What follows belongs to an exercise in optimizing a design on an open flow for small area; a production flow would make more cautious choices.
At most, simulation tests tie the RTL to the original design; equivalence was not proved.
The series may have gaps, and a smaller design here may also do less where the tests do not look.
The RTL of run 6 was laid out without a check of its function.
Power and IR drop assume default switching activity.

$ cat flow/flow/abc_map.script
strash
dch -f
amap
mfs -a
strash
dch -f
amap
topo
$ cat flow/flow/synth.tcl
# The standard flow's synthesis script (synth_recipe.tcl) with one change: the combinational
# logic is mapped by ABC with flow/abc_map.script (area-oriented amap and mfs) instead of
# ORFS's abc_speed/abc_area script. Registers are untouched by ABC.
proc synth {args} { yosys synth -nofsm -noshare {*}$args }
proc abc {args} {
  set i [lsearch -exact $args -script]
  if {$i >= 0} { lset args [expr {$i + 1}] $::env(FLOW_ABC_SCRIPT) }
  yosys abc {*}$args
}
source $::env(SCRIPTS_DIR)/synth.tcl
# left out here: clear keep_hierarchy, flatten, clean up, hide names made inside functions, write 1_2_yosys.v
$ cat flow/config.mk
export PLATFORM = sky130hd
export DESIGN_NAME = FourBitCPU
export DESIGN_NICKNAME = FourBitCPU
export VERILOG_FILES = /design/flow/design.v
export SDC_FILE = /design/flow/constraint.sdc
export NUM_CORES = 4
export LEC_CHECK = 0
export CAP_MARGIN = 20
export CORE_MARGIN = 2
export CORE_UTILIZATION = 60
export GPL_TIMING_DRIVEN = 0
export SLEW_MARGIN = 20
$ cat flow/flow/run.sh
#!/bin/bash
# Own flow: the standard layout (standard.sh), with the synthesis script
# swapped for flow/synth.tcl (same as synth_recipe.tcl but a different ABC
# mapping script). Every tool's output goes to a log file in this folder.
set -euo pipefail
HERE=$(pwd)
export FLOW_ABC_SCRIPT=$HERE/flow/abc_map.script
# check that synth_recipe.tcl is the script we modified
diff <(grep -v '^proc synth' synth_recipe.tcl) <(grep -v '^#\|^proc\|^  \|^}' flow/synth.tcl) > synth_diff.log 2>&1 || true
sed "s#SYNTH_SCRIPT=[^ ]*#SYNTH_SCRIPT=$HERE/flow/synth.tcl#" standard.sh > my_standard.sh
if [[ -f flow/cts_args ]]; then export CTS_ARGS="$(cat flow/cts_args)"; fi
if [[ -f flow/buffer_ports_args ]]; then export BUFFER_PORTS_ARGS="$(cat flow/buffer_ports_args)"; fi
bash my_standard.sh > flow_run.log 2>&1
$ cat flow/standard.sh
#!/bin/bash
# synth_recipe.tcl (not shown) runs the flow's synth.tcl, then flattens the netlist and writes it again
# the make line also repeats each setting of config.mk as NAME=value (left out here)
make -C /OpenROAD-flow-scripts/flow DESIGN_CONFIG=/design/flow/config.mk WORK_HOME=/design/flow/orfs CLKGATE_MAP_FILE= SYNTH_SCRIPT=/design/flow/synth_recipe.tcl "${@:-finish}"
$ cat flow/flow/cts_args
-sink_clustering_enable -repair_clock_nets -dont_use_dummy_load -buf_list {sky130_fd_sc_hd__clkbuf_8} -sink_clustering_size 16 -sink_clustering_max_diameter 80
$ cat flow/design.v
`timescale 1ns / 1ps
module FourBitCPU(rst, clk, opcode, address, myinput, myoutput, HLT, s_flag, z_flag, c_flag);
input rst, clk;
input [3:0] opcode;
input [3:0] address;
input [7:0] myinput;
output reg [7:0] myoutput;
output reg HLT, s_flag, z_flag, c_flag;
reg [7:0] memE [0:7];
reg [7:0] memO [0:7];
reg [7:0] stk  [0:7];
reg [3:0] stackPoint;
reg [4:0] progCount;
wire run = !progCount[4] && !HLT;
wire [7:0] oSel = 8'd1 << address[3:1];
wire [7:0] eSel = address[0] ? {oSel[6:0], oSel[7]} : oSel;
wire [2:0] eIdx = address[3:1] + address[0];
wire [7:0] eVal = memE[eIdx];
wire [7:0] oVal = memO[address[3:1]];
wire [7:0] memA  = address[0] ? oVal : eVal;
wire [7:0] memA1 = address[0] ? eVal : oVal;
wire [7:0] mem0  = memE[0];
wire [7:0] spSel  = 8'd1 << stackPoint[2:0];
wire [7:0] stkTop = stk[stackPoint[2:0]];
wire       isSub = (opcode == 4'd1);
wire [7:0] addB  = myinput ^ {8{isSub}};
reg [8:0] cy;
reg [7:0] sum;
integer k;
always @*
begin
  cy[0] = isSub;
  for (k=0; k<8; k=k+1)
  begin
    sum[k] = memA[k] ^ addB[k] ^ cy[k];
    cy[k+1] = (memA[k] & addB[k]) | (cy[k] & (memA[k] ^ addB[k]));
  end
end
wire borrow = !cy[8];
reg [7:0] lres;
always @*
  case (opcode)
    4'd3:  lres = mem0;
    4'd5:  lres = myinput;
    4'd7:  lres = memA & myinput;
    4'd9:  lres = memA | myinput;
    4'd10: lres = memA ^ myinput;
    default: lres = memA;
  endcase
reg [7:0] res;
always @*
  case (opcode)
    4'd0:  res = sum;
    4'd2:  res = memA1;
    4'd4:  res = memA >> 1;
    4'd12: res = stkTop;
    4'd13: res = memA << 1;
    4'd14: res = ~memA;
    default: res = lres;
  endcase
wire resZero = (lres == 8'd0);
wire memZero = (memA == 8'd0);
wire isXchg = (opcode == 4'd2);
wire isPush = (opcode == 4'd11);
wire isPop  = (opcode == 4'd12);
wire wrA    = (opcode == 4'd3) || (opcode == 4'd5) || (opcode == 4'd7) || (opcode == 4'd9) ||
              (opcode == 4'd10) || (opcode == 4'd12) || (opcode == 4'd14);
wire weE = run && (isXchg || (wrA && !address[0]));
wire weO = run && (isXchg || (wrA && address[0]));
wire [7:0] dE = isXchg ? oVal : res;
wire [7:0] dO = isXchg ? eVal : res;
wire [7:0] dE0 = dE & {8{!rst}};
wire [7:0] dE1 = dE | {8{rst}};
wire [7:0] dO0 = dO & {8{!rst}};
wire [7:0] dO1 = dO | {8{rst}};
wire stkWe = run && (isPush || isPop);
wire stkK  = rst || isPop;
wire [7:0] dS0 = memA & {8{!stkK}};
wire [7:0] dS1 = memA | {8{stkK}};
wire       dS3a = rst ? 1'b0 : isPop ? !stackPoint[3] : memA[3];
wire       dS3b = rst ? 1'b1 : isPop ? !stackPoint[3] : memA[3];
genvar g;
generate
  for (g=0; g<8; g=g+1)
  begin : bank
    wire enE = rst || (weE && eSel[g]);
    wire enO = rst || (weO && oSel[g]);
    wire [7:0] nE = {dE0[7:4], g[2] ? dE1[3] : dE0[3], g[1] ? dE1[2] : dE0[2],
                     g[0] ? dE1[1] : dE0[1], dE0[0]};
    wire [7:0] nO = {dO0[7:4], g[2] ? dO1[3] : dO0[3], g[1] ? dO1[2] : dO0[2],
                     g[0] ? dO1[1] : dO0[1], dO1[0]};
    wire enS = rst || (stkWe && (isPush ? spSel[(g+1)%8] : spSel[g]));
    wire [7:0] nS = {dS0[7:4], (g >= 6) ? dS3b : dS3a, g[2] ? dS1[2] : dS0[2],
                     g[1] ? dS1[1] : dS0[1], g[0] ? dS1[0] : dS0[0]};
    always @(posedge clk)
    begin
      if (enE) memE[g] <= nE;
      if (enO) memO[g] <= nO;
      if (enS) stk[g] <= nS;
    end
  end
endgenerate
always @(posedge clk)
begin
if (rst)
begin
  c_flag <= 0;
  z_flag <= 0;
  s_flag <= 0;
  myoutput <= 0;
  HLT <= 0;
  progCount <= 0;
  stackPoint <= 4'b1110;
end
else if (run)
begin
  progCount <= progCount + 1'b1;
  if (opcode != 4'd15) myoutput <= res;
  case (opcode)
  4'd0: begin c_flag <= cy[8]; s_flag <= 1'b0; if (memZero) z_flag <= 1'b1; end
  4'd1: begin c_flag <= borrow; s_flag <= borrow; z_flag <= memZero; end
  4'd3, 4'd7: if (resZero) z_flag <= 1'b1;
  4'd5, 4'd6: z_flag <= resZero;
  4'd8: begin c_flag <= 1'b0; s_flag <= 1'b0; z_flag <= 1'b0; end
  4'd9, 4'd10: begin c_flag <= 1'b0; s_flag <= 1'b0; z_flag <= resZero; end
  4'd11: stackPoint <= stackPoint - 1'b1;
  4'd12: stackPoint <= stackPoint + 1'b1;
  4'd13: z_flag <= memZero;
  4'd15: HLT <= 1'b1;
  default: ;
  endcase
end
end
endmodule
$ cat flow/constraint.sdc
create_clock -name core_clock -period 8.0 [get_ports {clk}]
set_input_delay 1.6000 -clock core_clock [delete_from_list [all_inputs] [get_ports {clk}]]
set_output_delay 1.6000 -clock core_clock [all_outputs]
set_load 0.01 [all_outputs]
$ cat flow/flow/buffer_ports_args
-buffer_cell sky130_fd_sc_hd__buf_1
**Run 1: port wiring**

Bar = 50 µm.
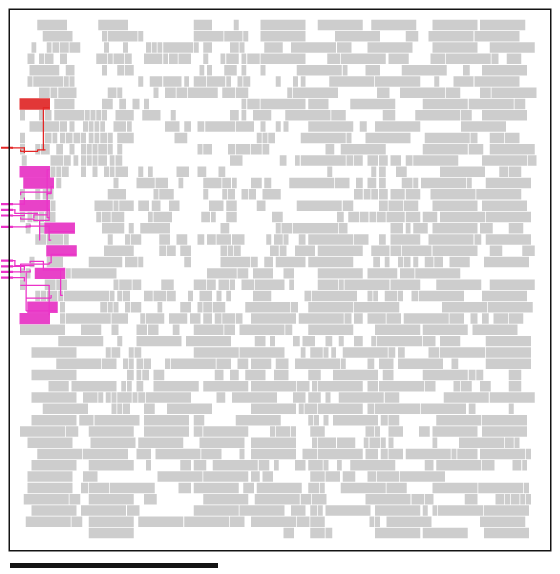
- z_flag: red (bits 1; direction output; edge west; end cells 1; buffers 1; wire 22.4 µm)
- myoutput: magenta (bits 8; direction output; edge west; end cells 8; buffers 8; wire 170 µm)

**Run 1: routing congestion map**

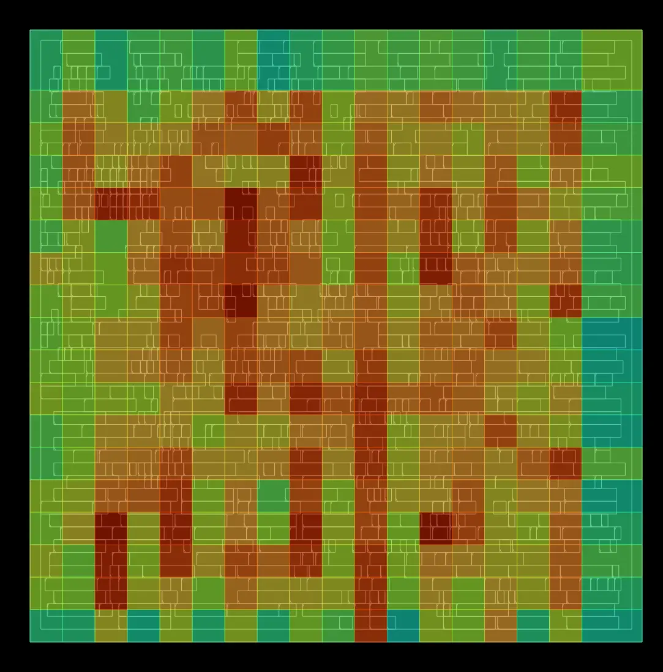
GR Layer Usage met2: 48.8%
GR Util met3: 5.74%
final design utilization: 67.0%
GR Util met1: 43.8%
routed len/inst: 24.8 µm

==> qor.yml, run 1 <==
synthesis:
  synth_most_common_cell: "edfxtp_1"
  synthTopCellsByCount: "edfxtp_1 (192), clkinv_1 (74), nor2_1 (73), nand2_1 (43), o21ai_0 (43)"
  avgSynthCellArea_um2: 12.7
  netlist_instances: 751
  yosys_warnings: 4
  synth_top_family_by_area: "compound AO/OA/AOI/OAI gates"
  synth_edf_count: 192
  ys_types: 40
route:
  wl_mm: 25.7
  drt_first_pass_iters: 6
  vias: 7098
  topRoutingLayerUsed: "met4"
  ant_nets: 0
sta:
  drv_slew: 0
  tightest_slew_ns: 1.07
  finalWorstSetupSlack_ns: 0.280
  relSlewSlack_pct: 28.2
clock_network:
  clock_latency_ns: 0.51
  clk_pin_slew_worst_paths_ns: 0.08
  htreeDepth: 1
  cts_hold_buffers: 0
  cts_inserted_buffers: 17
  cts_buffer_depth: 3
global_route:
  grt_pass1_vias: 6789
  grt_usage_pct: 30.7
  grt_pass1_wl_mm: 38.5
  grt_remaining_overflow: 0
  grt_max_degree: 38
worst_setup_path:
  crit_end: "memO[7][7]"
  reg2reg_depth: 20
  crit_start: "address[0]"
  r2r_slack_ns: 2.24
  crit_path_end_kind: "flip-flop"
  crit_arrival_ns: 7.95
  r2r-end: "memO[7][7]"
cells_and_area:
  drive_above_1_share_pct: 9.52
  final_cell_mix: "edfxtp_1 (192), nor2_1 (72), clkinv_1 (71)"
  antenna_cells: 0
  fillers: 1187
hold_path:
  hold_end: "progCount[3]"
outcome:
  outcome: "timing/DRC/antenna clean"
pwr:
  p_clk_uw: 506
  pg_seq_mw: 1.41
  leakage_nw: 3.50
floorplan:
  start_util_pct: 60.7
  die_w_um: 130
flow_run:
  drv_cap: 0
placement:
  dp_hpwl_mm: 18.2
**Run 1: cell area per tile**

Bar = 50 µm. The die is cut into 13 by 13 equal tiles; dark purple is low, yellow is high, 0 to 100% covered.
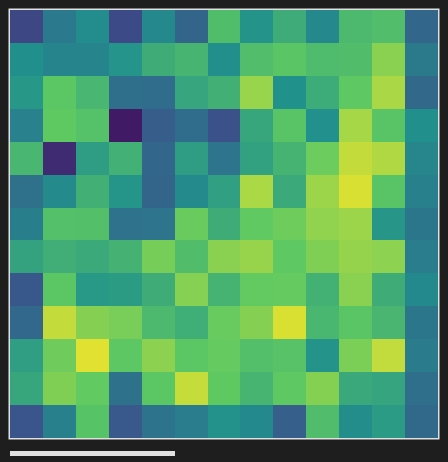
- tiles over 75% full: 26%
- mean over tiles: 61%
- fullest tile: 95%
- emptiest ninth of the die: north-west

**Run 1: final layout**

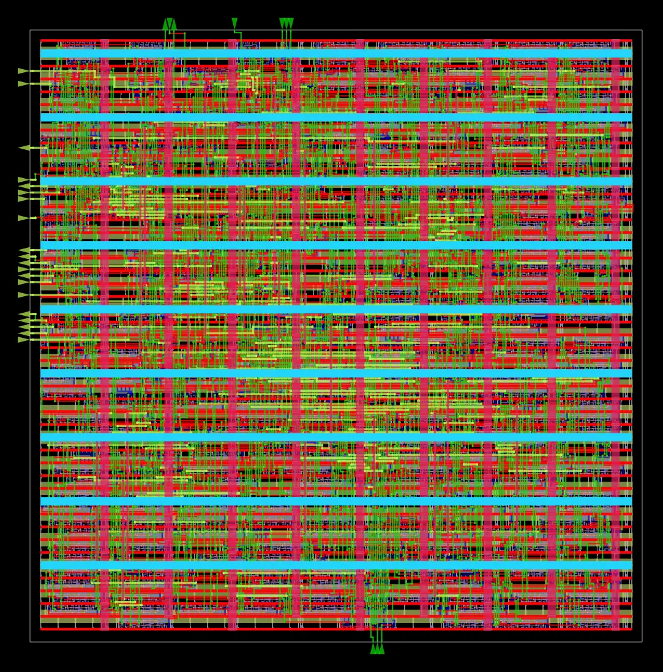
Ports: 30
die height: 130 µm

==> run 1: critical path, cell delays in order <==
cell,delay [ns]
buf_8,0.17
ha_1,0.17
ha_1,0.18
nor2_1,0.07
a21oi_2,0.22
inv_2,0.09
and3_2,0.29
a222oi_1,0.48
a31oi_2,0.23
o22ai_4,0.23
o22ai_1,0.14
fa_1,0.47
fa_1,0.47
fa_2,0.45
fa_1,0.44
clkinv_1,0.08
fa_1,0.20
fa_1,0.18
clkinv_1,0.10
fa_1,0.49
clkinv_1,0.05
o221ai_1,0.17
o32a_1,0.46
nor2_1,0.10
buf_4,0.15
a211oi_4,0.04
buf_4,0.20
==> run 1: area by class of cell <==
class                   instances  area, µm²  share of cell area [%]
flip-flops and latches        213       6190                    58.8
inverters                      74        279                    2.65
repair buffers                 51        303                    2.88
well taps                     216        270                    2.57
clock buffers                  17        234                    2.22
multi-input cells             464       3250                    30.9
==> run 1: per-stage QoR <==
step | cells | hold WS (ns) | area [µm²]
finish | 1035 | 0.498 | 10500
global placement | 996 | 0.451 | 9920
global route | 1035 | 0.516 | 10500
floorplan | 751 | 0.434 | 9540
CTS | 1029 | 0.501 | 10400
detailed placement | 1008 | 0.478 | 10100
==> run 1 -> run 2 <==
--- a/flow/design.v
+++ b/flow/design.v
@@ -13,3 +13,4 @@
 reg [4:0] progCount;
-wire run = !progCount[4] && !HLT;
+wire pcDone = (progCount[2:0] == 3'b000);
+wire run = !pcDone && !HLT;
 wire [7:0] oSel = 8'd1 << address[3:1];
@@ -39,12 +40,18 @@
 wire borrow = !cy[8];
-reg [7:0] lres;
+reg [3:0] lut;    
 always @*
   case (opcode)
-    4'd3:  lres = mem0;
-    4'd5:  lres = myinput;
-    4'd7:  lres = memA & myinput;
-    4'd9:  lres = memA | myinput;
-    4'd10: lres = memA ^ myinput;
-    default: lres = memA;
+    4'd3:  lut = 4'b1100;    
+    4'd5:  lut = 4'b1010;    
+    4'd7:  lut = 4'b1000;    
+    4'd9:  lut = 4'b1110;    
+    4'd10: lut = 4'b0110;    
+    4'd14: lut = 4'b0011;    
+    default: lut = 4'b1100;  
   endcase
+reg [7:0] lres;
+integer j;
+always @*
+  for (j=0; j<8; j=j+1)
+    lres[j] = (opcode == 4'd3) ? mem0[j] : lut[{memA[j], myinput[j]}];
 reg [7:0] res;
@@ -57,3 +64,2 @@
     4'd13: res = memA << 1;
-    4'd14: res = ~memA;
     default: res = lres;
@@ -111,3 +117,3 @@
   HLT <= 0;
-  progCount <= 0;
+  progCount <= 5'b00001;
   stackPoint <= 4'b1110;
@@ -116,3 +122,3 @@
 begin
-  progCount <= progCount + 1'b1;
+  progCount <= {progCount[3:0], progCount[4] ^ progCount[2]};
   if (opcode != 4'd15) myoutput <= res;
--- a/flow/config.mk
+++ b/flow/config.mk
@@ -7,3 +7,3 @@
 export LEC_CHECK = 0
-export CAP_MARGIN = 20
+export CAP_MARGIN = 0
 export CORE_MARGIN = 2
@@ -11,2 +11,2 @@
 export GPL_TIMING_DRIVEN = 0
-export SLEW_MARGIN = 20
+export SLEW_MARGIN = 0
**Run 2: final layout**

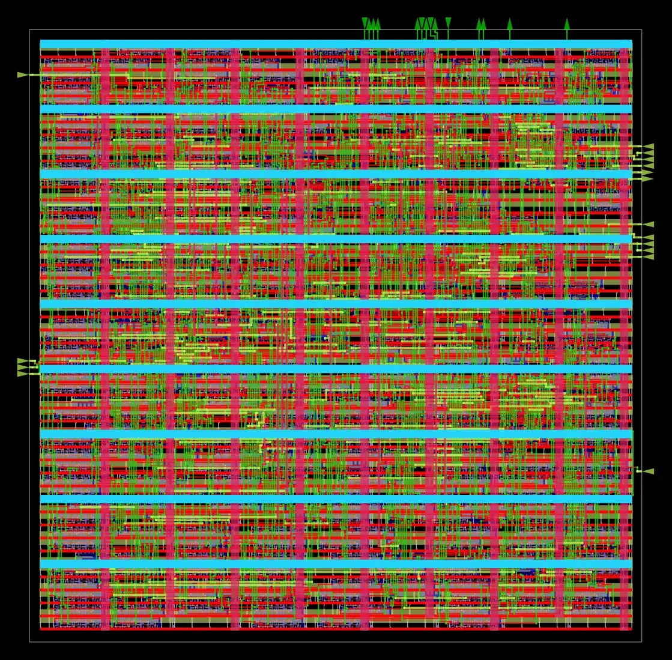
Final Cell Area: 0.0101 mm²
final design utilization: 66.9%
Post-Route WL: 24.3 mm
DIE WIDTH: 128 µm

**Run 2: port wiring**

Bar = 50 µm.
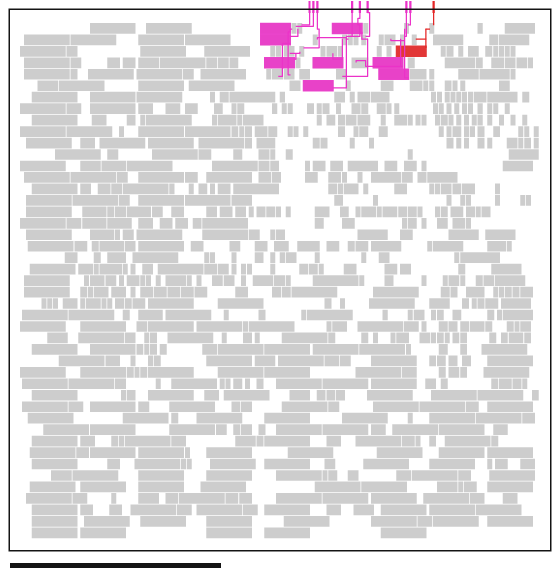
IO buf count: 29

**Run 2: routing congestion map**

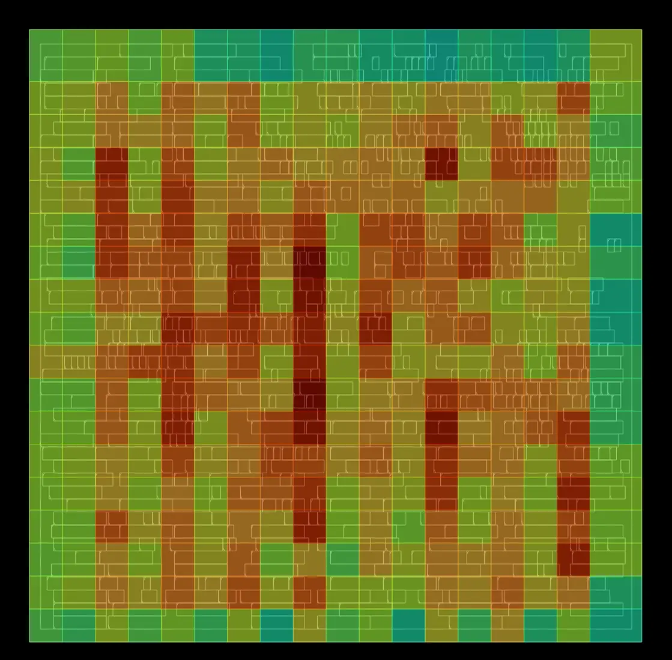
routed len/inst: 25.1 µm
Tot GR Track Use: 30.2%
GR Util met3: 5.13%
GR Util met1: 43.2%

==> run 2 against run 1 <==
Net effect:
- the layout now fails its checks (max-capacitance violations, max-slew violations)
- sequential cell count unchanged
- register-to-register slack better by 0.05 ns
- setup slack better by 0.11 ns
- cell count down 6.5%
- wire length down 5.4%
- critical path depth unchanged
- synthesized cell count down 4.7%
- via count down 5.0%
- sequential share of layout area up 2.2 points
- hold slack worse by 0.025 ns
- largest cell class unchanged
- largest power group unchanged
- highest routed layer unchanged
==> qor.yml, run 2 <==
cells_and_area:
  regArea_mm2: 0.00619  # unchanged
  seq_area_share_pct: 61.0  # was 58.8%
  final-clk-cell-share_pct: 2.31  # was 2.22%
  final_cell_mix: "edfxtp_1 (192), nor2_1 (84), clkinv_1 (61)"  # was edfxtp_1 (192), nor2_1 (72), clkinv_1 (71)
  fillers: 1124  # was 1187
  clock_buffers: 17  # unchanged
  nNonClkBuffers: 47  # was 51
  antenna_cells: 0  # unchanged
  multi_input_cells: 439  # was 464
  dominant_cells: "registers"  # unchanged
  num-nonclk-inverters: 64  # was 74
  layout.cells.non_filler: 968  # was 1035
  multi_input_area_share_pct: 29.5  # was 30.9%
  drive_above_1_share_pct: 8.08  # was 9.52%
  seq_cells: 213  # unchanged
  multi_input_area_mm2: 0.00299  # was 0.00325 mm²
sta:
  drv_slew: 11  # was 0
  timing.hold.ws_ns: 0.474  # was 0.498 ns
  finalWorstSetupSlack_ns: 0.388  # was 0.280 ns
  fin_skew_ns: 0.0495  # was 0.0378 ns
  relSlewSlack_pct: -2.09  # was 28.2%
  tightest_slew_ns: 1.52  # was 1.07 ns
synthesis:
  synth_top_family_by_area: "compound AO/OA/AOI/OAI gates"  # unchanged
  synth_most_common_cell: "edfxtp_1"  # unchanged
  synth_area_leaders: "edfxtp_1 (62%), dfxtp_1 (4.5%), nor2_1 (3.4%)"  # was edfxtp_1 (60%), dfxtp_1 (4.4%), clkinv_1 (2.9%)
  avgSynthCellArea_um2: 12.9  # was 12.7 µm²
  synthTopCellsByCount: "edfxtp_1 (192), nor2_1 (84), clkinv_1 (64), nand2_1 (46), o22ai_1 (35)"  # was edfxtp_1 (192), clkinv_1 (74), nor2_1 (73), nand2_1 (43), o21ai_0 (43)
  yosys_warnings: 4  # unchanged
  netlist_instances: 716  # was 751
  synth_edf_count: 192  # unchanged
placement:
  placed_area_mm2: 0.00964  # was 0.0101 mm²
  dp_hpwl_mm: 16.4  # was 18.2 mm
pwr:
  leakage_nw: 3.32  # was 3.50 nW
  p_clk_uw: 510  # was 506 µW
worst_setup_path:
  r2r-end: "memE[2][7]"  # was memO[7][7]
  crit_arrival_ns: 7.83  # was 7.95 ns
  crit_start: "address[0]"  # unchanged
  slowest_stage: "nor4_1"  # was fa_1
  crit_path_end_kind: "flip-flop"  # unchanged
  critPathTopFamily: "adder cells"  # unchanged
  crit_buf_inv: 7  # unchanged
  path_depth: 27  # unchanged
  slowest_delay_ns: 0.53  # was 0.49 ns
  crit_end: "memE[2][7]"  # was memO[7][7]
outcome:
  outcome: "finished with violations"  # was timing/DRC/antenna clean
  check.faults: "max-capacitance violations, max-slew violations"
global_route:
  use_met2_pct: 47.8  # was 48.8%
  grt_pass1_wl_mm: 37.0  # was 38.5 mm
  grt_max_degree: 38  # unchanged
  grt_remaining_overflow: 0  # unchanged
  grt_pass1_vias: 6275  # was 6789
route:
  topRoutingLayerUsed: "met4"  # unchanged
  ant_nets: 0  # unchanged
  drt_first_pass_iters: 7  # was 6
  vias: 6741  # was 7098
clock_network:
  clk_pin_slew_worst_paths_ns: 0.09  # was 0.08 ns
  cts_buffer_depth: 3  # unchanged
  cts_hold_buffers: 0  # unchanged
  htreeDepth: 1  # unchanged
  cts_inserted_buffers: 17  # unchanged
hold_path:
  hp-start: "progCount[4]"  # was progCount[3]
floorplan:
  num_io_pins: 30  # unchanged
  start_util_pct: 61.0  # was 60.7%
  taps: 188  # was 216
flow_run:
  drv_cap: 1  # was 0
==> run 2: cell types whose count changed in the layout (fill, tap and decap cells not counted), sizes merged, moves of 5 or more <==
cell	change
clkinv	-8
nand3	-6
o21ai	-11
o21a	+6
a22o	+10
a221oi	-8
o221ai	+5
nor2	+11
ha	-17
==> run 2: worst min-delay path, stage by stage, from the launching register on <==
cell and delay [ns]:
dfxtp_1 0.32, clkinv_1 0.05, a21oi_1 0.05
==> run 2: per-stage QoR <==
stage / setup TNS [ns] / total power, mW
detailed placement: -85.54 / 1.82
finish: 0 / 2.34
global placement: -83.99 / 1.81
CTS: 0 / 2.33
floorplan: 0 / 1.67
global route: 0 / 2.43
==> run 2: worst min-delay path by stage <==
stage,to,slack [ns],depth (start not counted)
2_1_floorplan,progCount[4],0.43,2
3_3_place_gp,progCount[4],0.44,2
3_5_place_dp,progCount[4],0.46,2
4_1_cts,progCount[4],0.47,2
5_1_grt,progCount[4],0.49,2
6_report,progCount[4],0.47,2
==> run 2: timing repair <==
item | 4_1_cts | 5_1_grt
endpoints found under the setup margin | 69 | 17
resized for setup | 29 | 7
buffers inserted | 6 | 2
pin swaps | 6 | 0
cloned | 0 | 0
==> run 2 -> run 3 <==
--- a/flow/config.mk
+++ b/flow/config.mk
@@ -7,3 +7,3 @@
 export LEC_CHECK = 0
-export CAP_MARGIN = 0
+export CAP_MARGIN = 10
 export CORE_MARGIN = 2
@@ -11,2 +11,2 @@
 export GPL_TIMING_DRIVEN = 0
-export SLEW_MARGIN = 0
+export SLEW_MARGIN = 10
**Run 3: port wiring**

Bar = 50 µm.
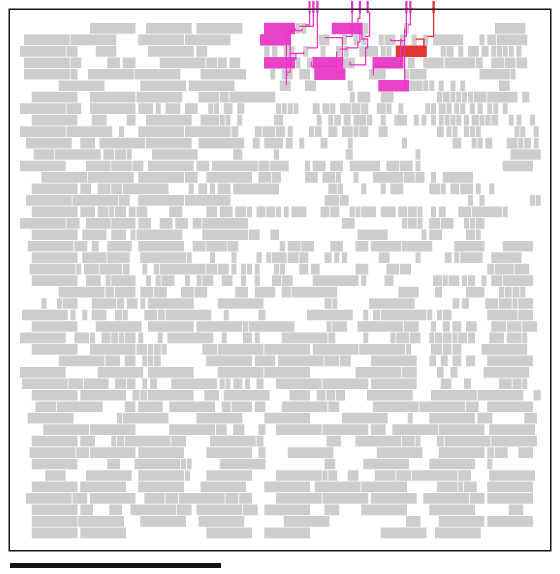
- z_flag: red (bits 1; direction output; edge north; end cells 1; buffers 1; wire 11.7 µm)
- myoutput: magenta (bits 8; direction output; edge north; end cells 8; buffers 8; wire 170 µm)

**Run 3: cell area per tile**

Bar = 50 µm. The die is cut into 13 by 13 equal tiles; dark purple is low, yellow is high, 0 to 100% covered.
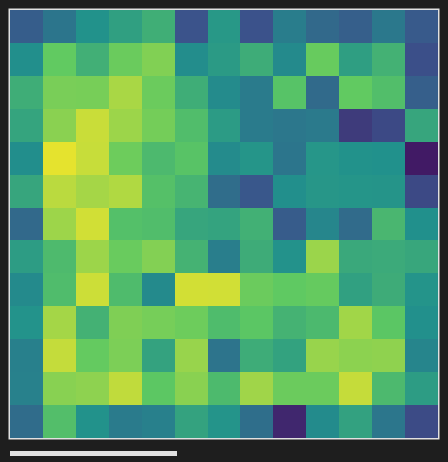
- fullest tile: 96%
- densest ninth of the die: west
- tiles over 75% full: 30%
- emptiest ninth of the die: north-east
- mean over tiles: 61%

**Run 3: routing congestion map**

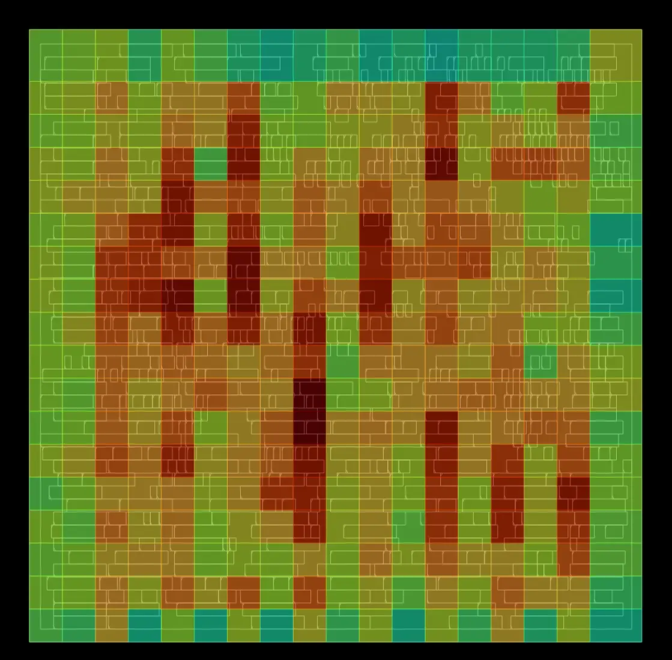
GR Util met1: 43.5%
GR Layer Usage met2: 47.9%
global routing's busiest layer: met2
Tot GR Track Use: 30.5%

==> run 3 against run 2 <==
Net effect:
- sequential share of layout area shrank 0.16 points
- first-iteration DRC count grew 1.6%
- global-route usage grew 0.34 points
- critical path type unchanged
- now clean on timing, DRC and antenna
- clock power grew 1%
- register-to-register slack lost 0.13 ns
- setup slack lost 0.14 ns
- largest power group unchanged
- cell area grew 0.26%
==> qor.yml, run 3 <==
outcome:
  outcome: "timing/DRC/antenna clean"  # was finished with violations
sta:
  tns_ns: 0  # unchanged
  drv_slew: 0  # was 11
  min_period_ns: 7.75  # was 7.61 ns
  finalHoldViolations: 0  # unchanged
  fin_skew_ns: 0.0424  # was 0.0495 ns
  tightest_slew_ns: 1.09  # was 1.52 ns
  relSlewSlack_pct: 26.6  # was -2.09%
clock_network:
  tritoncts: "built"  # unchanged
  clk_pin_slew_worst_paths_ns: 0.09  # about the same
  cts_setup_buffers: 5  # was 6
  cts_buffer_depth: 3  # unchanged
  clock_latency_ns: 0.51  # was 0.52 ns
  cts_hold_buffers: 0  # unchanged
  cts_inserted_buffers: 17  # unchanged
  htreeDepth: 1  # unchanged
  cts_resized: 28  # was 29
synthesis:
  synth_top_family_by_area: "compound AO/OA/AOI/OAI gates"  # unchanged
  ys_types: 37  # unchanged
  yosys_warnings: 4  # unchanged
  synth_most_common_cell: "edfxtp_1"  # unchanged
  synth_compound_area_share_pct: 19.6  # unchanged
  synthesis.nets: 746  # unchanged
  ys_async_sr_fraction_pct: 0  # unchanged
  netlist_instances: 716  # unchanged
  synthAdderAreaFrac_pct: 2.27  # unchanged
  syn_area_mm2: 0.00925  # unchanged
  synthTopCellsByCount: "edfxtp_1 (192), nor2_1 (84), clkinv_1 (64), nand2_1 (46), o22ai_1 (35)"  # unchanged
  avgSynthCellArea_um2: 12.9  # unchanged
  synth_edf_count: 192  # unchanged
  muxShareOfSynthArea_pct: 0  # unchanged
  synth_area_leaders: "edfxtp_1 (62%), dfxtp_1 (4.5%), nor2_1 (3.4%)"  # unchanged
  synthXorXnorAreaFrac_pct: 0  # unchanged
floorplan:
  taps: 188  # unchanged
  num_io_pins: 30  # unchanged
  core-area_mm2: 0.0151  # unchanged
  start_util_pct: 61.0  # unchanged
  dieArea_mm2: 0.0164  # unchanged
  core.rowCount: 45  # unchanged
  die_w_um: 128  # unchanged
  die_h_um: 128  # unchanged
route:
  wl_per_cell_um: 25.7  # was 25.1 µm
  drc: 0  # unchanged
  ant_nets: 0  # unchanged
  drt_first_pass_iters: 7  # unchanged
  vias: 6845  # was 6741
  wl_mm: 24.9  # was 24.3 mm
pwr:
  leakage_nw: 3.31  # was 3.32 nW
  p_total_mw: 2.35  # was 2.34 mW
  power_density_mw_per_mm2: 231  # about the same
worst_setup_path:
  crit_arrival_ns: 7.93  # was 7.83 ns
  worstSetupStartpointType: "primary input"  # unchanged
  crit_buf_inv: 7  # unchanged
  slowest_stage: "nor3_2"  # was nor4_1
  slowest_delay_ns: 0.86  # was 0.53 ns
  critPathTopFamily: "adder cells"  # unchanged
  path_common_cell: "fa_1"  # unchanged
  crit_path_end_kind: "flip-flop"  # unchanged
global_route:
  grt_max_degree: 38  # unchanged
  grt_pass1_wl_mm: 37.5  # was 37.0 mm
  grt_pass1_vias: 6526  # was 6275
  grt_remaining_overflow: 0  # unchanged
cells_and_area:
  multi_input_area_mm2: 0.00303  # was 0.00299 mm²
  num-nonclk-inverters: 64  # unchanged
  clock_buffers: 17  # unchanged
  nNonClkBuffers: 45  # was 47
  final_core_util_pct: 67.1  # was 66.9%
  multi_input_area_share_pct: 29.8  # was 29.5%
  multi_input_cells: 439  # unchanged
  layout.cells.non_filler: 966  # was 968
  dominant_cells: "registers"  # unchanged
  drive_above_1_share_pct: 8.87  # was 8.08%
  regArea_mm2: 0.00619  # unchanged
  final_cell_mix: "edfxtp_1 (192), nor2_1 (83), clkinv_1 (61)"  # was edfxtp_1 (192), nor2_1 (84), clkinv_1 (61)
  antenna_cells: 0  # unchanged
  buffer_area_share_pct: 2.25  # was 2.38%
  seq_area_share_pct: 60.9  # was 61.0%
  final-clk-cell-share_pct: 2.30  # was 2.31%
  seq_cells: 213  # unchanged
  fillers: 1111  # was 1124
placement:
  dp_hpwl_mm: 16.5  # was 16.4 mm
  gp_congestion: 1.03  # unchanged
  post-place-cells: 940  # was 939
  io_buffers: 29  # unchanged
hold_path:
  hp-class: "flip-flop to flip-flop"  # unchanged
flow_run:
  drv_cap: 0  # was 1
## run 3: cell types whose count changed in the layout (fill, tap and decap cells not counted), sizes merged
cell and delta:
buf -3, clkbuf +1
## run 3: worst paths after layout
| kind | slack [ns] | cells after the start | startpoint | to |
|---|---|---|---|---|
| setup / recovery | 0.25 | 25 | address[2] | memO[6][7] |
| hold / removal | 0.48 | 2 | progCount[4] | progCount[4] |
| setup reg to reg | 2.16 | 22 | memO[4][0] | memO[6][7] |
| hold reg to reg | 0.48 | 2 | progCount[4] | progCount[4] |
## run 3: metrics by stage
stage	setup WS, ns	cell area, µm²	hold slack (ns)
floorplan	0.672	9250	0.435
global placement	-1.88	9590	0.442
detailed placement	-1.90	9710	0.459
CTS	0.129	10100	0.473
global route	-0.0557	10200	0.496
finish	0.250	10200	0.477
## run 3: per-layer routing
metal / up-vias / global-route usage [%] / wire length, µm
li1: 3031 / - / -
met1: 3323 / 43.5 / 10000
met2: 419 / 47.9 / 11500
met3: 72 / 4.01 / 2270
met4: 0 / 13.3 / 1020
met5: - / 0 / 0
## run 3: power by group
group | switching (mW) | internal (mW)
Sequential | 0.0408 | 1.37
Clock | 0.324 | 0.192
Combinational | 0.301 | 0.125
Total | 0.666 | 1.68
==> run 3 -> run 4 <==
--- a/flow/config.mk
+++ b/flow/config.mk
@@ -7,3 +7,3 @@
 export LEC_CHECK = 0
-export CAP_MARGIN = 10
+export CAP_MARGIN = 20
 export CORE_MARGIN = 2
@@ -11,2 +11,2 @@
 export GPL_TIMING_DRIVEN = 0
-export SLEW_MARGIN = 10
+export SLEW_MARGIN = 20
**Run 4: register map, names as in the netlist**

Bar = 50 µm. Other sequential cells in the stronger gray, the rest of the logic in the fainter gray.
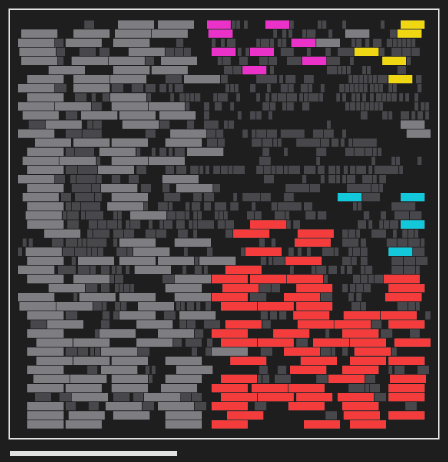
- stackPoint: cyan (sequential cells 4; where east)
- myoutput: magenta (sequential cells 8; where north)
- progCount: yellow (sequential cells 5; where north-east)
- stk: red (sequential cells 64)
- not colored: 132
Seq/total area: 61.1%
Register Area: 0.00619 mm²
seq pwr: 1.41 mW
final design utilization: 66.8%

**Run 4: routing congestion map**

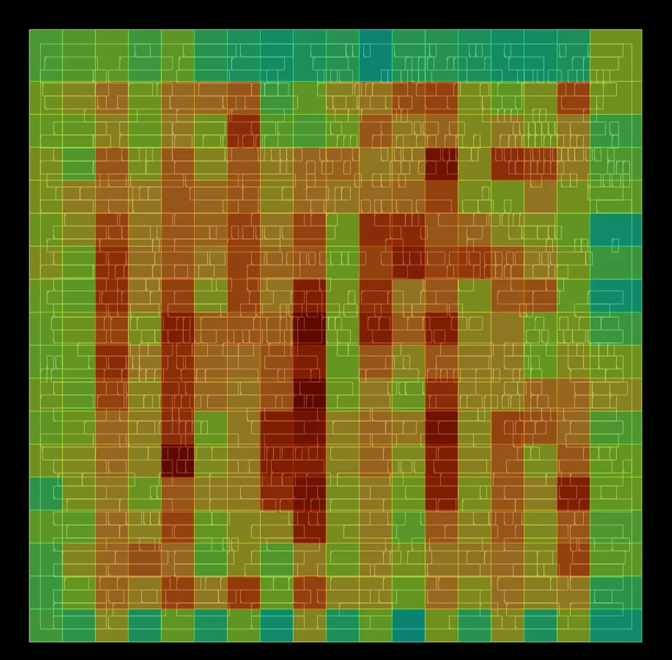
Tot GR Track Use: 30.4%
GR Util met1: 43.4%
GR Layer Usage met2: 48.1%
routed len/inst: 25.3 µm
GR Util met3: 3.92%

**Run 4: port wiring**

Bar = 50 µm.
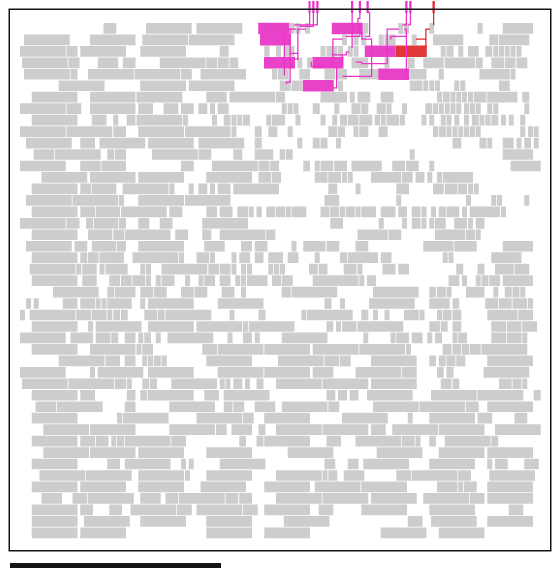
- z_flag: red (bits 1; direction output; edge north; end cells 1; buffers 1; wire 10.9 µm)
- myoutput: magenta (bits 8; direction output; edge north; end cells 8; buffers 8; wire 178 µm)

==> run 4 against run 3 <==
Net effect:
- still clean on timing, DRC and antenna
- sequential share of layout area up 0.23 points
- sequential power about the same
- combinational power down 0.9%
- register-to-register slack worse by 0.03 ns
- total power down 0.24%
- critical path depth up 5
- global-route usage down 0.17 points
- clock power about the same
- cell area down 0.38%
- critical path type unchanged
==> qor.yml, run 4 <==
outcome:
  outcome: "timing/DRC/antenna clean"  # unchanged
synthesis:
  yosys_warnings: 4  # unchanged
  synthesis.nets: 746  # unchanged
  synth_edf_count: 192  # unchanged
  avgSynthCellArea_um2: 12.9  # unchanged
  netlist_instances: 716  # unchanged
  ys_async_sr_fraction_pct: 0  # unchanged
  synth_area_leaders: "edfxtp_1 (62%), dfxtp_1 (4.5%), nor2_1 (3.4%)"  # unchanged
  seq_area_frac_synth_pct: 66.9  # unchanged
  syn_area_mm2: 0.00925  # unchanged
  yosysTopAreaCellShare_pct: 62.4  # unchanged
  ys_types: 37  # unchanged
  synthTopCellsByCount: "edfxtp_1 (192), nor2_1 (84), clkinv_1 (64), nand2_1 (46), o22ai_1 (35)"  # unchanged
  synth_most_common_cell: "edfxtp_1"  # unchanged
pwr:
  p_total_mw: 2.34  # was 2.35 mW
  p_clk_uw: 514  # was 516 µW
  clockPowerShare_pct: 22.0  # about the same
  p_sw_share_pct: 28.1  # was 28.3%
  power_density_mw_per_mm2: 231  # about the same
  leakage_nw: 3.30  # was 3.31 nW
  seq_power_share_pct: 60.0  # was 59.9%
  p_switching_uw: 659  # was 666 µW
  comb_power_uw: 422  # was 426 µW
  top_power_group: "registers"  # unchanged
  internal_power_mw: 1.68  # about the same
  power_frac_comb_pct: 18.0  # was 18.1%
worst_setup_path:
  critPathTopFamily: "adder cells"  # unchanged
  reg2reg_depth: 22  # unchanged
  worstSetupStartpointType: "primary input"  # unchanged
  crit_start: "address[1]"  # was address[2]
  crit_path_end_kind: "flip-flop"  # unchanged
  path_common_cell: "fa_1"  # unchanged
  crit_buf_inv: 8  # was 7
  path_depth: 30  # was 25
  path_class: "primary input to flip-flop"  # unchanged
  slowest_delay_ns: 0.46  # was 0.86 ns
  slowest_stage: "fa_1"  # was nor3_2
  r2r_slack_ns: 2.13  # was 2.16 ns
  crit_end: "memO[6][7]"  # unchanged
  crit_arrival_ns: 7.94  # was 7.93 ns
  r2r-end: "memO[6][7]"  # unchanged
  reg2reg_from: "memO[4][0]"  # unchanged
floorplan:
  core.rowCount: 45  # unchanged
  die_h_um: 128  # unchanged
  core-area_mm2: 0.0151  # unchanged
  num_io_pins: 30  # unchanged
  dieArea_mm2: 0.0164  # unchanged
  start_util_pct: 61.0  # unchanged
  die_w_um: 128  # unchanged
clock_network:
  clk_pin_slew_worst_paths_ns: 0.09  # about the same
  tritoncts: "built"  # unchanged
  cts_buffer_depth: 3  # unchanged
  htreeDepth: 1  # unchanged
  cts_setup_buffers: 0  # was 5
  cts_resized: 24  # was 28
  cts_inserted_buffers: 17  # unchanged
  cts_hold_buffers: 0  # unchanged
  clock_latency_ns: 0.52  # was 0.51 ns
sta:
  timing.hold.ws_ns: 0.472  # was 0.477 ns
  tns_ns: 0  # unchanged
  fin_skew_ns: 0.0446  # was 0.0424 ns
  drv_slew: 0  # unchanged
  min_period_ns: 7.77  # was 7.75 ns
  relSlewSlack_pct: 27.8  # was 26.6%
  tightest_slew_ns: 1.07  # was 1.09 ns
  finalHoldViolations: 0  # unchanged
  finalWorstSetupSlack_ns: 0.228  # was 0.250 ns
cells_and_area:
  largestRegisters: "memE x64, memO x64, stk x64"  # unchanged
  antenna_cells: 0  # unchanged
  multi_input_area_mm2: 0.00301  # was 0.00303 mm²
  fillers: 1091  # was 1111
  drive_above_1_share_pct: 8.27  # was 8.87%
  final_cell_mix: "edfxtp_1 (192), nor2_1 (84), clkinv_1 (59)"  # was edfxtp_1 (192), nor2_1 (83), clkinv_1 (61)
placement:
  io_buffers: 29  # unchanged
  dp_hpwl_mm: 16.7  # was 16.5 mm
  place_ws_ns: -1.69  # was -1.90 ns
  gp_congestion: 1.03  # unchanged
global_route:
  grt_pass1_vias: 6426  # was 6526
  grt_pass1_wl_mm: 37.1  # was 37.5 mm
  grt_max_degree: 38  # unchanged
  grt_remaining_overflow: 0  # unchanged
route:
  ant_nets: 0  # unchanged
  drc: 0  # unchanged
  drt_first_pass_iters: 6  # was 7
  wl_mm: 24.3  # was 24.9 mm
  vias: 6764  # was 6845
hold_path:
  hold_end: "progCount[4]"  # unchanged
  hp-class: "flip-flop to flip-flop"  # unchanged
  whs_path_depth: 2  # unchanged
  hp-start: "progCount[4]"  # unchanged
flow_run:
  drv_cap: 0  # unchanged
==> run 4: changes by cell type in the layout (fill, tap and decap cells not counted), sizes merged <==
cell / change
buf: -3
bufinv: +1
clkbuf: -1
clkinv: -3
clkinvlp: +1
inv: +1
==> run 4: layer usage <==
layer  vias to the layer above  wire length, µm  part of all wire, %  track usage (%)
met5                         -                0                    0                0
met4                         0              899                  3.7             12.2
met3                        58             2010                  8.2             3.92
met2                       363            11600                   48             48.1
met1                      3313             9850                   41             43.4
li1                       3030                -                    -                -
==> run 4: metrics by stage <==
step           cells  area [µm²]
2_1_floorplan    716        9250
6_report         962       10100
5_1_grt          962       10100
3_5_place_dp     943        9750
4_1_cts          960       10100
3_3_place_gp     933        9590
==> run 4: kinds of logic (layout without fill, tap and decap cells) <==
kind of cell	Yosys count	in the layout	share of synthesized area, %
AND/OR/NAND/NOR	186	186	8.61
AO/OA/AOI/OAI	241	241	19.6
flip-flops	213	213	66.9
buffers and inverters	64	122	2.60
adder cells (fa/ha/maj)	12	12	2.27
==> run 4: cell type report <==
class	instances	area share, %
repair buffers	41	1.97
multi-input cells	439	29.7
clock buffers	17	2.31
inverters	64	2.57
flip-flops and latches	213	61.1
well taps	188	2.32
==> run 4 -> run 5 <==
==> flow/flow/cts_args (replaced) <==
-sink_clustering_enable -repair_clock_nets -dont_use_dummy_load -buf_list {sky130_fd_sc_hd__clkbuf_16} -sink_clustering_size 32 -sink_clustering_max_diameter 100
**Run 5: register map, names as in the netlist**

Bar = 50 µm. Other sequential cells in the stronger gray, the rest of the logic in the fainter gray.
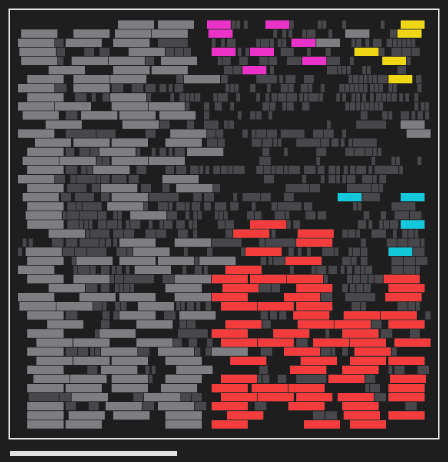
- stackPoint: cyan (sequential cells 4; where east)
- progCount: yellow (sequential cells 5; where north-east)
- stk: red (sequential cells 64)
- myoutput: magenta (sequential cells 8; where north)
- not colored: 132
final design utilization: 67.1%
Seq/total area: 60.8%

**Run 5: cell area per tile**

Bar = 50 µm. The die is cut into 13 by 13 equal tiles; dark purple is low, yellow is high, 0 to 100% covered.
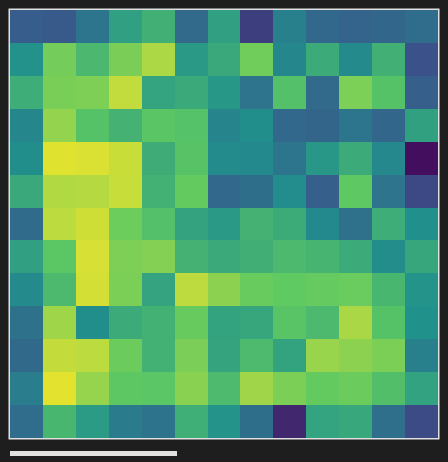
core area: 0.0151 mm²
Initial Util: 61.0%

**Run 5: routing congestion map**

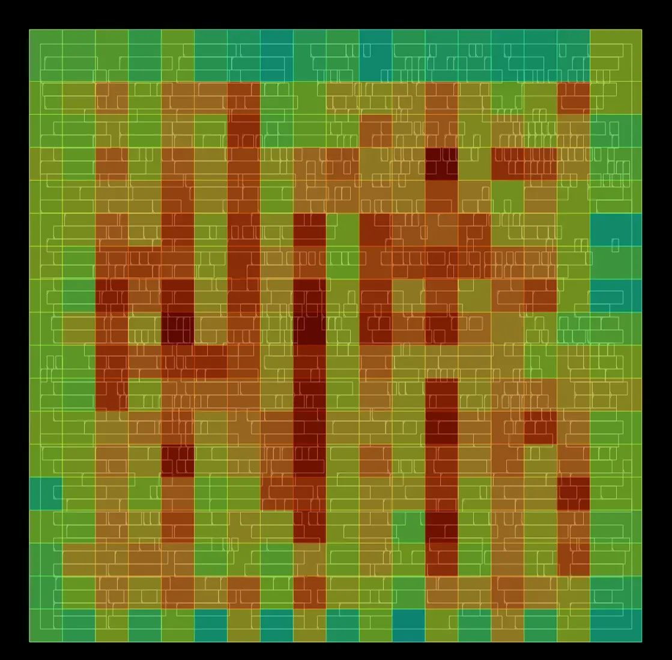
GR Layer Usage met2: 48.2%
GR Util met1: 42.2%
routed len/inst: 25.6 µm

==> run 5 against run 4 <==
Net effect:
- hold slack worse by 0.0039 ns
- clock skew is 0.010 ns higher
- largest cell class unchanged
- synthesized cell count stayed put
- critical path type unchanged
- count of clock-buffer cells in the layout is 6 lower
- wire length is 0.71% higher
- sequential power hardly changed
- largest power group unchanged
- critical path depth stayed put
==> qor.yml, run 5 <==
clock_network:
  htreeDepth: 1  # unchanged
  cts_buffer_depth: 3  # unchanged
  cts_inserted_buffers: 11  # was 17
  tritoncts: "built"  # unchanged
  clk_pin_slew_worst_paths_ns: 0.07  # was 0.09 ns
cells_and_area:
  drive_above_1_share_pct: 7.67  # was 8.27%
  layout.cells.non_filler: 957  # was 962
  final_area_mm2: 0.0102  # was 0.0101 mm²
synthesis:
  yosys_warnings: 4  # unchanged
  synthTopCellsByCount: "edfxtp_1 (192), nor2_1 (84), clkinv_1 (64), nand2_1 (46), o22ai_1 (35)"  # unchanged
  synthesis.nets: 746  # unchanged
  synth_most_common_cell: "edfxtp_1"  # unchanged
pwr:
  p_sw_share_pct: 27.5  # was 28.1%
  internal_power_mw: 1.74  # was 1.68 mW
  power_frac_comb_pct: 17.7  # was 18.0%
  p_clk_uw: 570  # was 514 µW
  seq_power_share_pct: 58.6  # was 60.0%
  comb_power_uw: 424  # was 422 µW
  power_density_mw_per_mm2: 236  # was 231 mW/mm²
  pg_seq_mw: 1.41  # about the same
  top_power_group: "registers"  # unchanged
  clockPowerShare_pct: 23.7  # was 22.0%
  p_switching_uw: 659  # about the same
global_route:
  grt_pass1_vias: 6377  # was 6426
  grt_remaining_overflow: 0  # unchanged
  grt_pass1_wl_mm: 37.1  # about the same
  grt_usage_pct: 30.2  # was 30.4%
floorplan:
  die_w_um: 128  # unchanged
  num_io_pins: 30  # unchanged
  dieArea_mm2: 0.0164  # unchanged
sta:
  tns_ns: 0  # unchanged
  finalWorstSetupSlack_ns: 0.242  # was 0.228 ns
  finalHoldViolations: 0  # unchanged
  tightest_slew_ns: 1.13  # was 1.07 ns
  drv_slew: 0  # unchanged
  min_period_ns: 7.76  # was 7.77 ns
worst_setup_path:
  path_class: "primary input to flip-flop"  # unchanged
  path_common_cell: "fa_1"  # unchanged
  crit_start: "address[1]"  # unchanged
  crit_arrival_ns: 7.93  # was 7.94 ns
  crit_end: "memO[4][7]"  # was memO[6][7]
  reg2reg_depth: 22  # unchanged
flow_run:
  drv_cap: 0  # unchanged
hold_path:
  hp-start: "progCount[4]"  # unchanged
  hold_end: "progCount[4]"  # unchanged
placement:
  gp_congestion: 1.03  # unchanged
  dp_hpwl_mm: 16.7  # unchanged
route:
  drt_first_pass_iters: 8  # was 6
  vias: 6717  # was 6764
outcome:
  outcome: "timing/DRC/antenna clean"  # unchanged
-- run 5: cell counts after synthesis --
No cell type changed its count.
-- run 5: area by class of cell --
cell class / count / area (µm²)
Tap cell: 188 / 235
Clock buffer: 11 / 275
Fill cell: 1082 / 4980
Sequential cell: 213 / 6190
Multi-Input combinational cell: 439 / 3010
Inverter: 64 / 260
Timing Repair Buffer: 42 / 206
-- run 5: worst min-delay path, delay by kind of cell, from the launching register on --
kind / cells / cell delay [ns]
DFF: 1 / 0.32
buffers and inverters: 1 / 0.05
AOI/OAI and AO/OA: 1 / 0.05
-- run 5: cell families (layout without fill, tap and decap cells) --
logic type                 Yosys count  count (layout)  share of synthesized area, %
AOI/OAI and AO/OA                  241             241                          19.6
buffers and inverters               64             117                          2.60
DFF                                213             213                          66.9
and+or+nand+nor                    186             186                          8.61
adders and majority gates           12              12                          2.27
-- run 5: metal layers --
layer	vias up	GRT usage (%)	wire, µm
met4	0	12.4	1020
met5	-	0	0
li1	3019	-	-
met2	372	48.2	11500
met1	3273	42.2	9810
met3	53	4.47	2130
-- run 5: repair_timing --
action / 4_1_cts / 5_1_grt
resized for setup: 24 / 5
setup endpoints to repair: 69 / 17
setup buffers: 0 / 3
==> run 5 -> run 6 <==
--- a/flow/design.v
+++ b/flow/design.v
@@ -20,4 +20,4 @@
 wire [7:0] oVal = memO[address[3:1]];
-wire [7:0] memA  = address[0] ? oVal : eVal;
-wire [7:0] memA1 = address[0] ? eVal : oVal;
+wire       isXchg = (opcode == 4'd2);
+wire [7:0] memA  = (address[0] ^ isXchg) ? oVal : eVal;
 wire [7:0] mem0  = memE[0];
@@ -60,3 +60,2 @@
     4'd0:  res = sum;
-    4'd2:  res = memA1;
     4'd4:  res = memA >> 1;
@@ -67,4 +66,3 @@
 wire resZero = (lres == 8'd0);
-wire memZero = (memA == 8'd0);
-wire isXchg = (opcode == 4'd2);
+wire memZero = resZero;
 wire isPush = (opcode == 4'd11);
==> flow/flow/cts_args (replaced) <==
-sink_clustering_enable -repair_clock_nets -dont_use_dummy_load -buf_list {sky130_fd_sc_hd__clkbuf_8} -sink_clustering_size 16 -sink_clustering_max_diameter 80
**Run 6: port wiring**

Bar = 50 µm.
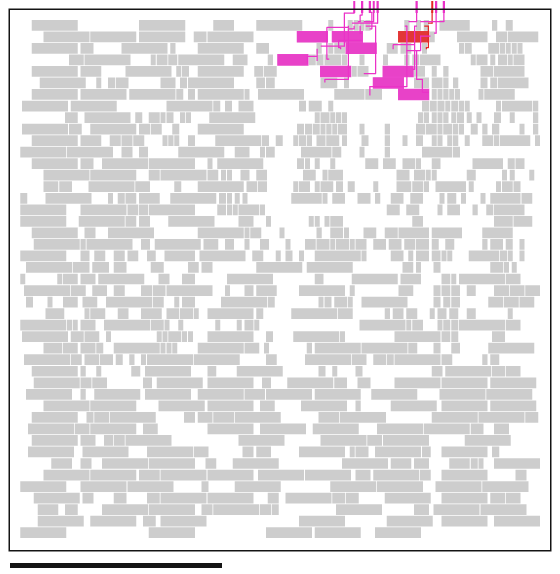
- myoutput: magenta (bits 8; direction output; edge north; end cells 8; buffers 8; wire 188 µm)
- z_flag: red (bits 1; direction output; edge north; end cells 1; buffers 1; wire 10.6 µm)

**Run 6: cell area per tile**

Bar = 50 µm. The die is cut into 13 by 13 equal tiles; dark purple is low, yellow is high, 0 to 100% covered.
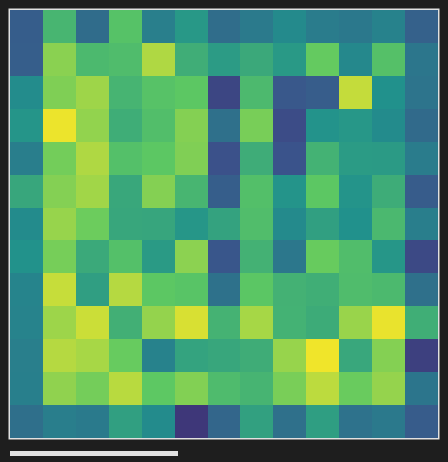
final design utilization: 66.3%
Initial Util: 60.7%
core area: 0.0150 mm²

**Run 6: wiring by layer**

Only two layers are drawn.
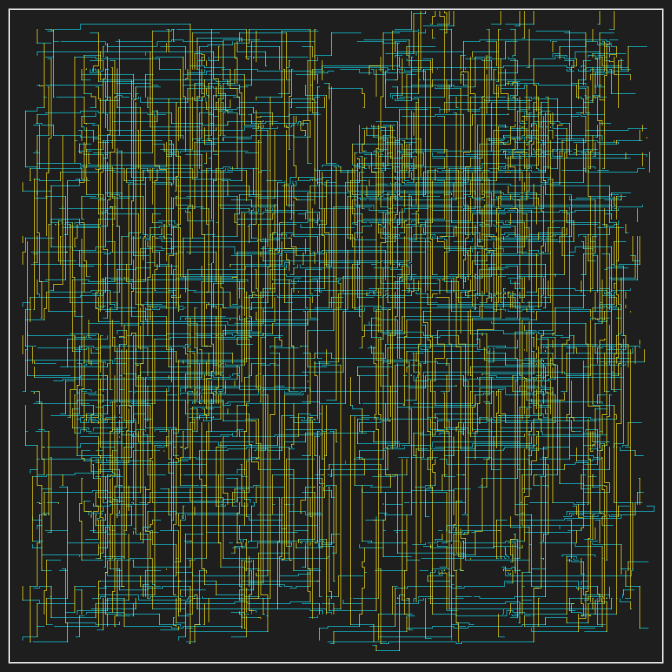
- M1: cyan (wire length 9540 µm)
- M2: yellow (wire length 11900 µm)
Tot GR Track Use: 30.9%
Post-Route WL: 24.4 mm
vias: 6631
routed len/inst: 25.9 µm

==> run 6 against run 5 <==
Net effect:
- via count fell by 1.3%
- still clean on timing, DRC and antenna
- critical endpoint is now memE[6][7]
- sequential power is essentially flat
- sequential share of layout area rose by 1.2 points
==> qor.yml, run 6 <==
pwr:
  power_frac_comb_pct: 17.4  # was 17.7%
  p_switching_uw: 645  # was 659 µW
  internal_power_mw: 1.69  # was 1.74 mW
  p_sw_share_pct: 27.6  # was 27.5%
  seq_power_share_pct: 60.8  # was 58.6%
  p_clk_uw: 509  # was 570 µW
  pg_seq_mw: 1.42  # was 1.41 mW
  power_density_mw_per_mm2: 234  # was 236 mW/mm²
  top_power_group: "registers"  # unchanged
  comb_power_uw: 406  # was 424 µW
  p_total_mw: 2.33  # was 2.40 mW
worst_setup_path:
  slowest_stage: "nor2_2"  # was fa_1
  crit_start: "opcode[3]"  # was address[1]
  crit_arrival_ns: 8.00  # was 7.93 ns
  critPathTopFamily: "adder cells"  # unchanged
  path_depth: 23  # was 30
  r2r-end: "memE[6][7]"  # was memO[4][7]
  reg2reg_depth: 20  # was 22
  crit_path_end_kind: "flip-flop"  # unchanged
  r2r_slack_ns: 2.06  # was 2.24 ns
  path_cells: "buf_1 -> clkinv_1 -> nand2_1 -> nor2_2 -> clkinv_2 -> o22ai_4 -> o22ai_1 -> clkinv_1 -> o22ai_1 -> fa_1 -> fa_1 -> clkinv_1 -> fa_1 -> clkinv_1 -> fa_1 -> fa_1 -> fa_1 -> fa_1 -> a21oi_1 -> o221ai_1 -> nor2_1 -> nor2_1 -> o21a_2"
  path_class: "primary input to flip-flop"  # unchanged
  slowest_delay_ns: 0.52  # was 0.46 ns
synthesis:
  syn_area_mm2: 0.00913  # was 0.00925 mm²
  muxShareOfSynthArea_pct: 0  # unchanged
  seq_area_frac_synth_pct: 67.7  # was 66.9%
  synthXorXnorAreaFrac_pct: 0  # unchanged
  ys_async_sr_fraction_pct: 0  # unchanged
  synth_compound_area_share_pct: 19.1  # was 19.6%
  synth_area_leaders: "edfxtp_1 (63%), dfxtp_1 (4.6%), nor2_1 (3.0%)"  # was edfxtp_1 (62%), dfxtp_1 (4.5%), nor2_1 (3.4%)
  synth_most_common_cell: "edfxtp_1"  # unchanged
  netlist_instances: 693  # was 716
  synth_top_family_by_area: "compound AO/OA/AOI/OAI gates"  # unchanged
  synth_edf_count: 192  # unchanged
  synthesis.nets: 723  # was 746
  yosysTopAreaCellShare_pct: 63.1  # was 62.4%
  yosys_warnings: 4  # unchanged
  yosys.area_share.simple_pct: 8.19  # was 8.61%
  ys_types: 37  # unchanged
placement:
  io_buffers: 29  # unchanged
  post-place-cells: 926  # was 943
  gp_congestion: 0.928  # was 1.03
  placed_area_mm2: 0.00969  # was 0.00975 mm²
cells_and_area:
  fillers: 1106  # was 1082
  area_growth_pct: 9.22  # was 10.0%
  antenna_cells: 0  # unchanged
  drive_above_1_share_pct: 8.48  # was 7.67%
  final_area_mm2: 0.00997  # was 0.0102 mm²
  layout.cells.non_filler: 943  # was 957
  regArea_mm2: 0.00619  # unchanged
clock_network:
  htreeDepth: 1  # unchanged
  clock_latency_ns: 0.51  # was 0.48 ns
  cts_buffer_depth: 3  # unchanged
  tritoncts: "built"  # unchanged
  cts_hold_buffers: 0  # unchanged
  cts_inserted_buffers: 17  # was 11
sta:
  finalHoldViolations: 0  # unchanged
  timing.hold.ws_ns: 0.471  # was 0.468 ns
  fin_skew_ns: 0.0526  # was 0.0546 ns
  min_period_ns: 7.82  # was 7.76 ns
  tightest_slew_ns: 1.10  # was 1.13 ns
  relSlewSlack_pct: 25.1  # was 24.2%
route:
  ant_nets: 0  # unchanged
  drt_first_pass_iters: 6  # was 8
  drc: 0  # unchanged
hold_path:
  hp-class: "flip-flop to flip-flop"  # unchanged
  hp-start: "progCount[4]"  # unchanged
  whs_path_depth: 2  # unchanged
floorplan:
  num_io_pins: 30  # unchanged
  die_h_um: 127  # was 128 µm
  die_w_um: 127  # was 128 µm
  core.rowCount: 45  # unchanged
global_route:
  grt_max_degree: 41  # was 38
  grt_pass1_vias: 6569  # was 6377
  antenna_found_initial: 0  # unchanged
  grt_remaining_overflow: 0  # unchanged
  grt_pass1_wl_mm: 37.7  # was 37.1 mm
outcome:
  outcome: "timing/DRC/antenna clean"  # unchanged
flow_run:
  drv_cap: 0  # unchanged
-- run 6: cell count changes after synthesis, sizes merged, moves of 4 or more --
cell,before,now
a22o,18,13
nor2,84,72
nand2,46,37
nor3,26,30
o21a,8,14
o22ai,35,28
-- run 6: metrics by stage --
stage	util [%]	worst slack (ns)	TNS (ns)
detailed placement	64.5	-1.11	-42.34
finish	66.3	0.179	0
floorplan	-	0.751	0
global placement	63.0	-1.01	-34.58
global route	66.3	0.0283	0
CTS	66.2	0.0854	0
-- run 6: layout make-up --
class                   instances  share of cell area, %
inverters                      65                   2.46
flip-flops and latches        213                   62.0
repair buffers                 45                   2.41
well taps                     188                   2.36
clock buffers                  17                   2.35
multi-input cells             415                   28.4
-- run 6: routing by layer --
metal  vias to the layer above  part of all wire (%)  global-route usage [%]
met2                       360                    49                    51.1
met3                        53                   8.8                    5.40
met1                      3289                    39                    41.7
met5                         -                     0                       0
met4                         0                   3.2                    11.4
li1                       2929                     -                       -
-- run 6: repair_timing --
action	4_1_cts	5_1_grt
buffers inserted	0	0
cloned	0	0
resized for setup	7	5
endpoints found under the setup margin	49	41
==> run 6 -> run 7 <==
--- a/flow/design.v
+++ b/flow/design.v
@@ -56,2 +56,3 @@
     lres[j] = (opcode == 4'd3) ? mem0[j] : lut[{memA[j], myinput[j]}];
+wire [7:0] wres = (opcode == 4'd12) ? stkTop : lres;
 reg [7:0] res;
@@ -61,5 +62,4 @@
     4'd4:  res = memA >> 1;
-    4'd12: res = stkTop;
     4'd13: res = memA << 1;
-    default: res = lres;
+    default: res = wres;
   endcase
@@ -73,4 +73,4 @@
 wire weO = run && (isXchg || (wrA && address[0]));
-wire [7:0] dE = isXchg ? oVal : res;
-wire [7:0] dO = isXchg ? eVal : res;
+wire [7:0] dE = isXchg ? oVal : wres;
+wire [7:0] dO = isXchg ? eVal : wres;
 wire [7:0] dE0 = dE & {8{!rst}};
**Run 7: wiring by layer**

Only two layers are drawn.
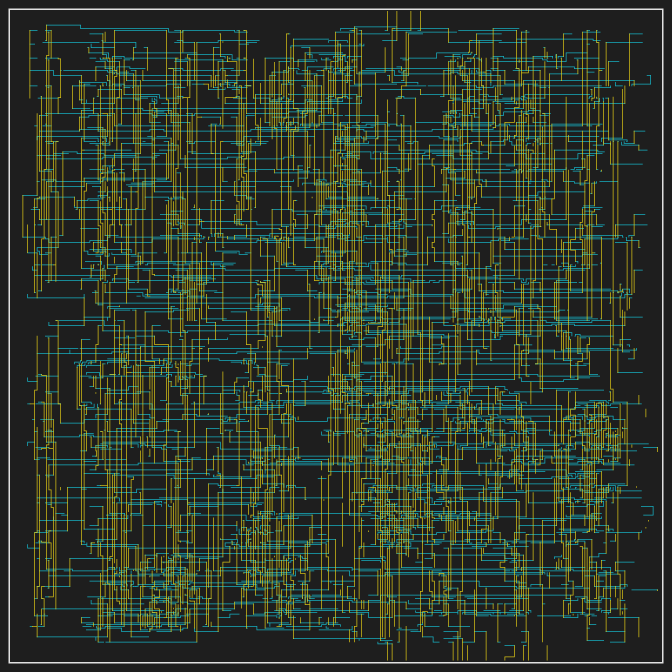
- M2: yellow (wire length 10700 µm)
- M1: cyan (wire length 10100 µm)
Tot GR Track Use: 29.0%
Post-Route WL: 23.4 mm
vias: 6639

**Run 7: port wiring**

Bar = 50 µm.
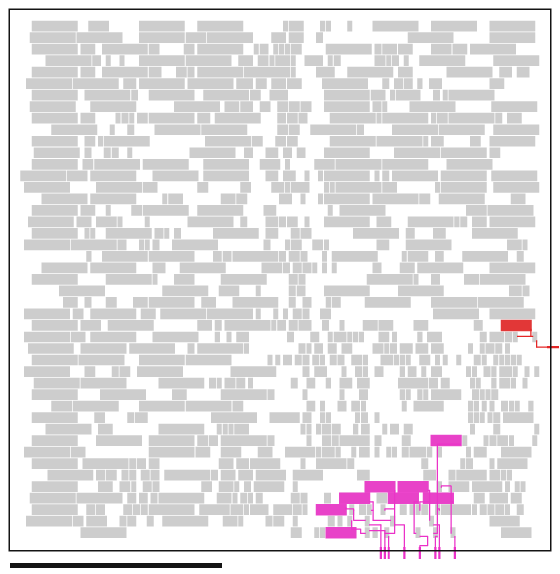
- z_flag: red (bits 1; direction output; edge east; end cells 1; buffers 1; wire 9.60 µm)
- myoutput: magenta (bits 8; direction output; edge south; end cells 8; buffers 8; wire 149 µm)

**Run 7: routing congestion map**

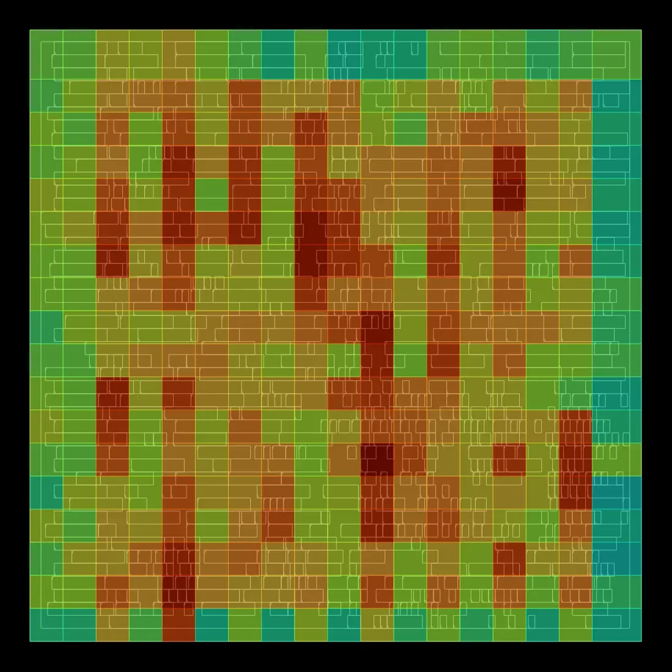
GR Util met3: 3.73%
GR Layer Usage met2: 45.1%
routed len/inst: 24.4 µm
GR Util met1: 43.3%

==> run 7 against run 6 <==
Net effect:
- still clean
- critical path depth grew 5
- sequential cell count is the same
- core utilization shrank 0.16 points
- fmax grew 4.5%
- register-to-register slack gained 0.90 ns
- cell area shrank 0.24%
- critical path type unchanged
- critical endpoint is now c_flag
- largest cell class unchanged
==> qor.yml, run 7 <==
sta:
  fin_skew_ns: 0.0570  # was 0.0526 ns
  maxClockFrequency_mhz: 134  # was 128 MHz
  min_period_ns: 7.48  # was 7.82 ns
  finalHoldViolations: 0  # unchanged
  relSlewSlack_pct: 30.1  # was 25.1%
  drv_slew: 0  # unchanged
  tightest_slew_ns: 1.04  # was 1.10 ns
floorplan:
  die_w_um: 128  # was 127 µm
  die_h_um: 128  # was 127 µm
  core-area_mm2: 0.0150  # unchanged
  core.rowCount: 45  # unchanged
  start_util_pct: 60.9  # was 60.7%
  dieArea_mm2: 0.0163  # was 0.0162 mm²
  taps: 188  # unchanged
  num_io_pins: 30  # unchanged
worst_setup_path:
  crit_start: "address[0]"  # was opcode[3]
  slowest_stage: "fa_1"  # was nor2_2
  worstSetupStartpointType: "primary input"  # unchanged
  r2r-end: "c_flag"  # was memE[6][7]
  crit_buf_inv: 7  # was 6
  reg2reg_depth: 21  # was 20
  crit_end: "c_flag"  # was memE[6][7]
  critPathMaxFanout: 12  # was 21
  critPathTopFamily: "adder cells"  # unchanged
  path_common_cell: "fa_1"  # unchanged
  path_depth: 28  # was 23
  path_class: "primary input to flip-flop"  # unchanged
  cp.required_ns: 8.44  # was 8.18 ns
  reg2reg_from: "memE[3][1]"  # was memO[3][0]
  crit_path_end_kind: "flip-flop"  # unchanged
  crit_arrival_ns: 7.92  # was 8.00 ns
  slowest_delay_ns: 0.48  # was 0.52 ns
  r2r_slack_ns: 2.96  # was 2.06 ns
cells_and_area:
  seq_cells: 213  # unchanged
  clock_buffers: 17  # unchanged
  final_area_mm2: 0.00995  # was 0.00997 mm²
  final_cell_mix: "edfxtp_1 (192), nor2_1 (70), clkinv_1 (67)"  # was edfxtp_1 (192), nor2_1 (71), clkinv_1 (63)
  regArea_mm2: 0.00619  # unchanged
  seq_area_share_pct: 62.2  # was 62.0%
  final_core_util_pct: 66.2  # was 66.3%
  buffer_area_share_pct: 2.06  # was 2.41%
  area_growth_pct: 8.60  # was 9.22%
  num-nonclk-inverters: 69  # was 65
  multi_input_area_share_pct: 28.4  # about the same
  largestRegisters: "memE x64, memO x64, stk x64"  # unchanged
  final_common_cell: "edfxtp_1"  # unchanged
  multi_input_cells: 430  # was 415
  final-clk-cell-share_pct: 2.35  # about the same
  drive_above_1_share_pct: 7.01  # was 8.48%
  fillers: 1133  # was 1106
  dominant_cells: "registers"  # unchanged
  nNonClkBuffers: 41  # was 45
  antenna_cells: 0  # unchanged
  multi_input_area_mm2: 0.00283  # about the same
global_route:
  grt_pass1_wl_mm: 35.6  # was 37.7 mm
  globalRoute.busiestLayer: "met2"  # unchanged
  grt_max_degree: 37  # was 41
  grt_pass1_vias: 6250  # was 6569
  antenna_found_initial: 0  # unchanged
  grt_remaining_overflow: 0  # unchanged
route:
  met3WireLength_mm: 1.96  # was 2.14 mm
  drt_first_iter_violations: 828  # was 794
  topRoutingLayerUsed: "met4"  # unchanged
  wl_met1_mm: 10.1  # was 9.54 mm
  met2_length_mm: 10.7  # was 11.9 mm
  ant_nets: 0  # unchanged
  drc: 0  # unchanged
  drt_first_pass_iters: 6  # unchanged
synthesis:
  seq_area_frac_synth_pct: 67.5  # was 67.7%
  yosys_warnings: 4  # unchanged
  synth_most_common_cell: "edfxtp_1"  # unchanged
  ys_types: 39  # was 37
  syn_area_mm2: 0.00916  # was 0.00913 mm²
  synthTopCellsByCount: "edfxtp_1 (192), nor2_1 (71), clkinv_1 (69), nand2_1 (42), o21ai_0 (40)"  # was edfxtp_1 (192), nor2_1 (72), clkinv_1 (65), nand2_1 (37), o21ai_0 (33)
  avgSynthCellArea_um2: 12.9  # was 13.2 µm²
  ys_async_sr_fraction_pct: 0  # unchanged
  synthesis.nets: 742  # was 723
  synth_area_leaders: "edfxtp_1 (63%), dfxtp_1 (4.6%), a222oi_1 (3.4%)"  # was edfxtp_1 (63%), dfxtp_1 (4.6%), nor2_1 (3.0%)
  synth_edf_count: 192  # unchanged
  netlist_instances: 712  # was 693
  yosysTopAreaCellShare_pct: 62.9  # was 63.1%
hold_path:
  hold_end: "progCount[4]"  # unchanged
  hp-class: "flip-flop to flip-flop"  # unchanged
  whs_path_depth: 2  # unchanged
  hp-start: "progCount[4]"  # unchanged
placement:
  io_buffers: 29  # unchanged
  placed_area_mm2: 0.00969  # about the same
  gp_congestion: 0.948  # was 0.928
  dp_hpwl_mm: 16.3  # was 17.2 mm
clock_network:
  clock_latency_ns: 0.52  # was 0.51 ns
  cts_buffer_depth: 3  # unchanged
  cts_setup_buffers: 0  # unchanged
  htreeDepth: 1  # unchanged
  cts_resized: 0  # was 7
  clk_pin_slew_worst_paths_ns: 0.10  # about the same
  tritoncts: "built"  # unchanged
  cts_hold_buffers: 0  # unchanged
  cts_inserted_buffers: 17  # unchanged
pwr:
  p_sw_share_pct: 27.7  # was 27.6%
  power_density_mw_per_mm2: 234  # about the same
  clockPowerShare_pct: 22.0  # was 21.8%
  power_frac_comb_pct: 17.3  # was 17.4%
  p_total_mw: 2.33  # about the same
  leakage_nw: 3.24  # was 3.23 nW
  seq_power_share_pct: 60.7  # was 60.8%
  p_switching_uw: 645  # about the same
  internal_power_mw: 1.68  # was 1.69 mW
outcome:
  outcome: "timing/DRC/antenna clean"  # unchanged
flow_run:
  drv_cap: 0  # unchanged
[run 7: cell families after synthesis]
family / synth area share, %
compound gates: 18.5
flops: 67.5
simple gates: 8.81
buf+inv: 2.83
fa+ha+maj: 2.29
[run 7: power groups by stage]
stage / Combinational, mW / Sequential [mW] / Clock (mW)
6_report: 0.403 / 1.41 / 0.512
5_1_grt: 0.437 / 1.42 / 0.555
4_1_cts: 0.393 / 1.41 / 0.516
3_5_place_dp: 0.391 / 1.44 / 0
3_3_place_gp: 0.374 / 1.43 / 0
2_1_floorplan: 0.246 / 1.43 / 0
[run 7: worst register-to-register path: cells and delay by family, from the launching register on]
family,cells,cell delay (ns)
and+or+nand+nor,2,0.26
AOI/OAI and AO/OA,7,1.55
DFF,1,0.37
adders and majority gates,7,2.37
buffers and inverters,5,0.43
[run 7: metrics by stage]
stage / std cells / setup slack (ns) / hold WS (ns) / setup TNS, ns
3_5_place_dp: 941 / -0.309 / 0.466 / -0.592
4_1_cts: 958 / 0.161 / 0.480 / 0
3_3_place_gp: 929 / -0.411 / 0.443 / -1.07
2_1_floorplan: 712 / 1.19 / 0.435 / 0
6_report: 958 / 0.519 / 0.474 / 0
5_1_grt: 958 / 0.101 / 0.500 / 0
==> run 7 -> run 8 <==
--- a/flow/config.mk
+++ b/flow/config.mk
@@ -9,3 +9,3 @@
 export CORE_MARGIN = 2
-export CORE_UTILIZATION = 60
+export CORE_UTILIZATION = 70
 export GPL_TIMING_DRIVEN = 0
**Run 8: register map, names as in the netlist**

Bar = 20 µm. Other sequential cells in the stronger gray, the rest of the logic in the fainter gray.
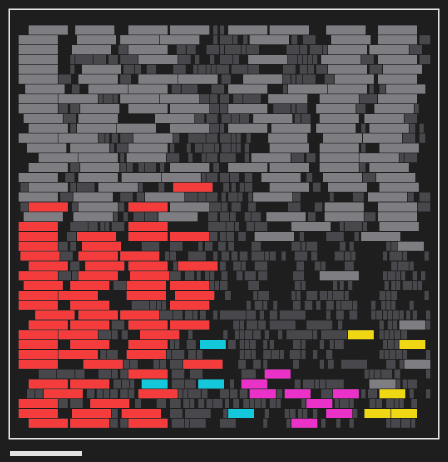
- stackPoint: cyan (sequential cells 4; where south)
- stk: red (sequential cells 64)
- myoutput: magenta (sequential cells 8)
- progCount: yellow (sequential cells 5; where south-east)
- not colored: 132
final design utilization: 77.6%
Seq/total area: 62.6%

**Run 8: wiring by layer**

Only two layers are drawn.
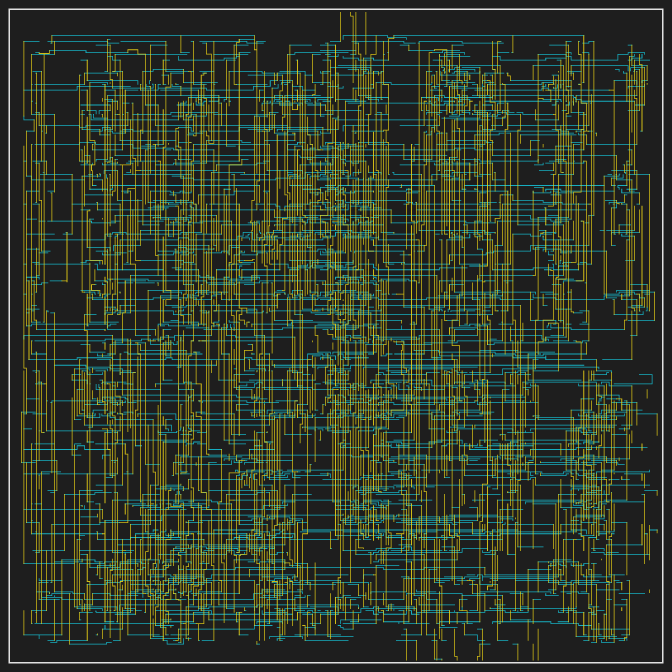
- M1: cyan (wire length 9110 µm)
- M2: yellow (wire length 11300 µm)
Tot GR Track Use: 35.0%
vias: 6895

**Run 8: cell area per tile**

Bar = 20 µm. The die is cut into 12 by 12 equal tiles; dark purple is low, yellow is high, 0 to 100% covered.
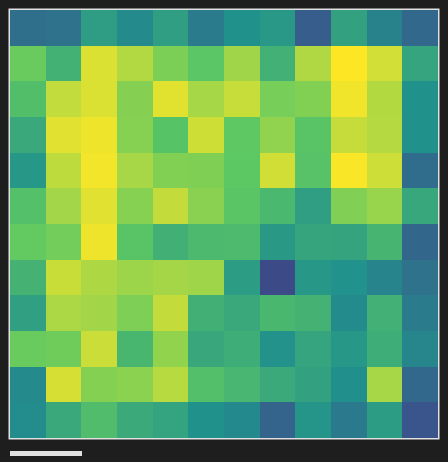
core area: 0.0127 mm²
Initial Util: 72.0%

==> run 8 against run 7 <==
Net effect:
- clock power up 1%
- critical path type unchanged
- global-route usage up 6.1 points
- wire length up 4.2%
- largest cell class unchanged
- non-clock buffer count down 5
- die area down 14%
- first-iteration DRC count up 36%
- critical endpoint is now myoutput[7]
==> qor.yml, run 8 <==
synthesis:
  yosys.area.top_type: "edfxtp_1"  # unchanged
  synth_edf_count: 192  # unchanged
  synthesis.nets: 742  # unchanged
  ys_types: 39  # unchanged
  synth_compound_area_share_pct: 18.5  # unchanged
  yosys_warnings: 4  # unchanged
  avgSynthCellArea_um2: 12.9  # unchanged
  ys_async_sr_fraction_pct: 0  # unchanged
  synth_most_common_cell: "edfxtp_1"  # unchanged
  seq_area_frac_synth_pct: 67.5  # unchanged
  muxShareOfSynthArea_pct: 0  # unchanged
  yosysTopAreaCellShare_pct: 62.9  # unchanged
  synthAdderAreaFrac_pct: 2.29  # unchanged
  synthTopCellsByCount: "edfxtp_1 (192), nor2_1 (71), clkinv_1 (69), nand2_1 (42), o21ai_0 (40)"  # unchanged
  synthXorXnorAreaFrac_pct: 0  # unchanged
  netlist_instances: 712  # unchanged
  yosys.area_share.simple_pct: 8.81  # unchanged
  syn_area_mm2: 0.00916  # unchanged
floorplan:
  die_w_um: 118  # was 128 µm
  dieArea_mm2: 0.0140  # was 0.0163 mm²
  die_h_um: 118  # was 128 µm
  core.rowCount: 41  # was 45
  num_io_pins: 30  # unchanged
placement:
  gp_congestion: 0.921  # was 0.948
  dp_hpwl_mm: 16.2  # was 16.3 mm
  post-place-cells: 920  # was 941
  io_buffers: 29  # unchanged
  placed_area_mm2: 0.00961  # was 0.00969 mm²
  place_ws_ns: -0.389  # was -0.309 ns
clock_network:
  tritoncts: "built"  # unchanged
  cts_buffer_depth: 3  # unchanged
  clock_latency_ns: 0.53  # was 0.52 ns
  cts_inserted_buffers: 17  # unchanged
  htreeDepth: 1  # unchanged
  clk_pin_slew_worst_paths_ns: 0.09  # was 0.10 ns
worst_setup_path:
  r2r_slack_ns: 2.82  # was 2.96 ns
  reg2reg_from: "memE[3][1]"  # unchanged
  crit_arrival_ns: 7.98  # was 7.92 ns
  reg2reg_depth: 21  # unchanged
  path_class: "primary input to flip-flop"  # unchanged
  cp.required_ns: 8.35  # was 8.44 ns
  r2r-end: "c_flag"  # unchanged
  crit_end: "myoutput[7]"  # was c_flag
  worstSetupStartpointType: "primary input"  # unchanged
  critPathMaxFanout: 20  # was 12
  crit_path_end_kind: "flip-flop"  # unchanged
  crit_start: "opcode[2]"  # was address[0]
pwr:
  power_frac_comb_pct: 17.4  # was 17.3%
  ir_drop_mv: 0.242  # was 0.173 mV
  internal_power_mw: 1.68  # about the same
  p_clk_uw: 519  # was 512 µW
  comb_power_uw: 408  # was 403 µW
  pg_seq_mw: 1.42  # was 1.41 mW
  power_density_mw_per_mm2: 238  # was 234 mW/mm²
  leakage_nw: 3.21  # was 3.24 nW
  p_switching_uw: 664  # was 645 µW
  p_sw_share_pct: 28.3  # was 27.7%
  p_total_mw: 2.35  # was 2.33 mW
  top_power_group: "registers"  # unchanged
  clockPowerShare_pct: 22.1  # was 22.0%
global_route:
  grt_max_degree: 37  # unchanged
  antenna_found_initial: 0  # unchanged
  grt_pass1_wl_mm: 37.0  # was 35.6 mm
  grt_remaining_overflow: 0  # unchanged
  grt_pass1_vias: 6462  # was 6250
sta:
  maxClockFrequency_mhz: 131  # was 134 MHz
  tns_ns: 0  # unchanged
  fin_skew_ns: 0.0605  # was 0.0570 ns
  tightest_slew_ns: 1.13  # was 1.04 ns
  min_period_ns: 7.63  # was 7.48 ns
  rsz0062_at_grt: "no"  # unchanged
  finalWorstSetupSlack_ns: 0.372  # was 0.519 ns
  relSlewSlack_pct: 24.0  # was 30.1%
  timing.hold.ws_ns: 0.465  # was 0.474 ns
cells_and_area:
  final_area_mm2: 0.00988  # was 0.00995 mm²
  drive_above_1_share_pct: 6.27  # was 7.01%
  final_common_cell: "edfxtp_1"  # unchanged
  final_cell_mix: "edfxtp_1 (192), nor2_1 (71), clkinv_1 (67)"  # was edfxtp_1 (192), nor2_1 (70), clkinv_1 (67)
  antenna_cells: 0  # unchanged
  area_growth_pct: 7.80  # was 8.60%
  largestRegisters: "memE x64, memO x64, stk x64"  # unchanged
  layout.cells.non_filler: 937  # was 958
route:
  ant_nets: 0  # unchanged
  drc: 0  # unchanged
  met2_length_mm: 11.3  # was 10.7 mm
  drt_first_pass_iters: 5  # was 6
  wl_per_cell_um: 26.0  # was 24.4 µm
  met3WireLength_mm: 3.16  # was 1.96 mm
  wl_met1_mm: 9.11  # was 10.1 mm
  topRoutingLayerUsed: "met4"  # unchanged
  wl_mm: 24.4  # was 23.4 mm
  drt_first_iter_violations: 1125  # was 828
hold_path:
  whs_path_depth: 2  # unchanged
  hp-start: "progCount[4]"  # unchanged
  hold_end: "progCount[4]"  # unchanged
  hp-class: "flip-flop to flip-flop"  # unchanged
outcome:
  outcome: "timing/DRC/antenna clean"  # unchanged
flow_run:
  drv_cap: 0  # unchanged
## run 8: repair_timing
item | in CTS | in global routing
setup endpoints to repair | 0 | 4
hold endpoints to repair | 0 | 0
buffers inserted | 0 | 0
resized for setup | 0 | 5
## run 8: critical path, cell delays in order
cell        delay [ns]
buf_1             0.12
clkinv_1          0.11
nand2_1           0.10
nor2_1            0.68
clkinvlp_4        0.60
o22ai_2           0.47
clkinv_1          0.36
o22ai_1           0.38
clkinv_1          0.28
o22ai_1           0.32
fa_1              0.27
fa_1              0.18
clkinv_1          0.08
fa_1              0.45
fa_1              0.43
clkinv_1          0.07
fa_1              0.17
clkinv_1          0.09
fa_1              0.42
clkinv_1          0.08
fa_1              0.39
nand2_1           0.09
o2111a_1          0.18
nor3_1            0.05
## run 8: layout make-up
class | instances | area (µm²)
inverter | 69 | 263
multi-input combinational | 430 | 2820
fill | 777 | 2850
clock buffer | 17 | 234
sequential | 213 | 6190
timing repair buffer | 36 | 161
tap | 172 | 215
## run 8: routing by layer
| metal | vias to the layer above | GRT usage (%) |
|---|---|---|
| met4 | 0 | 10.4 |
| met1 | 3261 | 51.3 |
| met2 | 582 | 55.0 |
| met3 | 81 | 5.98 |
| met5 | - | 0 |
| li1 | 2971 | - |
==> run 8 -> run 9 <==
==> flow/flow/cts_args (replaced) <==
-sink_clustering_enable -repair_clock_nets -dont_use_dummy_load -buf_list {sky130_fd_sc_hd__clkbuf_8} -sink_clustering_size 20 -sink_clustering_max_diameter 50
**Run 9: port wiring**

Bar = 20 µm.
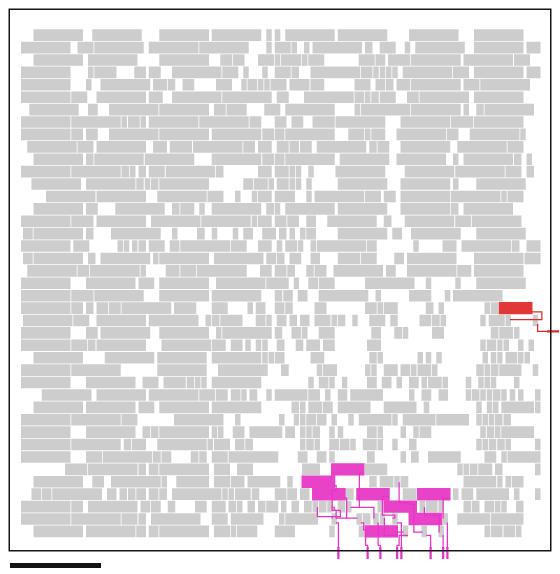

**Run 9: cell area per tile**

Bar = 20 µm. The die is cut into 12 by 12 equal tiles; dark purple is low, yellow is high, 0 to 100% covered.
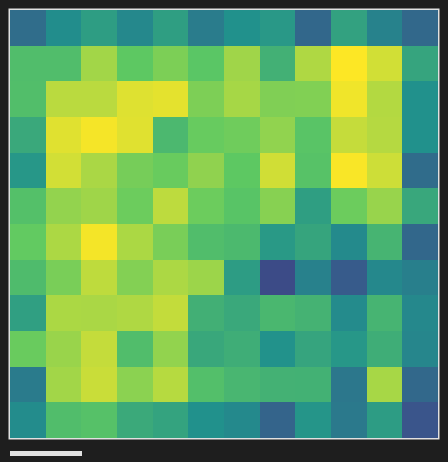
- tiles over 75% full: 44%
- fullest tile: 100%
- emptiest ninth of the die: south-east

**Run 9: wiring by layer**

Only two layers are drawn.
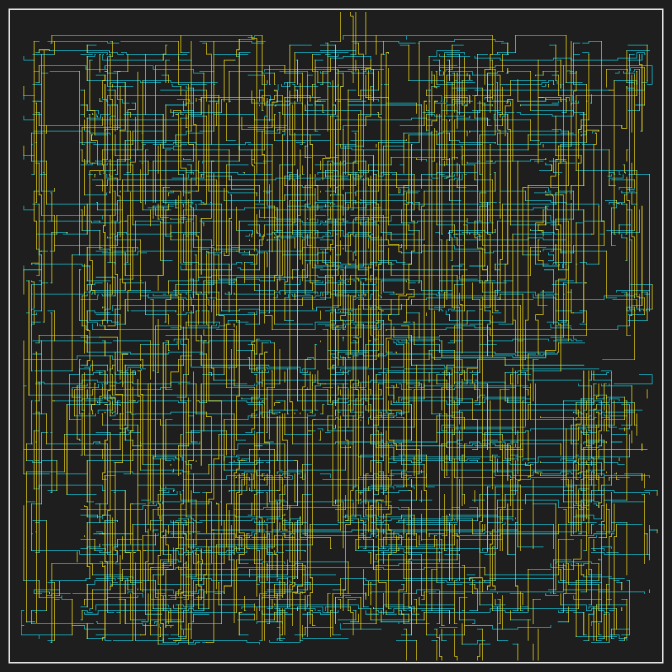
- M1: cyan (wire length 9130 µm)
- M2: yellow (wire length 11000 µm)
Post-Route WL: 23.5 mm
Tot GR Track Use: 33.7%

==> run 9 against run 8 <==
Net effect:
- largest power group unchanged
- combinational power decreased by 1%
- first-iteration DRC count decreased by 16%
- wire length decreased by 3.7%
- hold slack got worse by 0.0061 ns
- synthesized cell count unchanged
- setup slack improved by 0.025 ns
- critical endpoint unchanged
- critical path type unchanged
- sequential cell count unchanged
- sequential power about the same
- core utilization decreased by 0.11 points
==> qor.yml, run 9 <==
route:
  drc: 0  # unchanged
  wl_per_cell_um: 25.1  # was 26.0 µm
  vias: 6812  # was 6895
  drt_first_iter_violations: 949  # was 1125
  ant_nets: 0  # unchanged
outcome:
  outcome: "timing/DRC/antenna clean"  # unchanged
global_route:
  grt_remaining_overflow: 0  # unchanged
  grt_max_degree: 37  # unchanged
  use_met2_pct: 53.8  # was 55.0%
  grt_util_met1_pct: 49.3  # was 51.3%
  globalRoute.busiestLayer: "met2"  # unchanged
  antenna_found_initial: 0  # unchanged
  use_met3_pct: 6.08  # was 5.98%
worst_setup_path:
  slowest_delay_ns: 0.64  # was 0.68 ns
  path_cells: "buf_1 -> clkinv_1 -> nand2_1 -> nor2_1 -> clkinvlp_4 -> o22ai_2 -> clkinv_1 -> o22ai_1 -> clkinv_1 -> o22ai_1 -> fa_1 -> fa_1 -> clkinv_1 -> fa_1 -> fa_1 -> clkinv_1 -> fa_1 -> clkinv_1 -> fa_1 -> clkinv_1 -> fa_1 -> nand2_1 -> o2111a_1 -> nor3_1"  # unchanged
  crit_buf_inv: 9  # unchanged
  critPathTopFamily: "adder cells"  # unchanged
  crit_arrival_ns: 7.92  # was 7.98 ns
  slowest_stage: "nor2_1"  # unchanged
  crit_path_end_kind: "flip-flop"  # unchanged
  critPathMaxFanout: 20  # unchanged
  path_class: "primary input to flip-flop"  # unchanged
floorplan:
  start_util_pct: 72.0  # unchanged
  die_h_um: 118  # unchanged
  core-area_mm2: 0.0127  # unchanged
  num_io_pins: 30  # unchanged
  dieArea_mm2: 0.0140  # unchanged
  core.rowCount: 41  # unchanged
  die_w_um: 118  # unchanged
cells_and_area:
  final_cell_mix: "edfxtp_1 (192), nor2_1 (71), clkinv_1 (67)"  # unchanged
  num-nonclk-inverters: 69  # unchanged
  layout.cells.non_filler: 936  # was 937
  nNonClkBuffers: 36  # unchanged
  multi_input_area_mm2: 0.00282  # unchanged
  regArea_mm2: 0.00619  # unchanged
  seq_area_share_pct: 62.7  # was 62.6%
  buffer_area_share_pct: 1.64  # was 1.63%
  final_common_cell: "edfxtp_1"  # unchanged
  fillers: 775  # was 777
  drive_above_1_share_pct: 6.15  # was 6.27%
  final-clk-cell-share_pct: 2.23  # was 2.37%
  area_growth_pct: 7.65  # was 7.80%
clock_network:
  htreeDepth: 1  # unchanged
  clk_pin_slew_worst_paths_ns: 0.07  # was 0.09 ns
  cts_setup_buffers: 0  # unchanged
  cts_buffer_depth: 3  # unchanged
  cts_hold_buffers: 0  # unchanged
synthesis:
  avgSynthCellArea_um2: 12.9  # unchanged
  synthesis.nets: 742  # unchanged
  synth_edf_count: 192  # unchanged
  yosysTopAreaCellShare_pct: 62.9  # unchanged
  yosys.area.top_type: "edfxtp_1"  # unchanged
  seq_area_frac_synth_pct: 67.5  # unchanged
  netlist_instances: 712  # unchanged
  synth_area_leaders: "edfxtp_1 (63%), dfxtp_1 (4.6%), a222oi_1 (3.4%)"  # unchanged
  synth_most_common_cell: "edfxtp_1"  # unchanged
  ys_types: 39  # unchanged
sta:
  tns_ns: 0  # unchanged
  min_period_ns: 7.60  # was 7.63 ns
  tightest_slew_ns: 1.12  # was 1.13 ns
  finalHoldViolations: 0  # unchanged
  fin_skew_ns: 0.0495  # was 0.0605 ns
placement:
  dp_hpwl_mm: 16.2  # unchanged
  gp_congestion: 0.921  # unchanged
pwr:
  p_clk_uw: 488  # was 519 µW
  clockPowerShare_pct: 21.1  # was 22.1%
  seq_power_share_pct: 61.4  # was 60.5%
  internal_power_mw: 1.67  # was 1.68 mW
  power_density_mw_per_mm2: 234  # was 238 mW/mm²
  p_total_mw: 2.31  # was 2.35 mW
  p_sw_share_pct: 27.6  # was 28.3%
  comb_power_uw: 403  # was 408 µW
  p_switching_uw: 636  # was 664 µW
flow_run:
  drv_cap: 0  # unchanged
## run 9: stage by stage
stage | instance area [µm²] | setup WS [ns] | hold WS, ns | util, %
floorplan | 9160 | 1.19 | 0.435 | -
global placement | 9490 | -0.219 | 0.441 | 74.6
detailed placement | 9610 | -0.389 | 0.455 | 75.6
CTS | 9830 | 0.0929 | 0.466 | 77.3
global route | 9860 | 0.0154 | 0.496 | 77.5
finish | 9860 | 0.397 | 0.459 | 77.5
## run 9: cell families after synthesis
kind of cell / Yosys count / share of synthesized area [%]
AOI/OAI and AO/OA: 235 / 18.5
and+or+nand+nor: 183 / 8.81
DFF: 213 / 67.5
buffers and inverters: 69 / 2.83
adders and majority gates: 12 / 2.29
## run 9: worst paths after layout
kind | start | endpoint | slack (ns) | depth (start not counted)
worst max register to register | memE[3][1] | c_flag | 2.81 | 21
worst max-delay path | opcode[2] | myoutput[7] | 0.40 | 24
worst min-delay path | progCount[4] | progCount[4] | 0.46 | 2
worst min register to register | progCount[4] | progCount[4] | 0.46 | 2
## run 9: layer usage
metal  up-vias  part of all wire (%)
met5         -                     0
met2       516                    47
li1       2966                     -
met4         0                   2.6
met3        64                    11
met1      3266                    39
==> run 9 -> run 10 <==
==> flow/flow/cts_args (replaced) <==
-sink_clustering_enable -repair_clock_nets -dont_use_dummy_load -buf_list {sky130_fd_sc_hd__clkbuf_4} -sink_clustering_size 10 -sink_clustering_max_diameter 40
**Run 10: port wiring**

Bar = 20 µm.
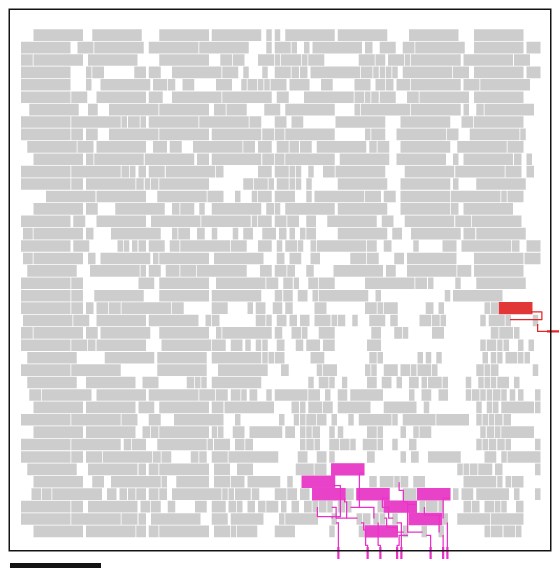

**Run 10: final layout**

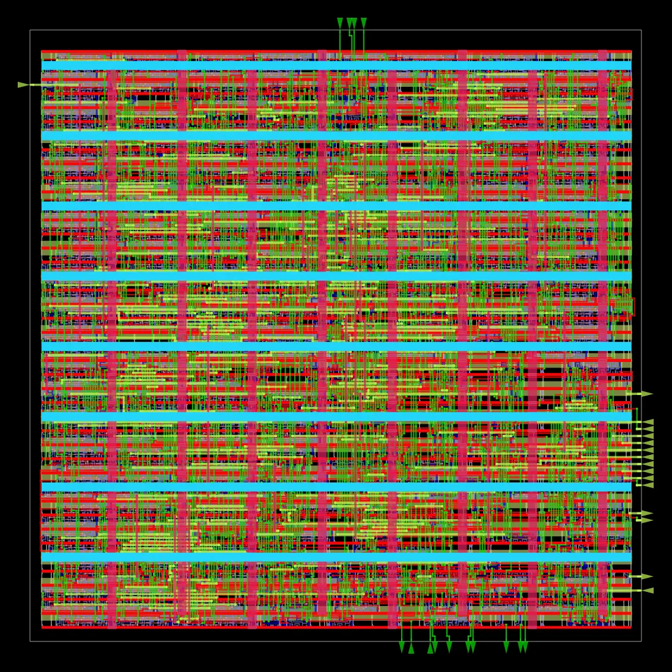
final design utilization: 77.3%
Post-Route WL: 23.5 mm
Final Cell Area: 0.00984 mm²
final cell count without fillers: 947

**Run 10: register map, names as in the netlist**

Bar = 20 µm. Other sequential cells in the stronger gray, the rest of the logic in the fainter gray.
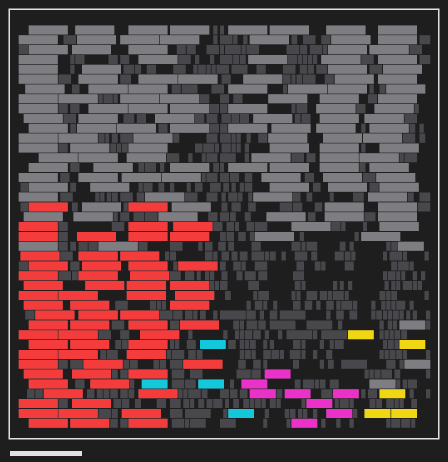
- stk: red (sequential cells 64)
- stackPoint: cyan (sequential cells 4; where south)
- progCount: yellow (sequential cells 5; where south-east)
- myoutput: magenta (sequential cells 8)
- not colored: 132
Seq/total area: 62.9%
seq pwr: 1.42 mW

==> run 10 against run 9 <==
Net effect:
- hold slack better by 0.0085 ns
- via count up 0.79%
- critical path depth unchanged
- total power shrank 0.75%
==> qor.yml, run 10 <==
cells_and_area:
  multi_input_cells: 430  # unchanged
  largestRegisters: "memE x64, memO x64, stk x64"  # unchanged
  fillers: 785  # was 775
  final_common_cell: "edfxtp_1"  # unchanged
  nNonClkBuffers: 36  # unchanged
  antenna_cells: 0  # unchanged
  area_growth_pct: 7.37  # was 7.65%
  final-clk-cell-share_pct: 2.06  # was 2.23%
  clock_buffers: 27  # was 16
  regArea_mm2: 0.00619  # unchanged
hold_path:
  whs_path_depth: 2  # unchanged
sta:
  tns_ns: 0  # unchanged
  finalWorstSetupSlack_ns: 0.437  # was 0.397 ns
  fin_skew_ns: 0.0821  # was 0.0495 ns
  finalHoldViolations: 0  # unchanged
  tightest_slew_ns: 1.15  # was 1.12 ns
  maxClockFrequency_mhz: 132  # about the same
  drv_slew: 0  # unchanged
global_route:
  grt_pass1_vias: 6458  # was 6441
  antenna_found_initial: 0  # unchanged
  grt_pass1_wl_mm: 36.0  # was 35.9 mm
worst_setup_path:
  worstSetupStartpointType: "primary input"  # unchanged
  r2r-end: "c_flag"  # unchanged
  critPathTopFamily: "adder cells"  # unchanged
  crit_end: "myoutput[7]"  # unchanged
  slowest_stage: "clkinv_1"  # was nor2_1
  path_class: "primary input to flip-flop"  # unchanged
  r2r_slack_ns: 2.83  # was 2.81 ns
  crit_arrival_ns: 7.99  # was 7.92 ns
synthesis:
  seq_area_frac_synth_pct: 67.5  # unchanged
  syn_area_mm2: 0.00916  # unchanged
  synth_area_leaders: "edfxtp_1 (63%), dfxtp_1 (4.6%), a222oi_1 (3.4%)"  # unchanged
  ys_async_sr_fraction_pct: 0  # unchanged
  yosys_warnings: 4  # unchanged
  yosys.area.top_type: "edfxtp_1"  # unchanged
  ys_types: 39  # unchanged
  yosysTopAreaCellShare_pct: 62.9  # unchanged
  synth_most_common_cell: "edfxtp_1"  # unchanged
outcome:
  outcome: "timing/DRC/antenna clean"  # unchanged
placement:
  placed_area_mm2: 0.00961  # unchanged
  dp_hpwl_mm: 16.2  # unchanged
  gp_congestion: 0.921  # unchanged
  place_ws_ns: -0.389  # unchanged
floorplan:
  start_util_pct: 72.0  # unchanged
  num_io_pins: 30  # unchanged
  core.rowCount: 41  # unchanged
clock_network:
  cts_resized: 0  # unchanged
  clk_pin_slew_worst_paths_ns: 0.10  # was 0.07 ns
  cts_inserted_buffers: 27  # was 16
  cts_setup_buffers: 0  # unchanged
  htreeDepth: 1  # unchanged
  cts_hold_buffers: 0  # unchanged
  clock_latency_ns: 0.65  # was 0.50 ns
pwr:
  ir_drop_mv: 0.166  # was 0.199 mV
  power_density_mw_per_mm2: 233  # was 234 mW/mm²
  p_total_mw: 2.29  # was 2.31 mW
  leakage_nw: 3.21  # was 3.20 nW
route:
  drc: 0  # unchanged
  ant_nets: 0  # unchanged
  vias: 6866  # was 6812
  drt_first_iter_violations: 970  # was 949
  wl_per_cell_um: 24.8  # was 25.1 µm
flow_run:
  drv_cap: 0  # unchanged
## run 10: changes by cell type in the layout (fill, tap and decap cells not counted)
cell | before | now
a21oi_1 | 23 | 24
a21oi_2 | 1 | 0
clkbuf_4 | 0 | 27
clkbuf_8 | 16 | 0
clkinv_1 | 67 | 68
clkinvlp_4 | 1 | 0
## run 10: cell families (layout without fill, tap and decap cells)
logic type | count (synthesis) | in the layout | synth area share [%]
and+or+nand+nor | 183 | 183 | 8.81
buffers and inverters | 69 | 132 | 2.83
adders and majority gates | 12 | 12 | 2.29
AOI/OAI and AO/OA | 235 | 235 | 18.5
DFF | 213 | 213 | 67.5
## run 10: routing by layer
metal	track usage [%]	part of all wire (%)	vias up
met5	0	0	-
met4	9.75	2.5	0
li1	-	-	2995
met1	49.2	38	3251
met2	52.9	47	558
met3	6.81	13	62
## run 10: power by group
| part | internal (mW) | switching [mW] | leakage, nW |
|---|---|---|---|
| sequential | 1.37 | 0.0441 | 2.10 |
| combinational | 0.119 | 0.285 | 0.984 |
| clock | 0.155 | 0.316 | 0.124 |
==> run 10 -> run 11 <==
--- a/flow/config.mk
+++ b/flow/config.mk
@@ -9,3 +9,3 @@
 export CORE_MARGIN = 2
-export CORE_UTILIZATION = 70
+export CORE_UTILIZATION = 75
 export GPL_TIMING_DRIVEN = 0
**Run 11: register map, names as in the netlist**

Bar = 20 µm. Other sequential cells in the stronger gray, the rest of the logic in the fainter gray.
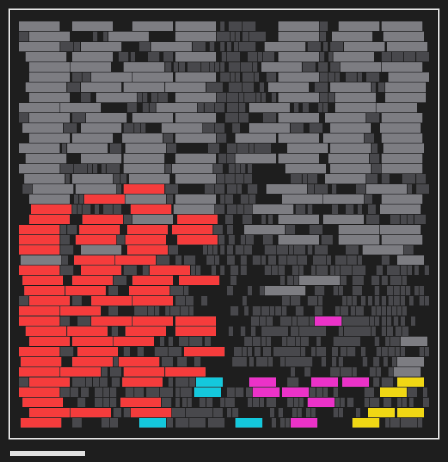
- progCount: yellow (sequential cells 5; where south-east)
- myoutput: magenta (sequential cells 8)
- stk: red (sequential cells 64)
- stackPoint: cyan (sequential cells 4; where south)
- not colored: 132

**Run 11: final layout**

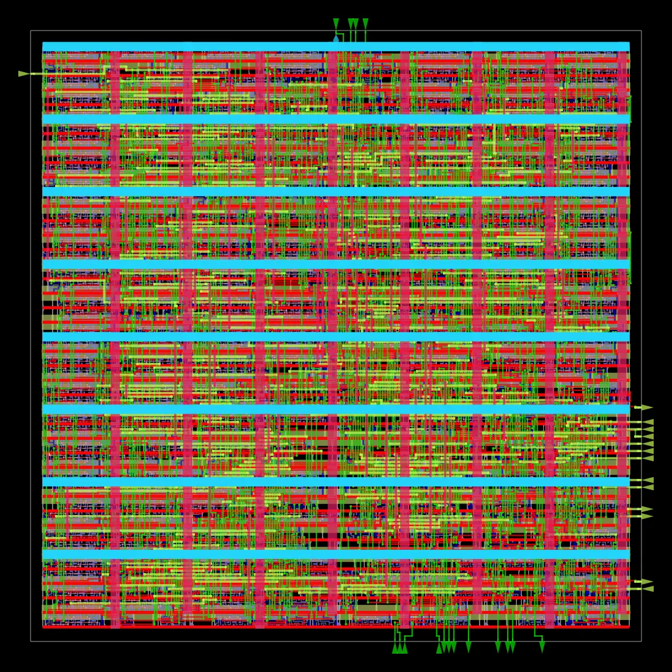
final cell count without fillers: 918
final design utilization: 81.8%
FP Rows: 40

**Run 11: cell area per tile**

Bar = 20 µm. The die is cut into 11 by 11 equal tiles; dark purple is low, yellow is high, 0 to 100% covered.
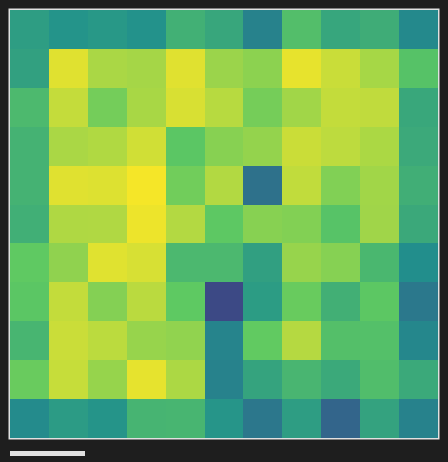
- mean over tiles: 73%
- tiles over 75% full: 51%
- densest ninth of the die: west
- fullest tile: 99%

==> run 11 against run 10 <==
Net effect:
- global-route usage rose by 1.9 points
- register-to-register slack got worse by 0.05 ns
- critical path depth fell by 1
- highest routed layer unchanged
==> qor.yml, run 11 <==
route:
  drt_first_pass_iters: 7  # was 6
  wl_per_cell_um: 25.2  # was 24.8 µm
  ant_nets: 0  # unchanged
  vias: 6980  # was 6866
  drc: 0  # unchanged
  drt_first_iter_violations: 1195  # was 970
  wl_mm: 23.1  # was 23.5 mm
global_route:
  grt_pass1_vias: 6476  # was 6458
  grt_remaining_overflow: 0  # unchanged
  antenna_found_initial: 0  # unchanged
  grt_max_degree: 37  # unchanged
  grt_pass1_wl_mm: 35.1  # was 36.0 mm
  grt_usage_pct: 35.7  # was 33.8%
worst_setup_path:
  path_common_cell: "fa_1"  # was clkinv_1
  crit_path_end_kind: "flip-flop"  # unchanged
  crit_buf_inv: 6  # was 9
  critPathTopFamily: "adder cells"  # unchanged
  path_cells: "clkbuf_2 -> ha_1 -> ha_1 -> nor3_1 -> a222oi_1 -> and3_1 -> o22ai_1 -> clkinv_1 -> o22ai_1 -> fa_1 -> fa_1 -> clkinv_1 -> fa_1 -> fa_1 -> clkinv_1 -> fa_1 -> clkinv_1 -> fa_1 -> clkinv_1 -> fa_1 -> nand2_1 -> o2111a_1 -> nor3_1"  # was buf_1 -> clkinv_1 -> nand2_1 -> nor2_1 -> clkinv_1 -> o22ai_2 -> clkinv_1 -> o22ai_1 -> clkinv_1 -> o22ai_1 -> fa_1 -> fa_1 -> clkinv_1 -> fa_1 -> fa_1 -> clkinv_1 -> fa_1 -> clkinv_1 -> fa_1 -> clkinv_1 -> fa_1 -> nand2_1 -> o2111a_1 -> nor3_1
  crit_arrival_ns: 7.81  # was 7.99 ns
  cp.required_ns: 8.42  # about the same
  critPathMaxFanout: 12  # was 20
  worstSetupStartpointType: "primary input"  # unchanged
  slowest_delay_ns: 0.87  # was 0.66 ns
  path_class: "primary input to flip-flop"  # unchanged
  slowest_stage: "nor3_1"  # was clkinv_1
synthesis:
  netlist_instances: 712  # unchanged
  yosys.area.top_type: "edfxtp_1"  # unchanged
  syn_area_mm2: 0.00916  # unchanged
  synthTopCellsByCount: "edfxtp_1 (192), nor2_1 (71), clkinv_1 (69), nand2_1 (42), o21ai_0 (40)"  # unchanged
  synth_ff_type: "edfxtp_1"  # unchanged
  ys_async_sr_fraction_pct: 0  # unchanged
  ys_types: 39  # unchanged
  yosys_warnings: 4  # unchanged
  seq_area_frac_synth_pct: 67.5  # unchanged
  avgSynthCellArea_um2: 12.9  # unchanged
  yosysTopAreaCellShare_pct: 62.9  # unchanged
  synth_most_common_cell: "edfxtp_1"  # unchanged
  synth_area_leaders: "edfxtp_1 (63%), dfxtp_1 (4.6%), a222oi_1 (3.4%)"  # unchanged
  synthesis.nets: 742  # unchanged
  synth_edf_count: 192  # unchanged
pwr:
  p_sw_share_pct: 28.1  # was 28.2%
  comb_power_uw: 404  # about the same
  power_density_mw_per_mm2: 234  # was 233 mW/mm²
  p_clk_uw: 468  # was 471 µW
  internal_power_mw: 1.64  # was 1.65 mW
  top_power_group: "registers"  # unchanged
  leakage_nw: 3.19  # was 3.21 nW
  clockPowerShare_pct: 20.4  # was 20.6%
  pg_seq_mw: 1.42  # about the same
  p_total_mw: 2.29  # about the same
  seq_power_share_pct: 61.9  # was 61.8%
  p_switching_uw: 644  # was 646 µW
  ir_drop_mv: 0.178  # was 0.166 mV
  power_frac_comb_pct: 17.6  # about the same
sta:
  tns_ns: 0  # unchanged
  rsz0062_at_grt: "no"
  min_period_ns: 7.39  # was 7.56 ns
  fin_skew_ns: 0.0835  # was 0.0821 ns
  finalWorstSetupSlack_ns: 0.608  # was 0.437 ns
  finalHoldViolations: 0  # unchanged
  tightest_slew_ns: 1.13  # was 1.15 ns
  drv_slew: 0  # unchanged
  setup_viol: 0  # unchanged
  relSlewSlack_pct: 23.7  # was 22.4%
  timing.hold.ws_ns: 0.482  # was 0.468 ns
  maxClockFrequency_mhz: 135  # was 132 MHz
cells_and_area:
  largestRegisters: "memE x64, memO x64, stk x64"  # unchanged
  regArea_mm2: 0.00619  # unchanged
  drive_above_1_share_pct: 7.01  # was 7.23%
  fillers: 671  # was 785
  multi_input_area_mm2: 0.00282  # was 0.00281 mm²
  area_growth_pct: 6.79  # was 7.37%
  final_area_mm2: 0.00978  # was 0.00984 mm²
  final_common_cell: "edfxtp_1"  # unchanged
  final_cell_mix: "edfxtp_1 (192), nor2_1 (70), clkinv_1 (67)"  # was edfxtp_1 (192), nor2_1 (71), clkinv_1 (68)
  nets: 802  # was 807
placement:
  dp_hpwl_mm: 15.6  # was 16.2 mm
  placed_area_mm2: 0.00955  # was 0.00961 mm²
  post-place-cells: 890  # was 920
  io_buffers: 29  # unchanged
  place_ws_ns: -0.626  # was -0.389 ns
  gp_congestion: 0.988  # was 0.921
floorplan:
  num_io_pins: 30  # unchanged
  start_util_pct: 76.6  # was 72.0%
  die_h_um: 115  # was 118 µm
  die_w_um: 115  # was 118 µm
  dieArea_mm2: 0.0131  # was 0.0140 mm²
  core-area_mm2: 0.0120  # was 0.0127 mm²
clock_network:
  clk_pin_slew_worst_paths_ns: 0.09  # was 0.10 ns
  cts_setup_buffers: 0  # unchanged
  cts_buffer_depth: 3  # unchanged
  tritoncts: "built"  # unchanged
  clock_latency_ns: 0.66  # was 0.65 ns
  htreeDepth: 1  # unchanged
  cts_inserted_buffers: 27  # unchanged
  cts_hold_buffers: 0  # unchanged
hold_path:
  hp-class: "flip-flop to flip-flop"  # unchanged
flow_run:
  drv_cap: 0  # unchanged
outcome:
  outcome: "timing/DRC/antenna clean"  # unchanged
[run 11: cell counts after synthesis]
Identical to the previous run, type by type.
[run 11: per-layer routing]
| metal | track usage [%] | wire [µm] |
|---|---|---|
| met3 | 7.46 | 3160 |
| met2 | 55.6 | 10400 |
| met1 | 50.8 | 8600 |
| met5 | 0 | 0 |
| met4 | 13.4 | 899 |
[run 11: area by class of cell]
class                           count  share of cell area [%]
Tap cell                          147                    1.88
Clock buffer                       27                    2.07
Antenna cell                        1                  0.0256
Timing Repair Buffer               31                    1.29
Inverter                           69                    2.69
Multi-Input combinational cell    430                    28.8
Sequential cell                   213                    63.2
[run 11: path summary, 6_finish.rpt]
check,from,end,slack (ns),depth (start not counted)
hold / removal,progCount[4],progCount[4],0.48,2
setup / recovery,address[0],myoutput[7],0.61,23
hold reg to reg,progCount[4],progCount[4],0.48,2
setup reg to reg,memO[3][0],myoutput[7],2.78,20
[run 11: cells by family after synthesis]
group	share of synthesized area [%]
AO/OA/AOI/OAI	18.5
flip-flops	67.5
AND/OR/NAND/NOR	8.81
buffers and inverters	2.83
adder cells (fa/ha/maj)	2.29
[run 11: timing repair]
item                       CTS  global route
setup endpoints to repair    1             4
resized for setup            1             6
hold endpoints to repair     0             0
==> run 11 -> run 12 <==
--- a/flow/flow/run.sh
+++ b/flow/flow/run.sh
@@ -3,3 +3,3 @@
 # swapped for flow/synth.tcl (same as synth_recipe.tcl but a different ABC
-# mapping script). Every tool's output goes to a log file in this folder.
+# mapping script) and no separate adder mapping. Every tool's output goes to a log file in this folder.
 set -euo pipefail
@@ -9,3 +9,5 @@
 diff <(grep -v '^proc synth' synth_recipe.tcl) <(grep -v '^#\|^proc\|^  \|^}' flow/synth.tcl) > synth_diff.log 2>&1 || true
-sed "s#SYNTH_SCRIPT=[^ ]*#SYNTH_SCRIPT=$HERE/flow/synth.tcl#" standard.sh > my_standard.sh
+# Also leave ADDER_MAP_FILE empty, so that ORFS skips its extract_fa/adder
+# mapping step and ABC maps the adder logic with everything else.
+sed "s#SYNTH_SCRIPT=[^ ]*#SYNTH_SCRIPT=$HERE/flow/synth.tcl ADDER_MAP_FILE=#" standard.sh > my_standard.sh
 if [[ -f flow/cts_args ]]; then export CTS_ARGS="$(cat flow/cts_args)"; fi
**Run 12: routing congestion map**

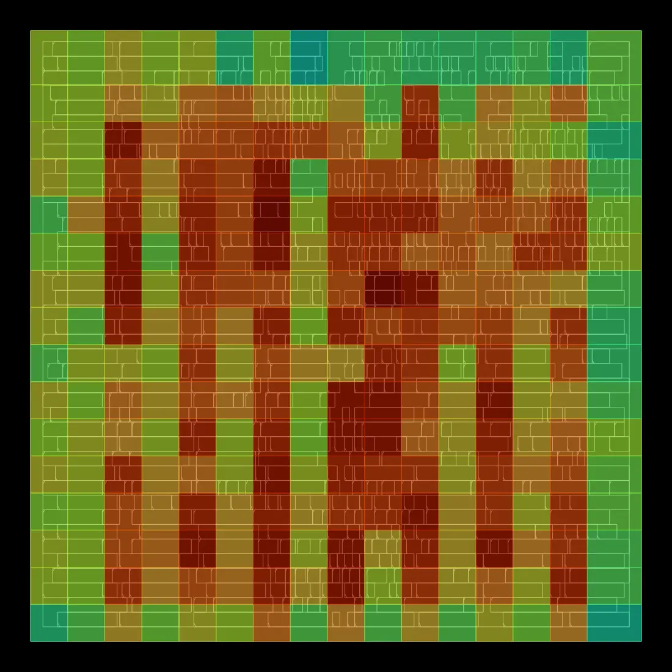
GR Util met1: 51.8%
Tot GR Track Use: 35.7%
GR Layer Usage met2: 53.9%
GR Util met3: 7.60%

**Run 12: cell area per tile**

Bar = 20 µm. The die is cut into 11 by 11 equal tiles; dark purple is low, yellow is high, 0 to 100% covered.
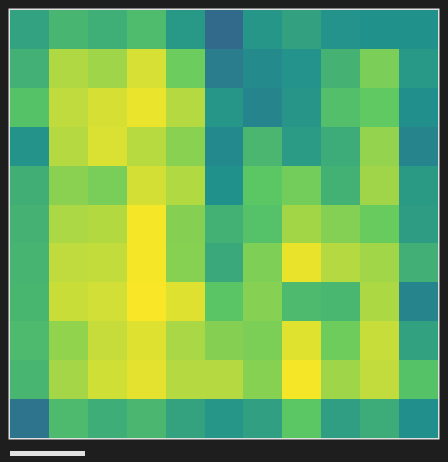
- mean over tiles: 73%
- tiles over 75% full: 50%
- fullest tile: 99%

**Run 12: wiring by layer**

Only two layers are drawn.
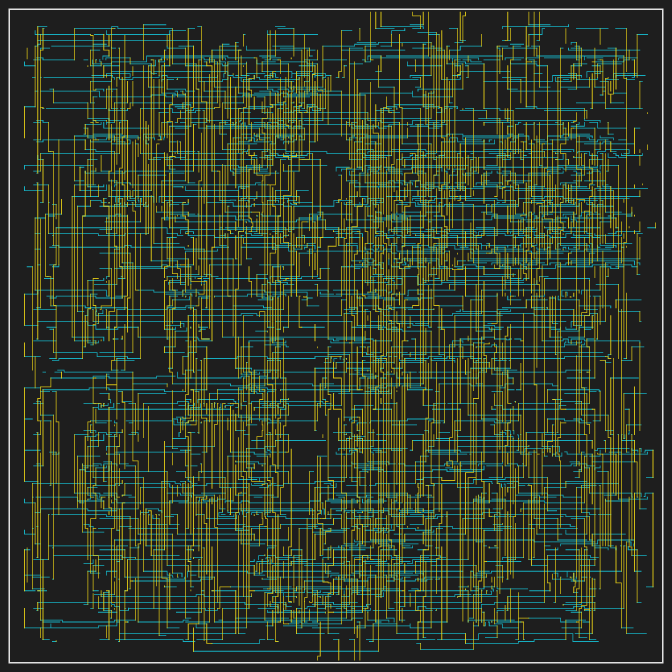
routed len/inst: 25.0 µm
vias: 6916
Post-Route WL: 23.1 mm

==> run 12 against run 11 <==
Net effect:
- non-clock buffer count up 5
- hold slack lost 0.011 ns
- critical endpoint is now c_flag
- core utilization decreased by 0.87 points
- wire length rose by 0.14%
- setup slack better by 0.50 ns
- sequential share of layout area is 1.2 points higher
- register-to-register slack improved by 1.3 ns
- clock skew increased by 0.030 ns
==> qor.yml, run 12 <==
cells_and_area:
  seq_area_share_pct: 64.5  # was 63.2%
  area_growth_pct: 6.57  # was 6.79%
  final_area_mm2: 0.00960  # was 0.00978 mm²
  antenna_cells: 0  # was 1
  clock_buffers: 28  # was 27
  buffer_area_share_pct: 1.69  # was 1.29%
  final_core_util_pct: 80.9  # was 81.8%
  seq_cells: 213  # unchanged
  nets: 799  # was 802
  multi_input_cells: 446  # was 430
  multi_input_area_share_pct: 27.6  # was 28.8%
placement:
  place_ws_ns: 0.737  # was -0.626 ns
  io_buffers: 29  # unchanged
  placed_area_mm2: 0.00938  # was 0.00955 mm²
  gp_congestion: 1.05  # was 0.988
  post-place-cells: 898  # was 890
clock_network:
  clock_latency_ns: 0.70  # was 0.66 ns
  htreeDepth: 1  # unchanged
  cts_resized: 0  # was 1
  cts_setup_buffers: 0  # unchanged
  cts_hold_buffers: 0  # unchanged
sta:
  drv_slew: 0  # unchanged
  rsz0062_at_grt: "no"  # unchanged
  finalWorstSetupSlack_ns: 1.11  # was 0.608 ns
  tns_ns: 0  # unchanged
  tightest_slew_ns: 1.18  # was 1.13 ns
  setup_viol: 0  # unchanged
  finalHoldViolations: 0  # unchanged
worst_setup_path:
  critPathTopFamily: "compound AO/OA/AOI/OAI gates"  # was adder cells
  crit_buf_inv: 5  # was 6
  slowest_stage: "o22ai_1"  # was nor3_1
  critPathMaxFanout: 18  # was 12
  crit_path_end_kind: "flip-flop"  # unchanged
  cp.required_ns: 8.48  # was 8.42 ns
  crit_arrival_ns: 7.38  # was 7.81 ns
  slowest_delay_ns: 0.75  # was 0.87 ns
floorplan:
  taps: 147  # unchanged
  die_w_um: 114  # was 115 µm
  dieArea_mm2: 0.0129  # was 0.0131 mm²
  start_util_pct: 75.9  # was 76.6%
global_route:
  antenna_found_initial: 0  # unchanged
  grt_remaining_overflow: 0  # unchanged
  grt_max_degree: 37  # unchanged
  grt_pass1_vias: 6367  # was 6476
  grt_pass1_wl_mm: 34.6  # was 35.1 mm
synthesis:
  ys_types: 34  # was 39
  synth_area_leaders: "edfxtp_1 (64%), dfxtp_1 (4.7%), nor2_1 (3.8%)"  # was edfxtp_1 (63%), dfxtp_1 (4.6%), a222oi_1 (3.4%)
  ys_async_sr_fraction_pct: 0  # unchanged
  syn_area_mm2: 0.00901  # was 0.00916 mm²
  synth_ff_type: "edfxtp_1"  # unchanged
  yosys_warnings: 4  # unchanged
pwr:
  power_density_mw_per_mm2: 233  # was 234 mW/mm²
  leakage_nw: 3.13  # was 3.19 nW
route:
  drt_first_pass_iters: 7  # unchanged
  drt_first_iter_violations: 1372  # was 1195
flow_run:
  drv_cap: 0  # unchanged
outcome:
  outcome: "timing/DRC/antenna clean"  # unchanged
==> run 12: cell count changes in the layout (fill, tap and decap cells not counted), sizes merged, moves of 7 or more <==
cell    change
clkinv     -12
a21oi       +9
nand2      -10
o21ai      +17
fa          -8
o221ai      -7
nor2       +20
==> run 12: metal layers <==
layer  global-route usage, %  share of wire, %  vias up
met4                    15.1               3.3        0
met1                    51.8                37     3208
met2                    53.9                46      618
met5                       0                 0        -
met3                    7.60                14       78
li1                        -                 -     3012
==> run 12: logic make-up (layout without fill, tap and decap cells) <==
kind of cell / count (synthesis) / after routing / synth area share (%)
AOI/OAI and AO/OA: 245 / 245 / 19.1
buffers and inverters: 56 / 120 / 2.33
DFF: 213 / 213 / 68.7
and+or+nand+nor: 201 / 201 / 9.91
==> run 12: power by group <==
group          internal, mW  switching, mW
Sequential             1.36         0.0411
Clock                 0.160          0.320
Combinational         0.103          0.254
==> run 12: final timing paths <==
| path | from | end | slack (ns) | cells after the start |
|---|---|---|---|---|
| max | opcode[2] | c_flag | 1.11 | 25 |
| min | progCount[4] | progCount[4] | 0.47 | 2 |
| max reg2reg | memO[7][0] | c_flag | 4.05 | 21 |
| min reg2reg | progCount[4] | progCount[4] | 0.47 | 2 |

==> layout pictures side by side <==
Register map, names as in the netlist.
panel A
Bar = 50 µm. Other sequential cells in the stronger gray, the rest of the logic in the fainter gray.
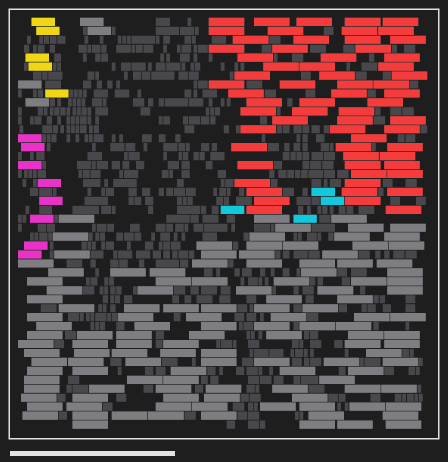
panel B
Bar = 50 µm. Other sequential cells in the stronger gray, the rest of the logic in the fainter gray.
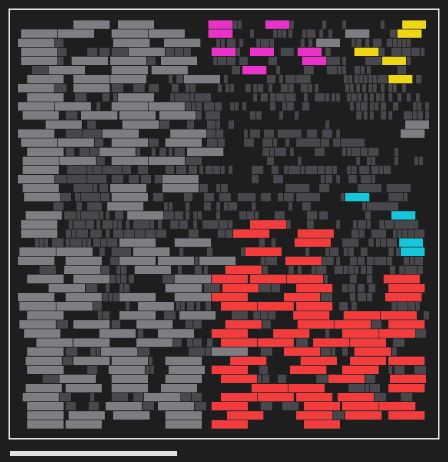
panel C
Bar = 50 µm. Other sequential cells in the stronger gray, the rest of the logic in the fainter gray.
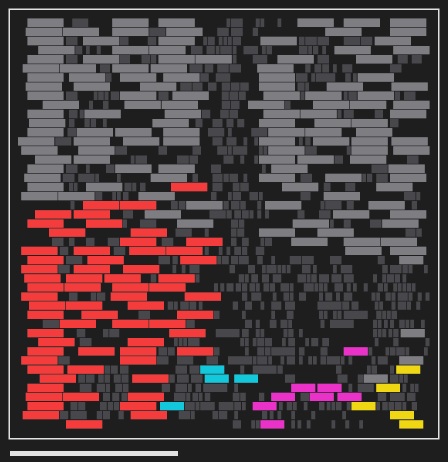
panel D
Bar = 20 µm. Other sequential cells in the stronger gray, the rest of the logic in the fainter gray.
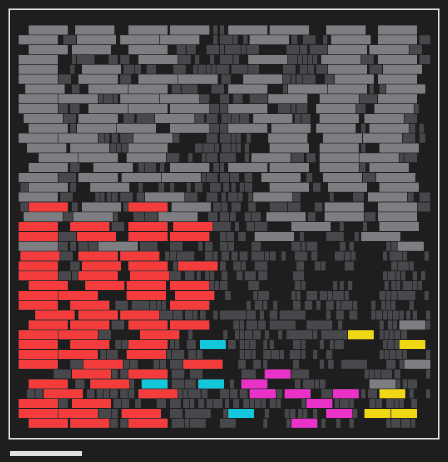
panel E
Bar = 20 µm. Other sequential cells in the stronger gray, the rest of the logic in the fainter gray.
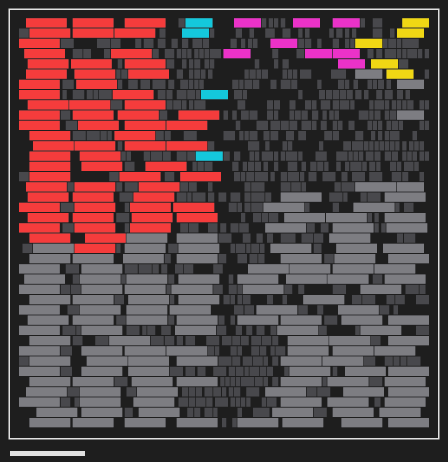
| picture | from |
|---|---|
| panel E | run 12 |
| panel D | run 9 |
| panel A | run 1 |
| panel B | run 2 |
| panel C | run 7 |

Key to panel A:
- myoutput: magenta (sequential cells 8; where west)
- stackPoint: cyan (sequential cells 4)
- progCount: yellow (sequential cells 5; where north-west)
- stk: red (sequential cells 64; where north-east)


==> layout pictures side by side <==
Wiring by layer.
Only two layers are drawn.
(a)
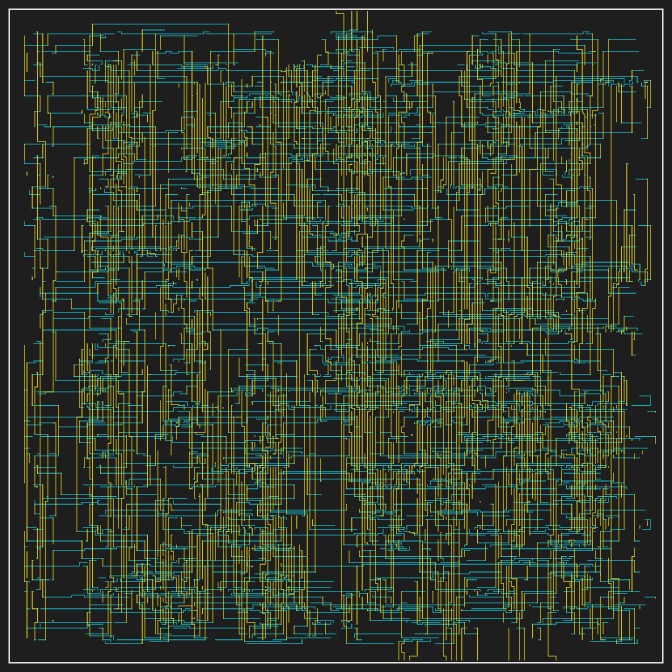
(b)
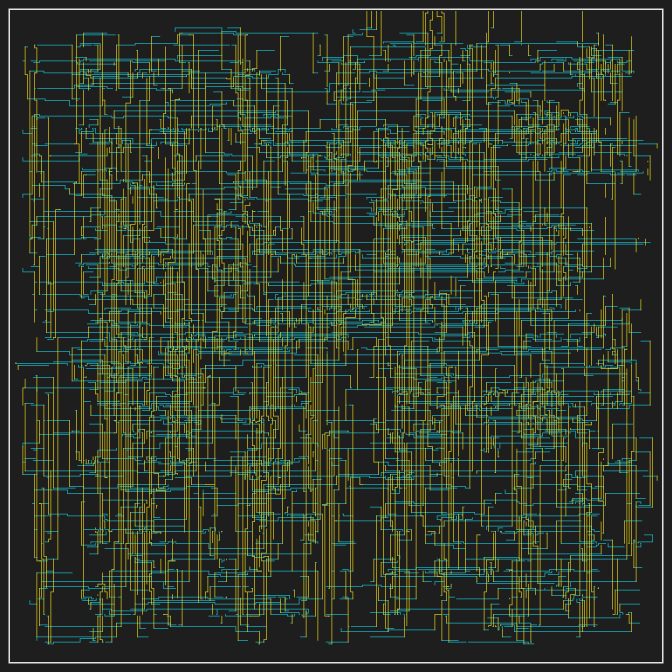
(c)
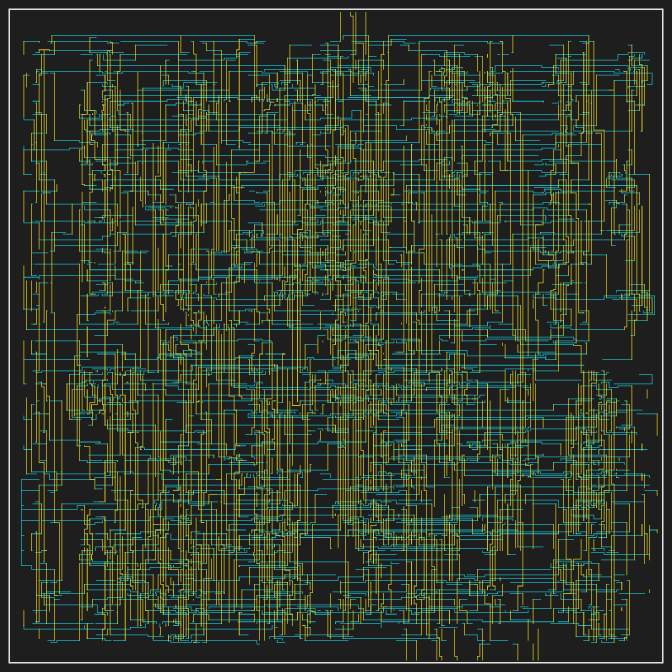
(d)
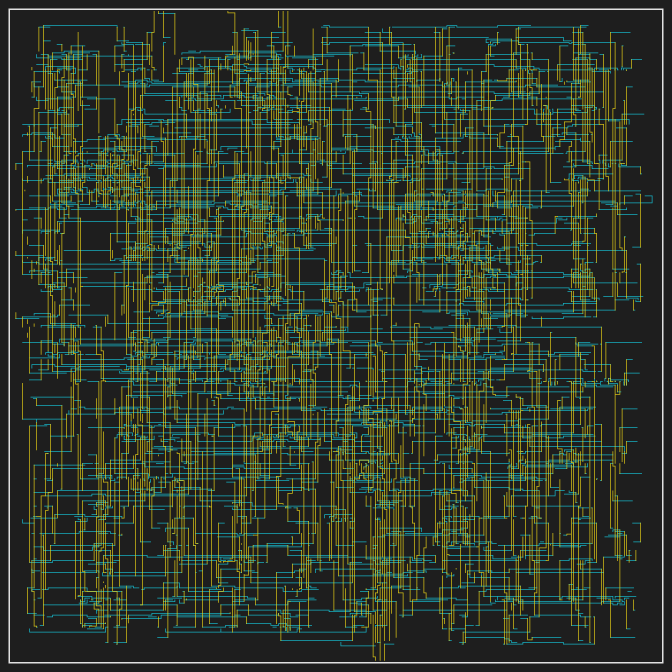
For run 10, see (c).
For run 1, see (d).
For run 11, see (a).
For run 3, see (b).

## re-timing with driven ports
How much do the figures lean on ideal ports? The routed layouts below were timed once more, with nothing changed but the port constraints. Step 1: set_driving_cell puts a clkbuf_16 on clk and a buf_2 on each other input, an assumption about the parent block. Step 2 also shifts input and output timing later by t, the mid clock arrival at the registers, as if the neighbouring blocks saw the same clock. a / b / c = no drivers / after step 1 / after step 2; a / b = the first two.
| run | shift t [ns] | setup WS [ns] | worst data-port slew with drivers (ns) |
|---|---|---|---|
| run 1 | 0.528 | 0.280 / 0.252 / -0.276 | 0.07 |
| run 2 | 0.537 | 0.388 / 0.383 / -0.154 | 0.04 |
| run 3 | 0.534 | 0.250 / 0.264 / -0.271 | 0.04 |
| run 4 | 0.534 | 0.228 / 0.231 / -0.303 | 0.04 |
| run 5 | 0.498 | 0.242 / 0.262 / -0.236 | 0.04 |
| run 6 | 0.520 | 0.179 / 0.198 / -0.322 | 0.04 |
| run 7 | 0.524 | 0.519 / 0.532 / 0.007 | 0.03 |
| run 8 | 0.538 | 0.372 / 0.388 / -0.150 | 0.04 |
| run 9 | 0.512 | 0.397 / 0.410 / -0.102 | 0.03 |
| run 10 | 0.646 | 0.437 / 0.451 / -0.196 | 0.03 |
| run 11 | 0.650 | 0.608 / 0.620 / -0.030 | 0.03 |
| run 12 | 0.678 | 1.107 / 1.122 / 0.444 | 0.03 |
The setup slack of run 12, which loses most, moves by +0.015 ns with the drivers and by -0.663 ns with both steps.
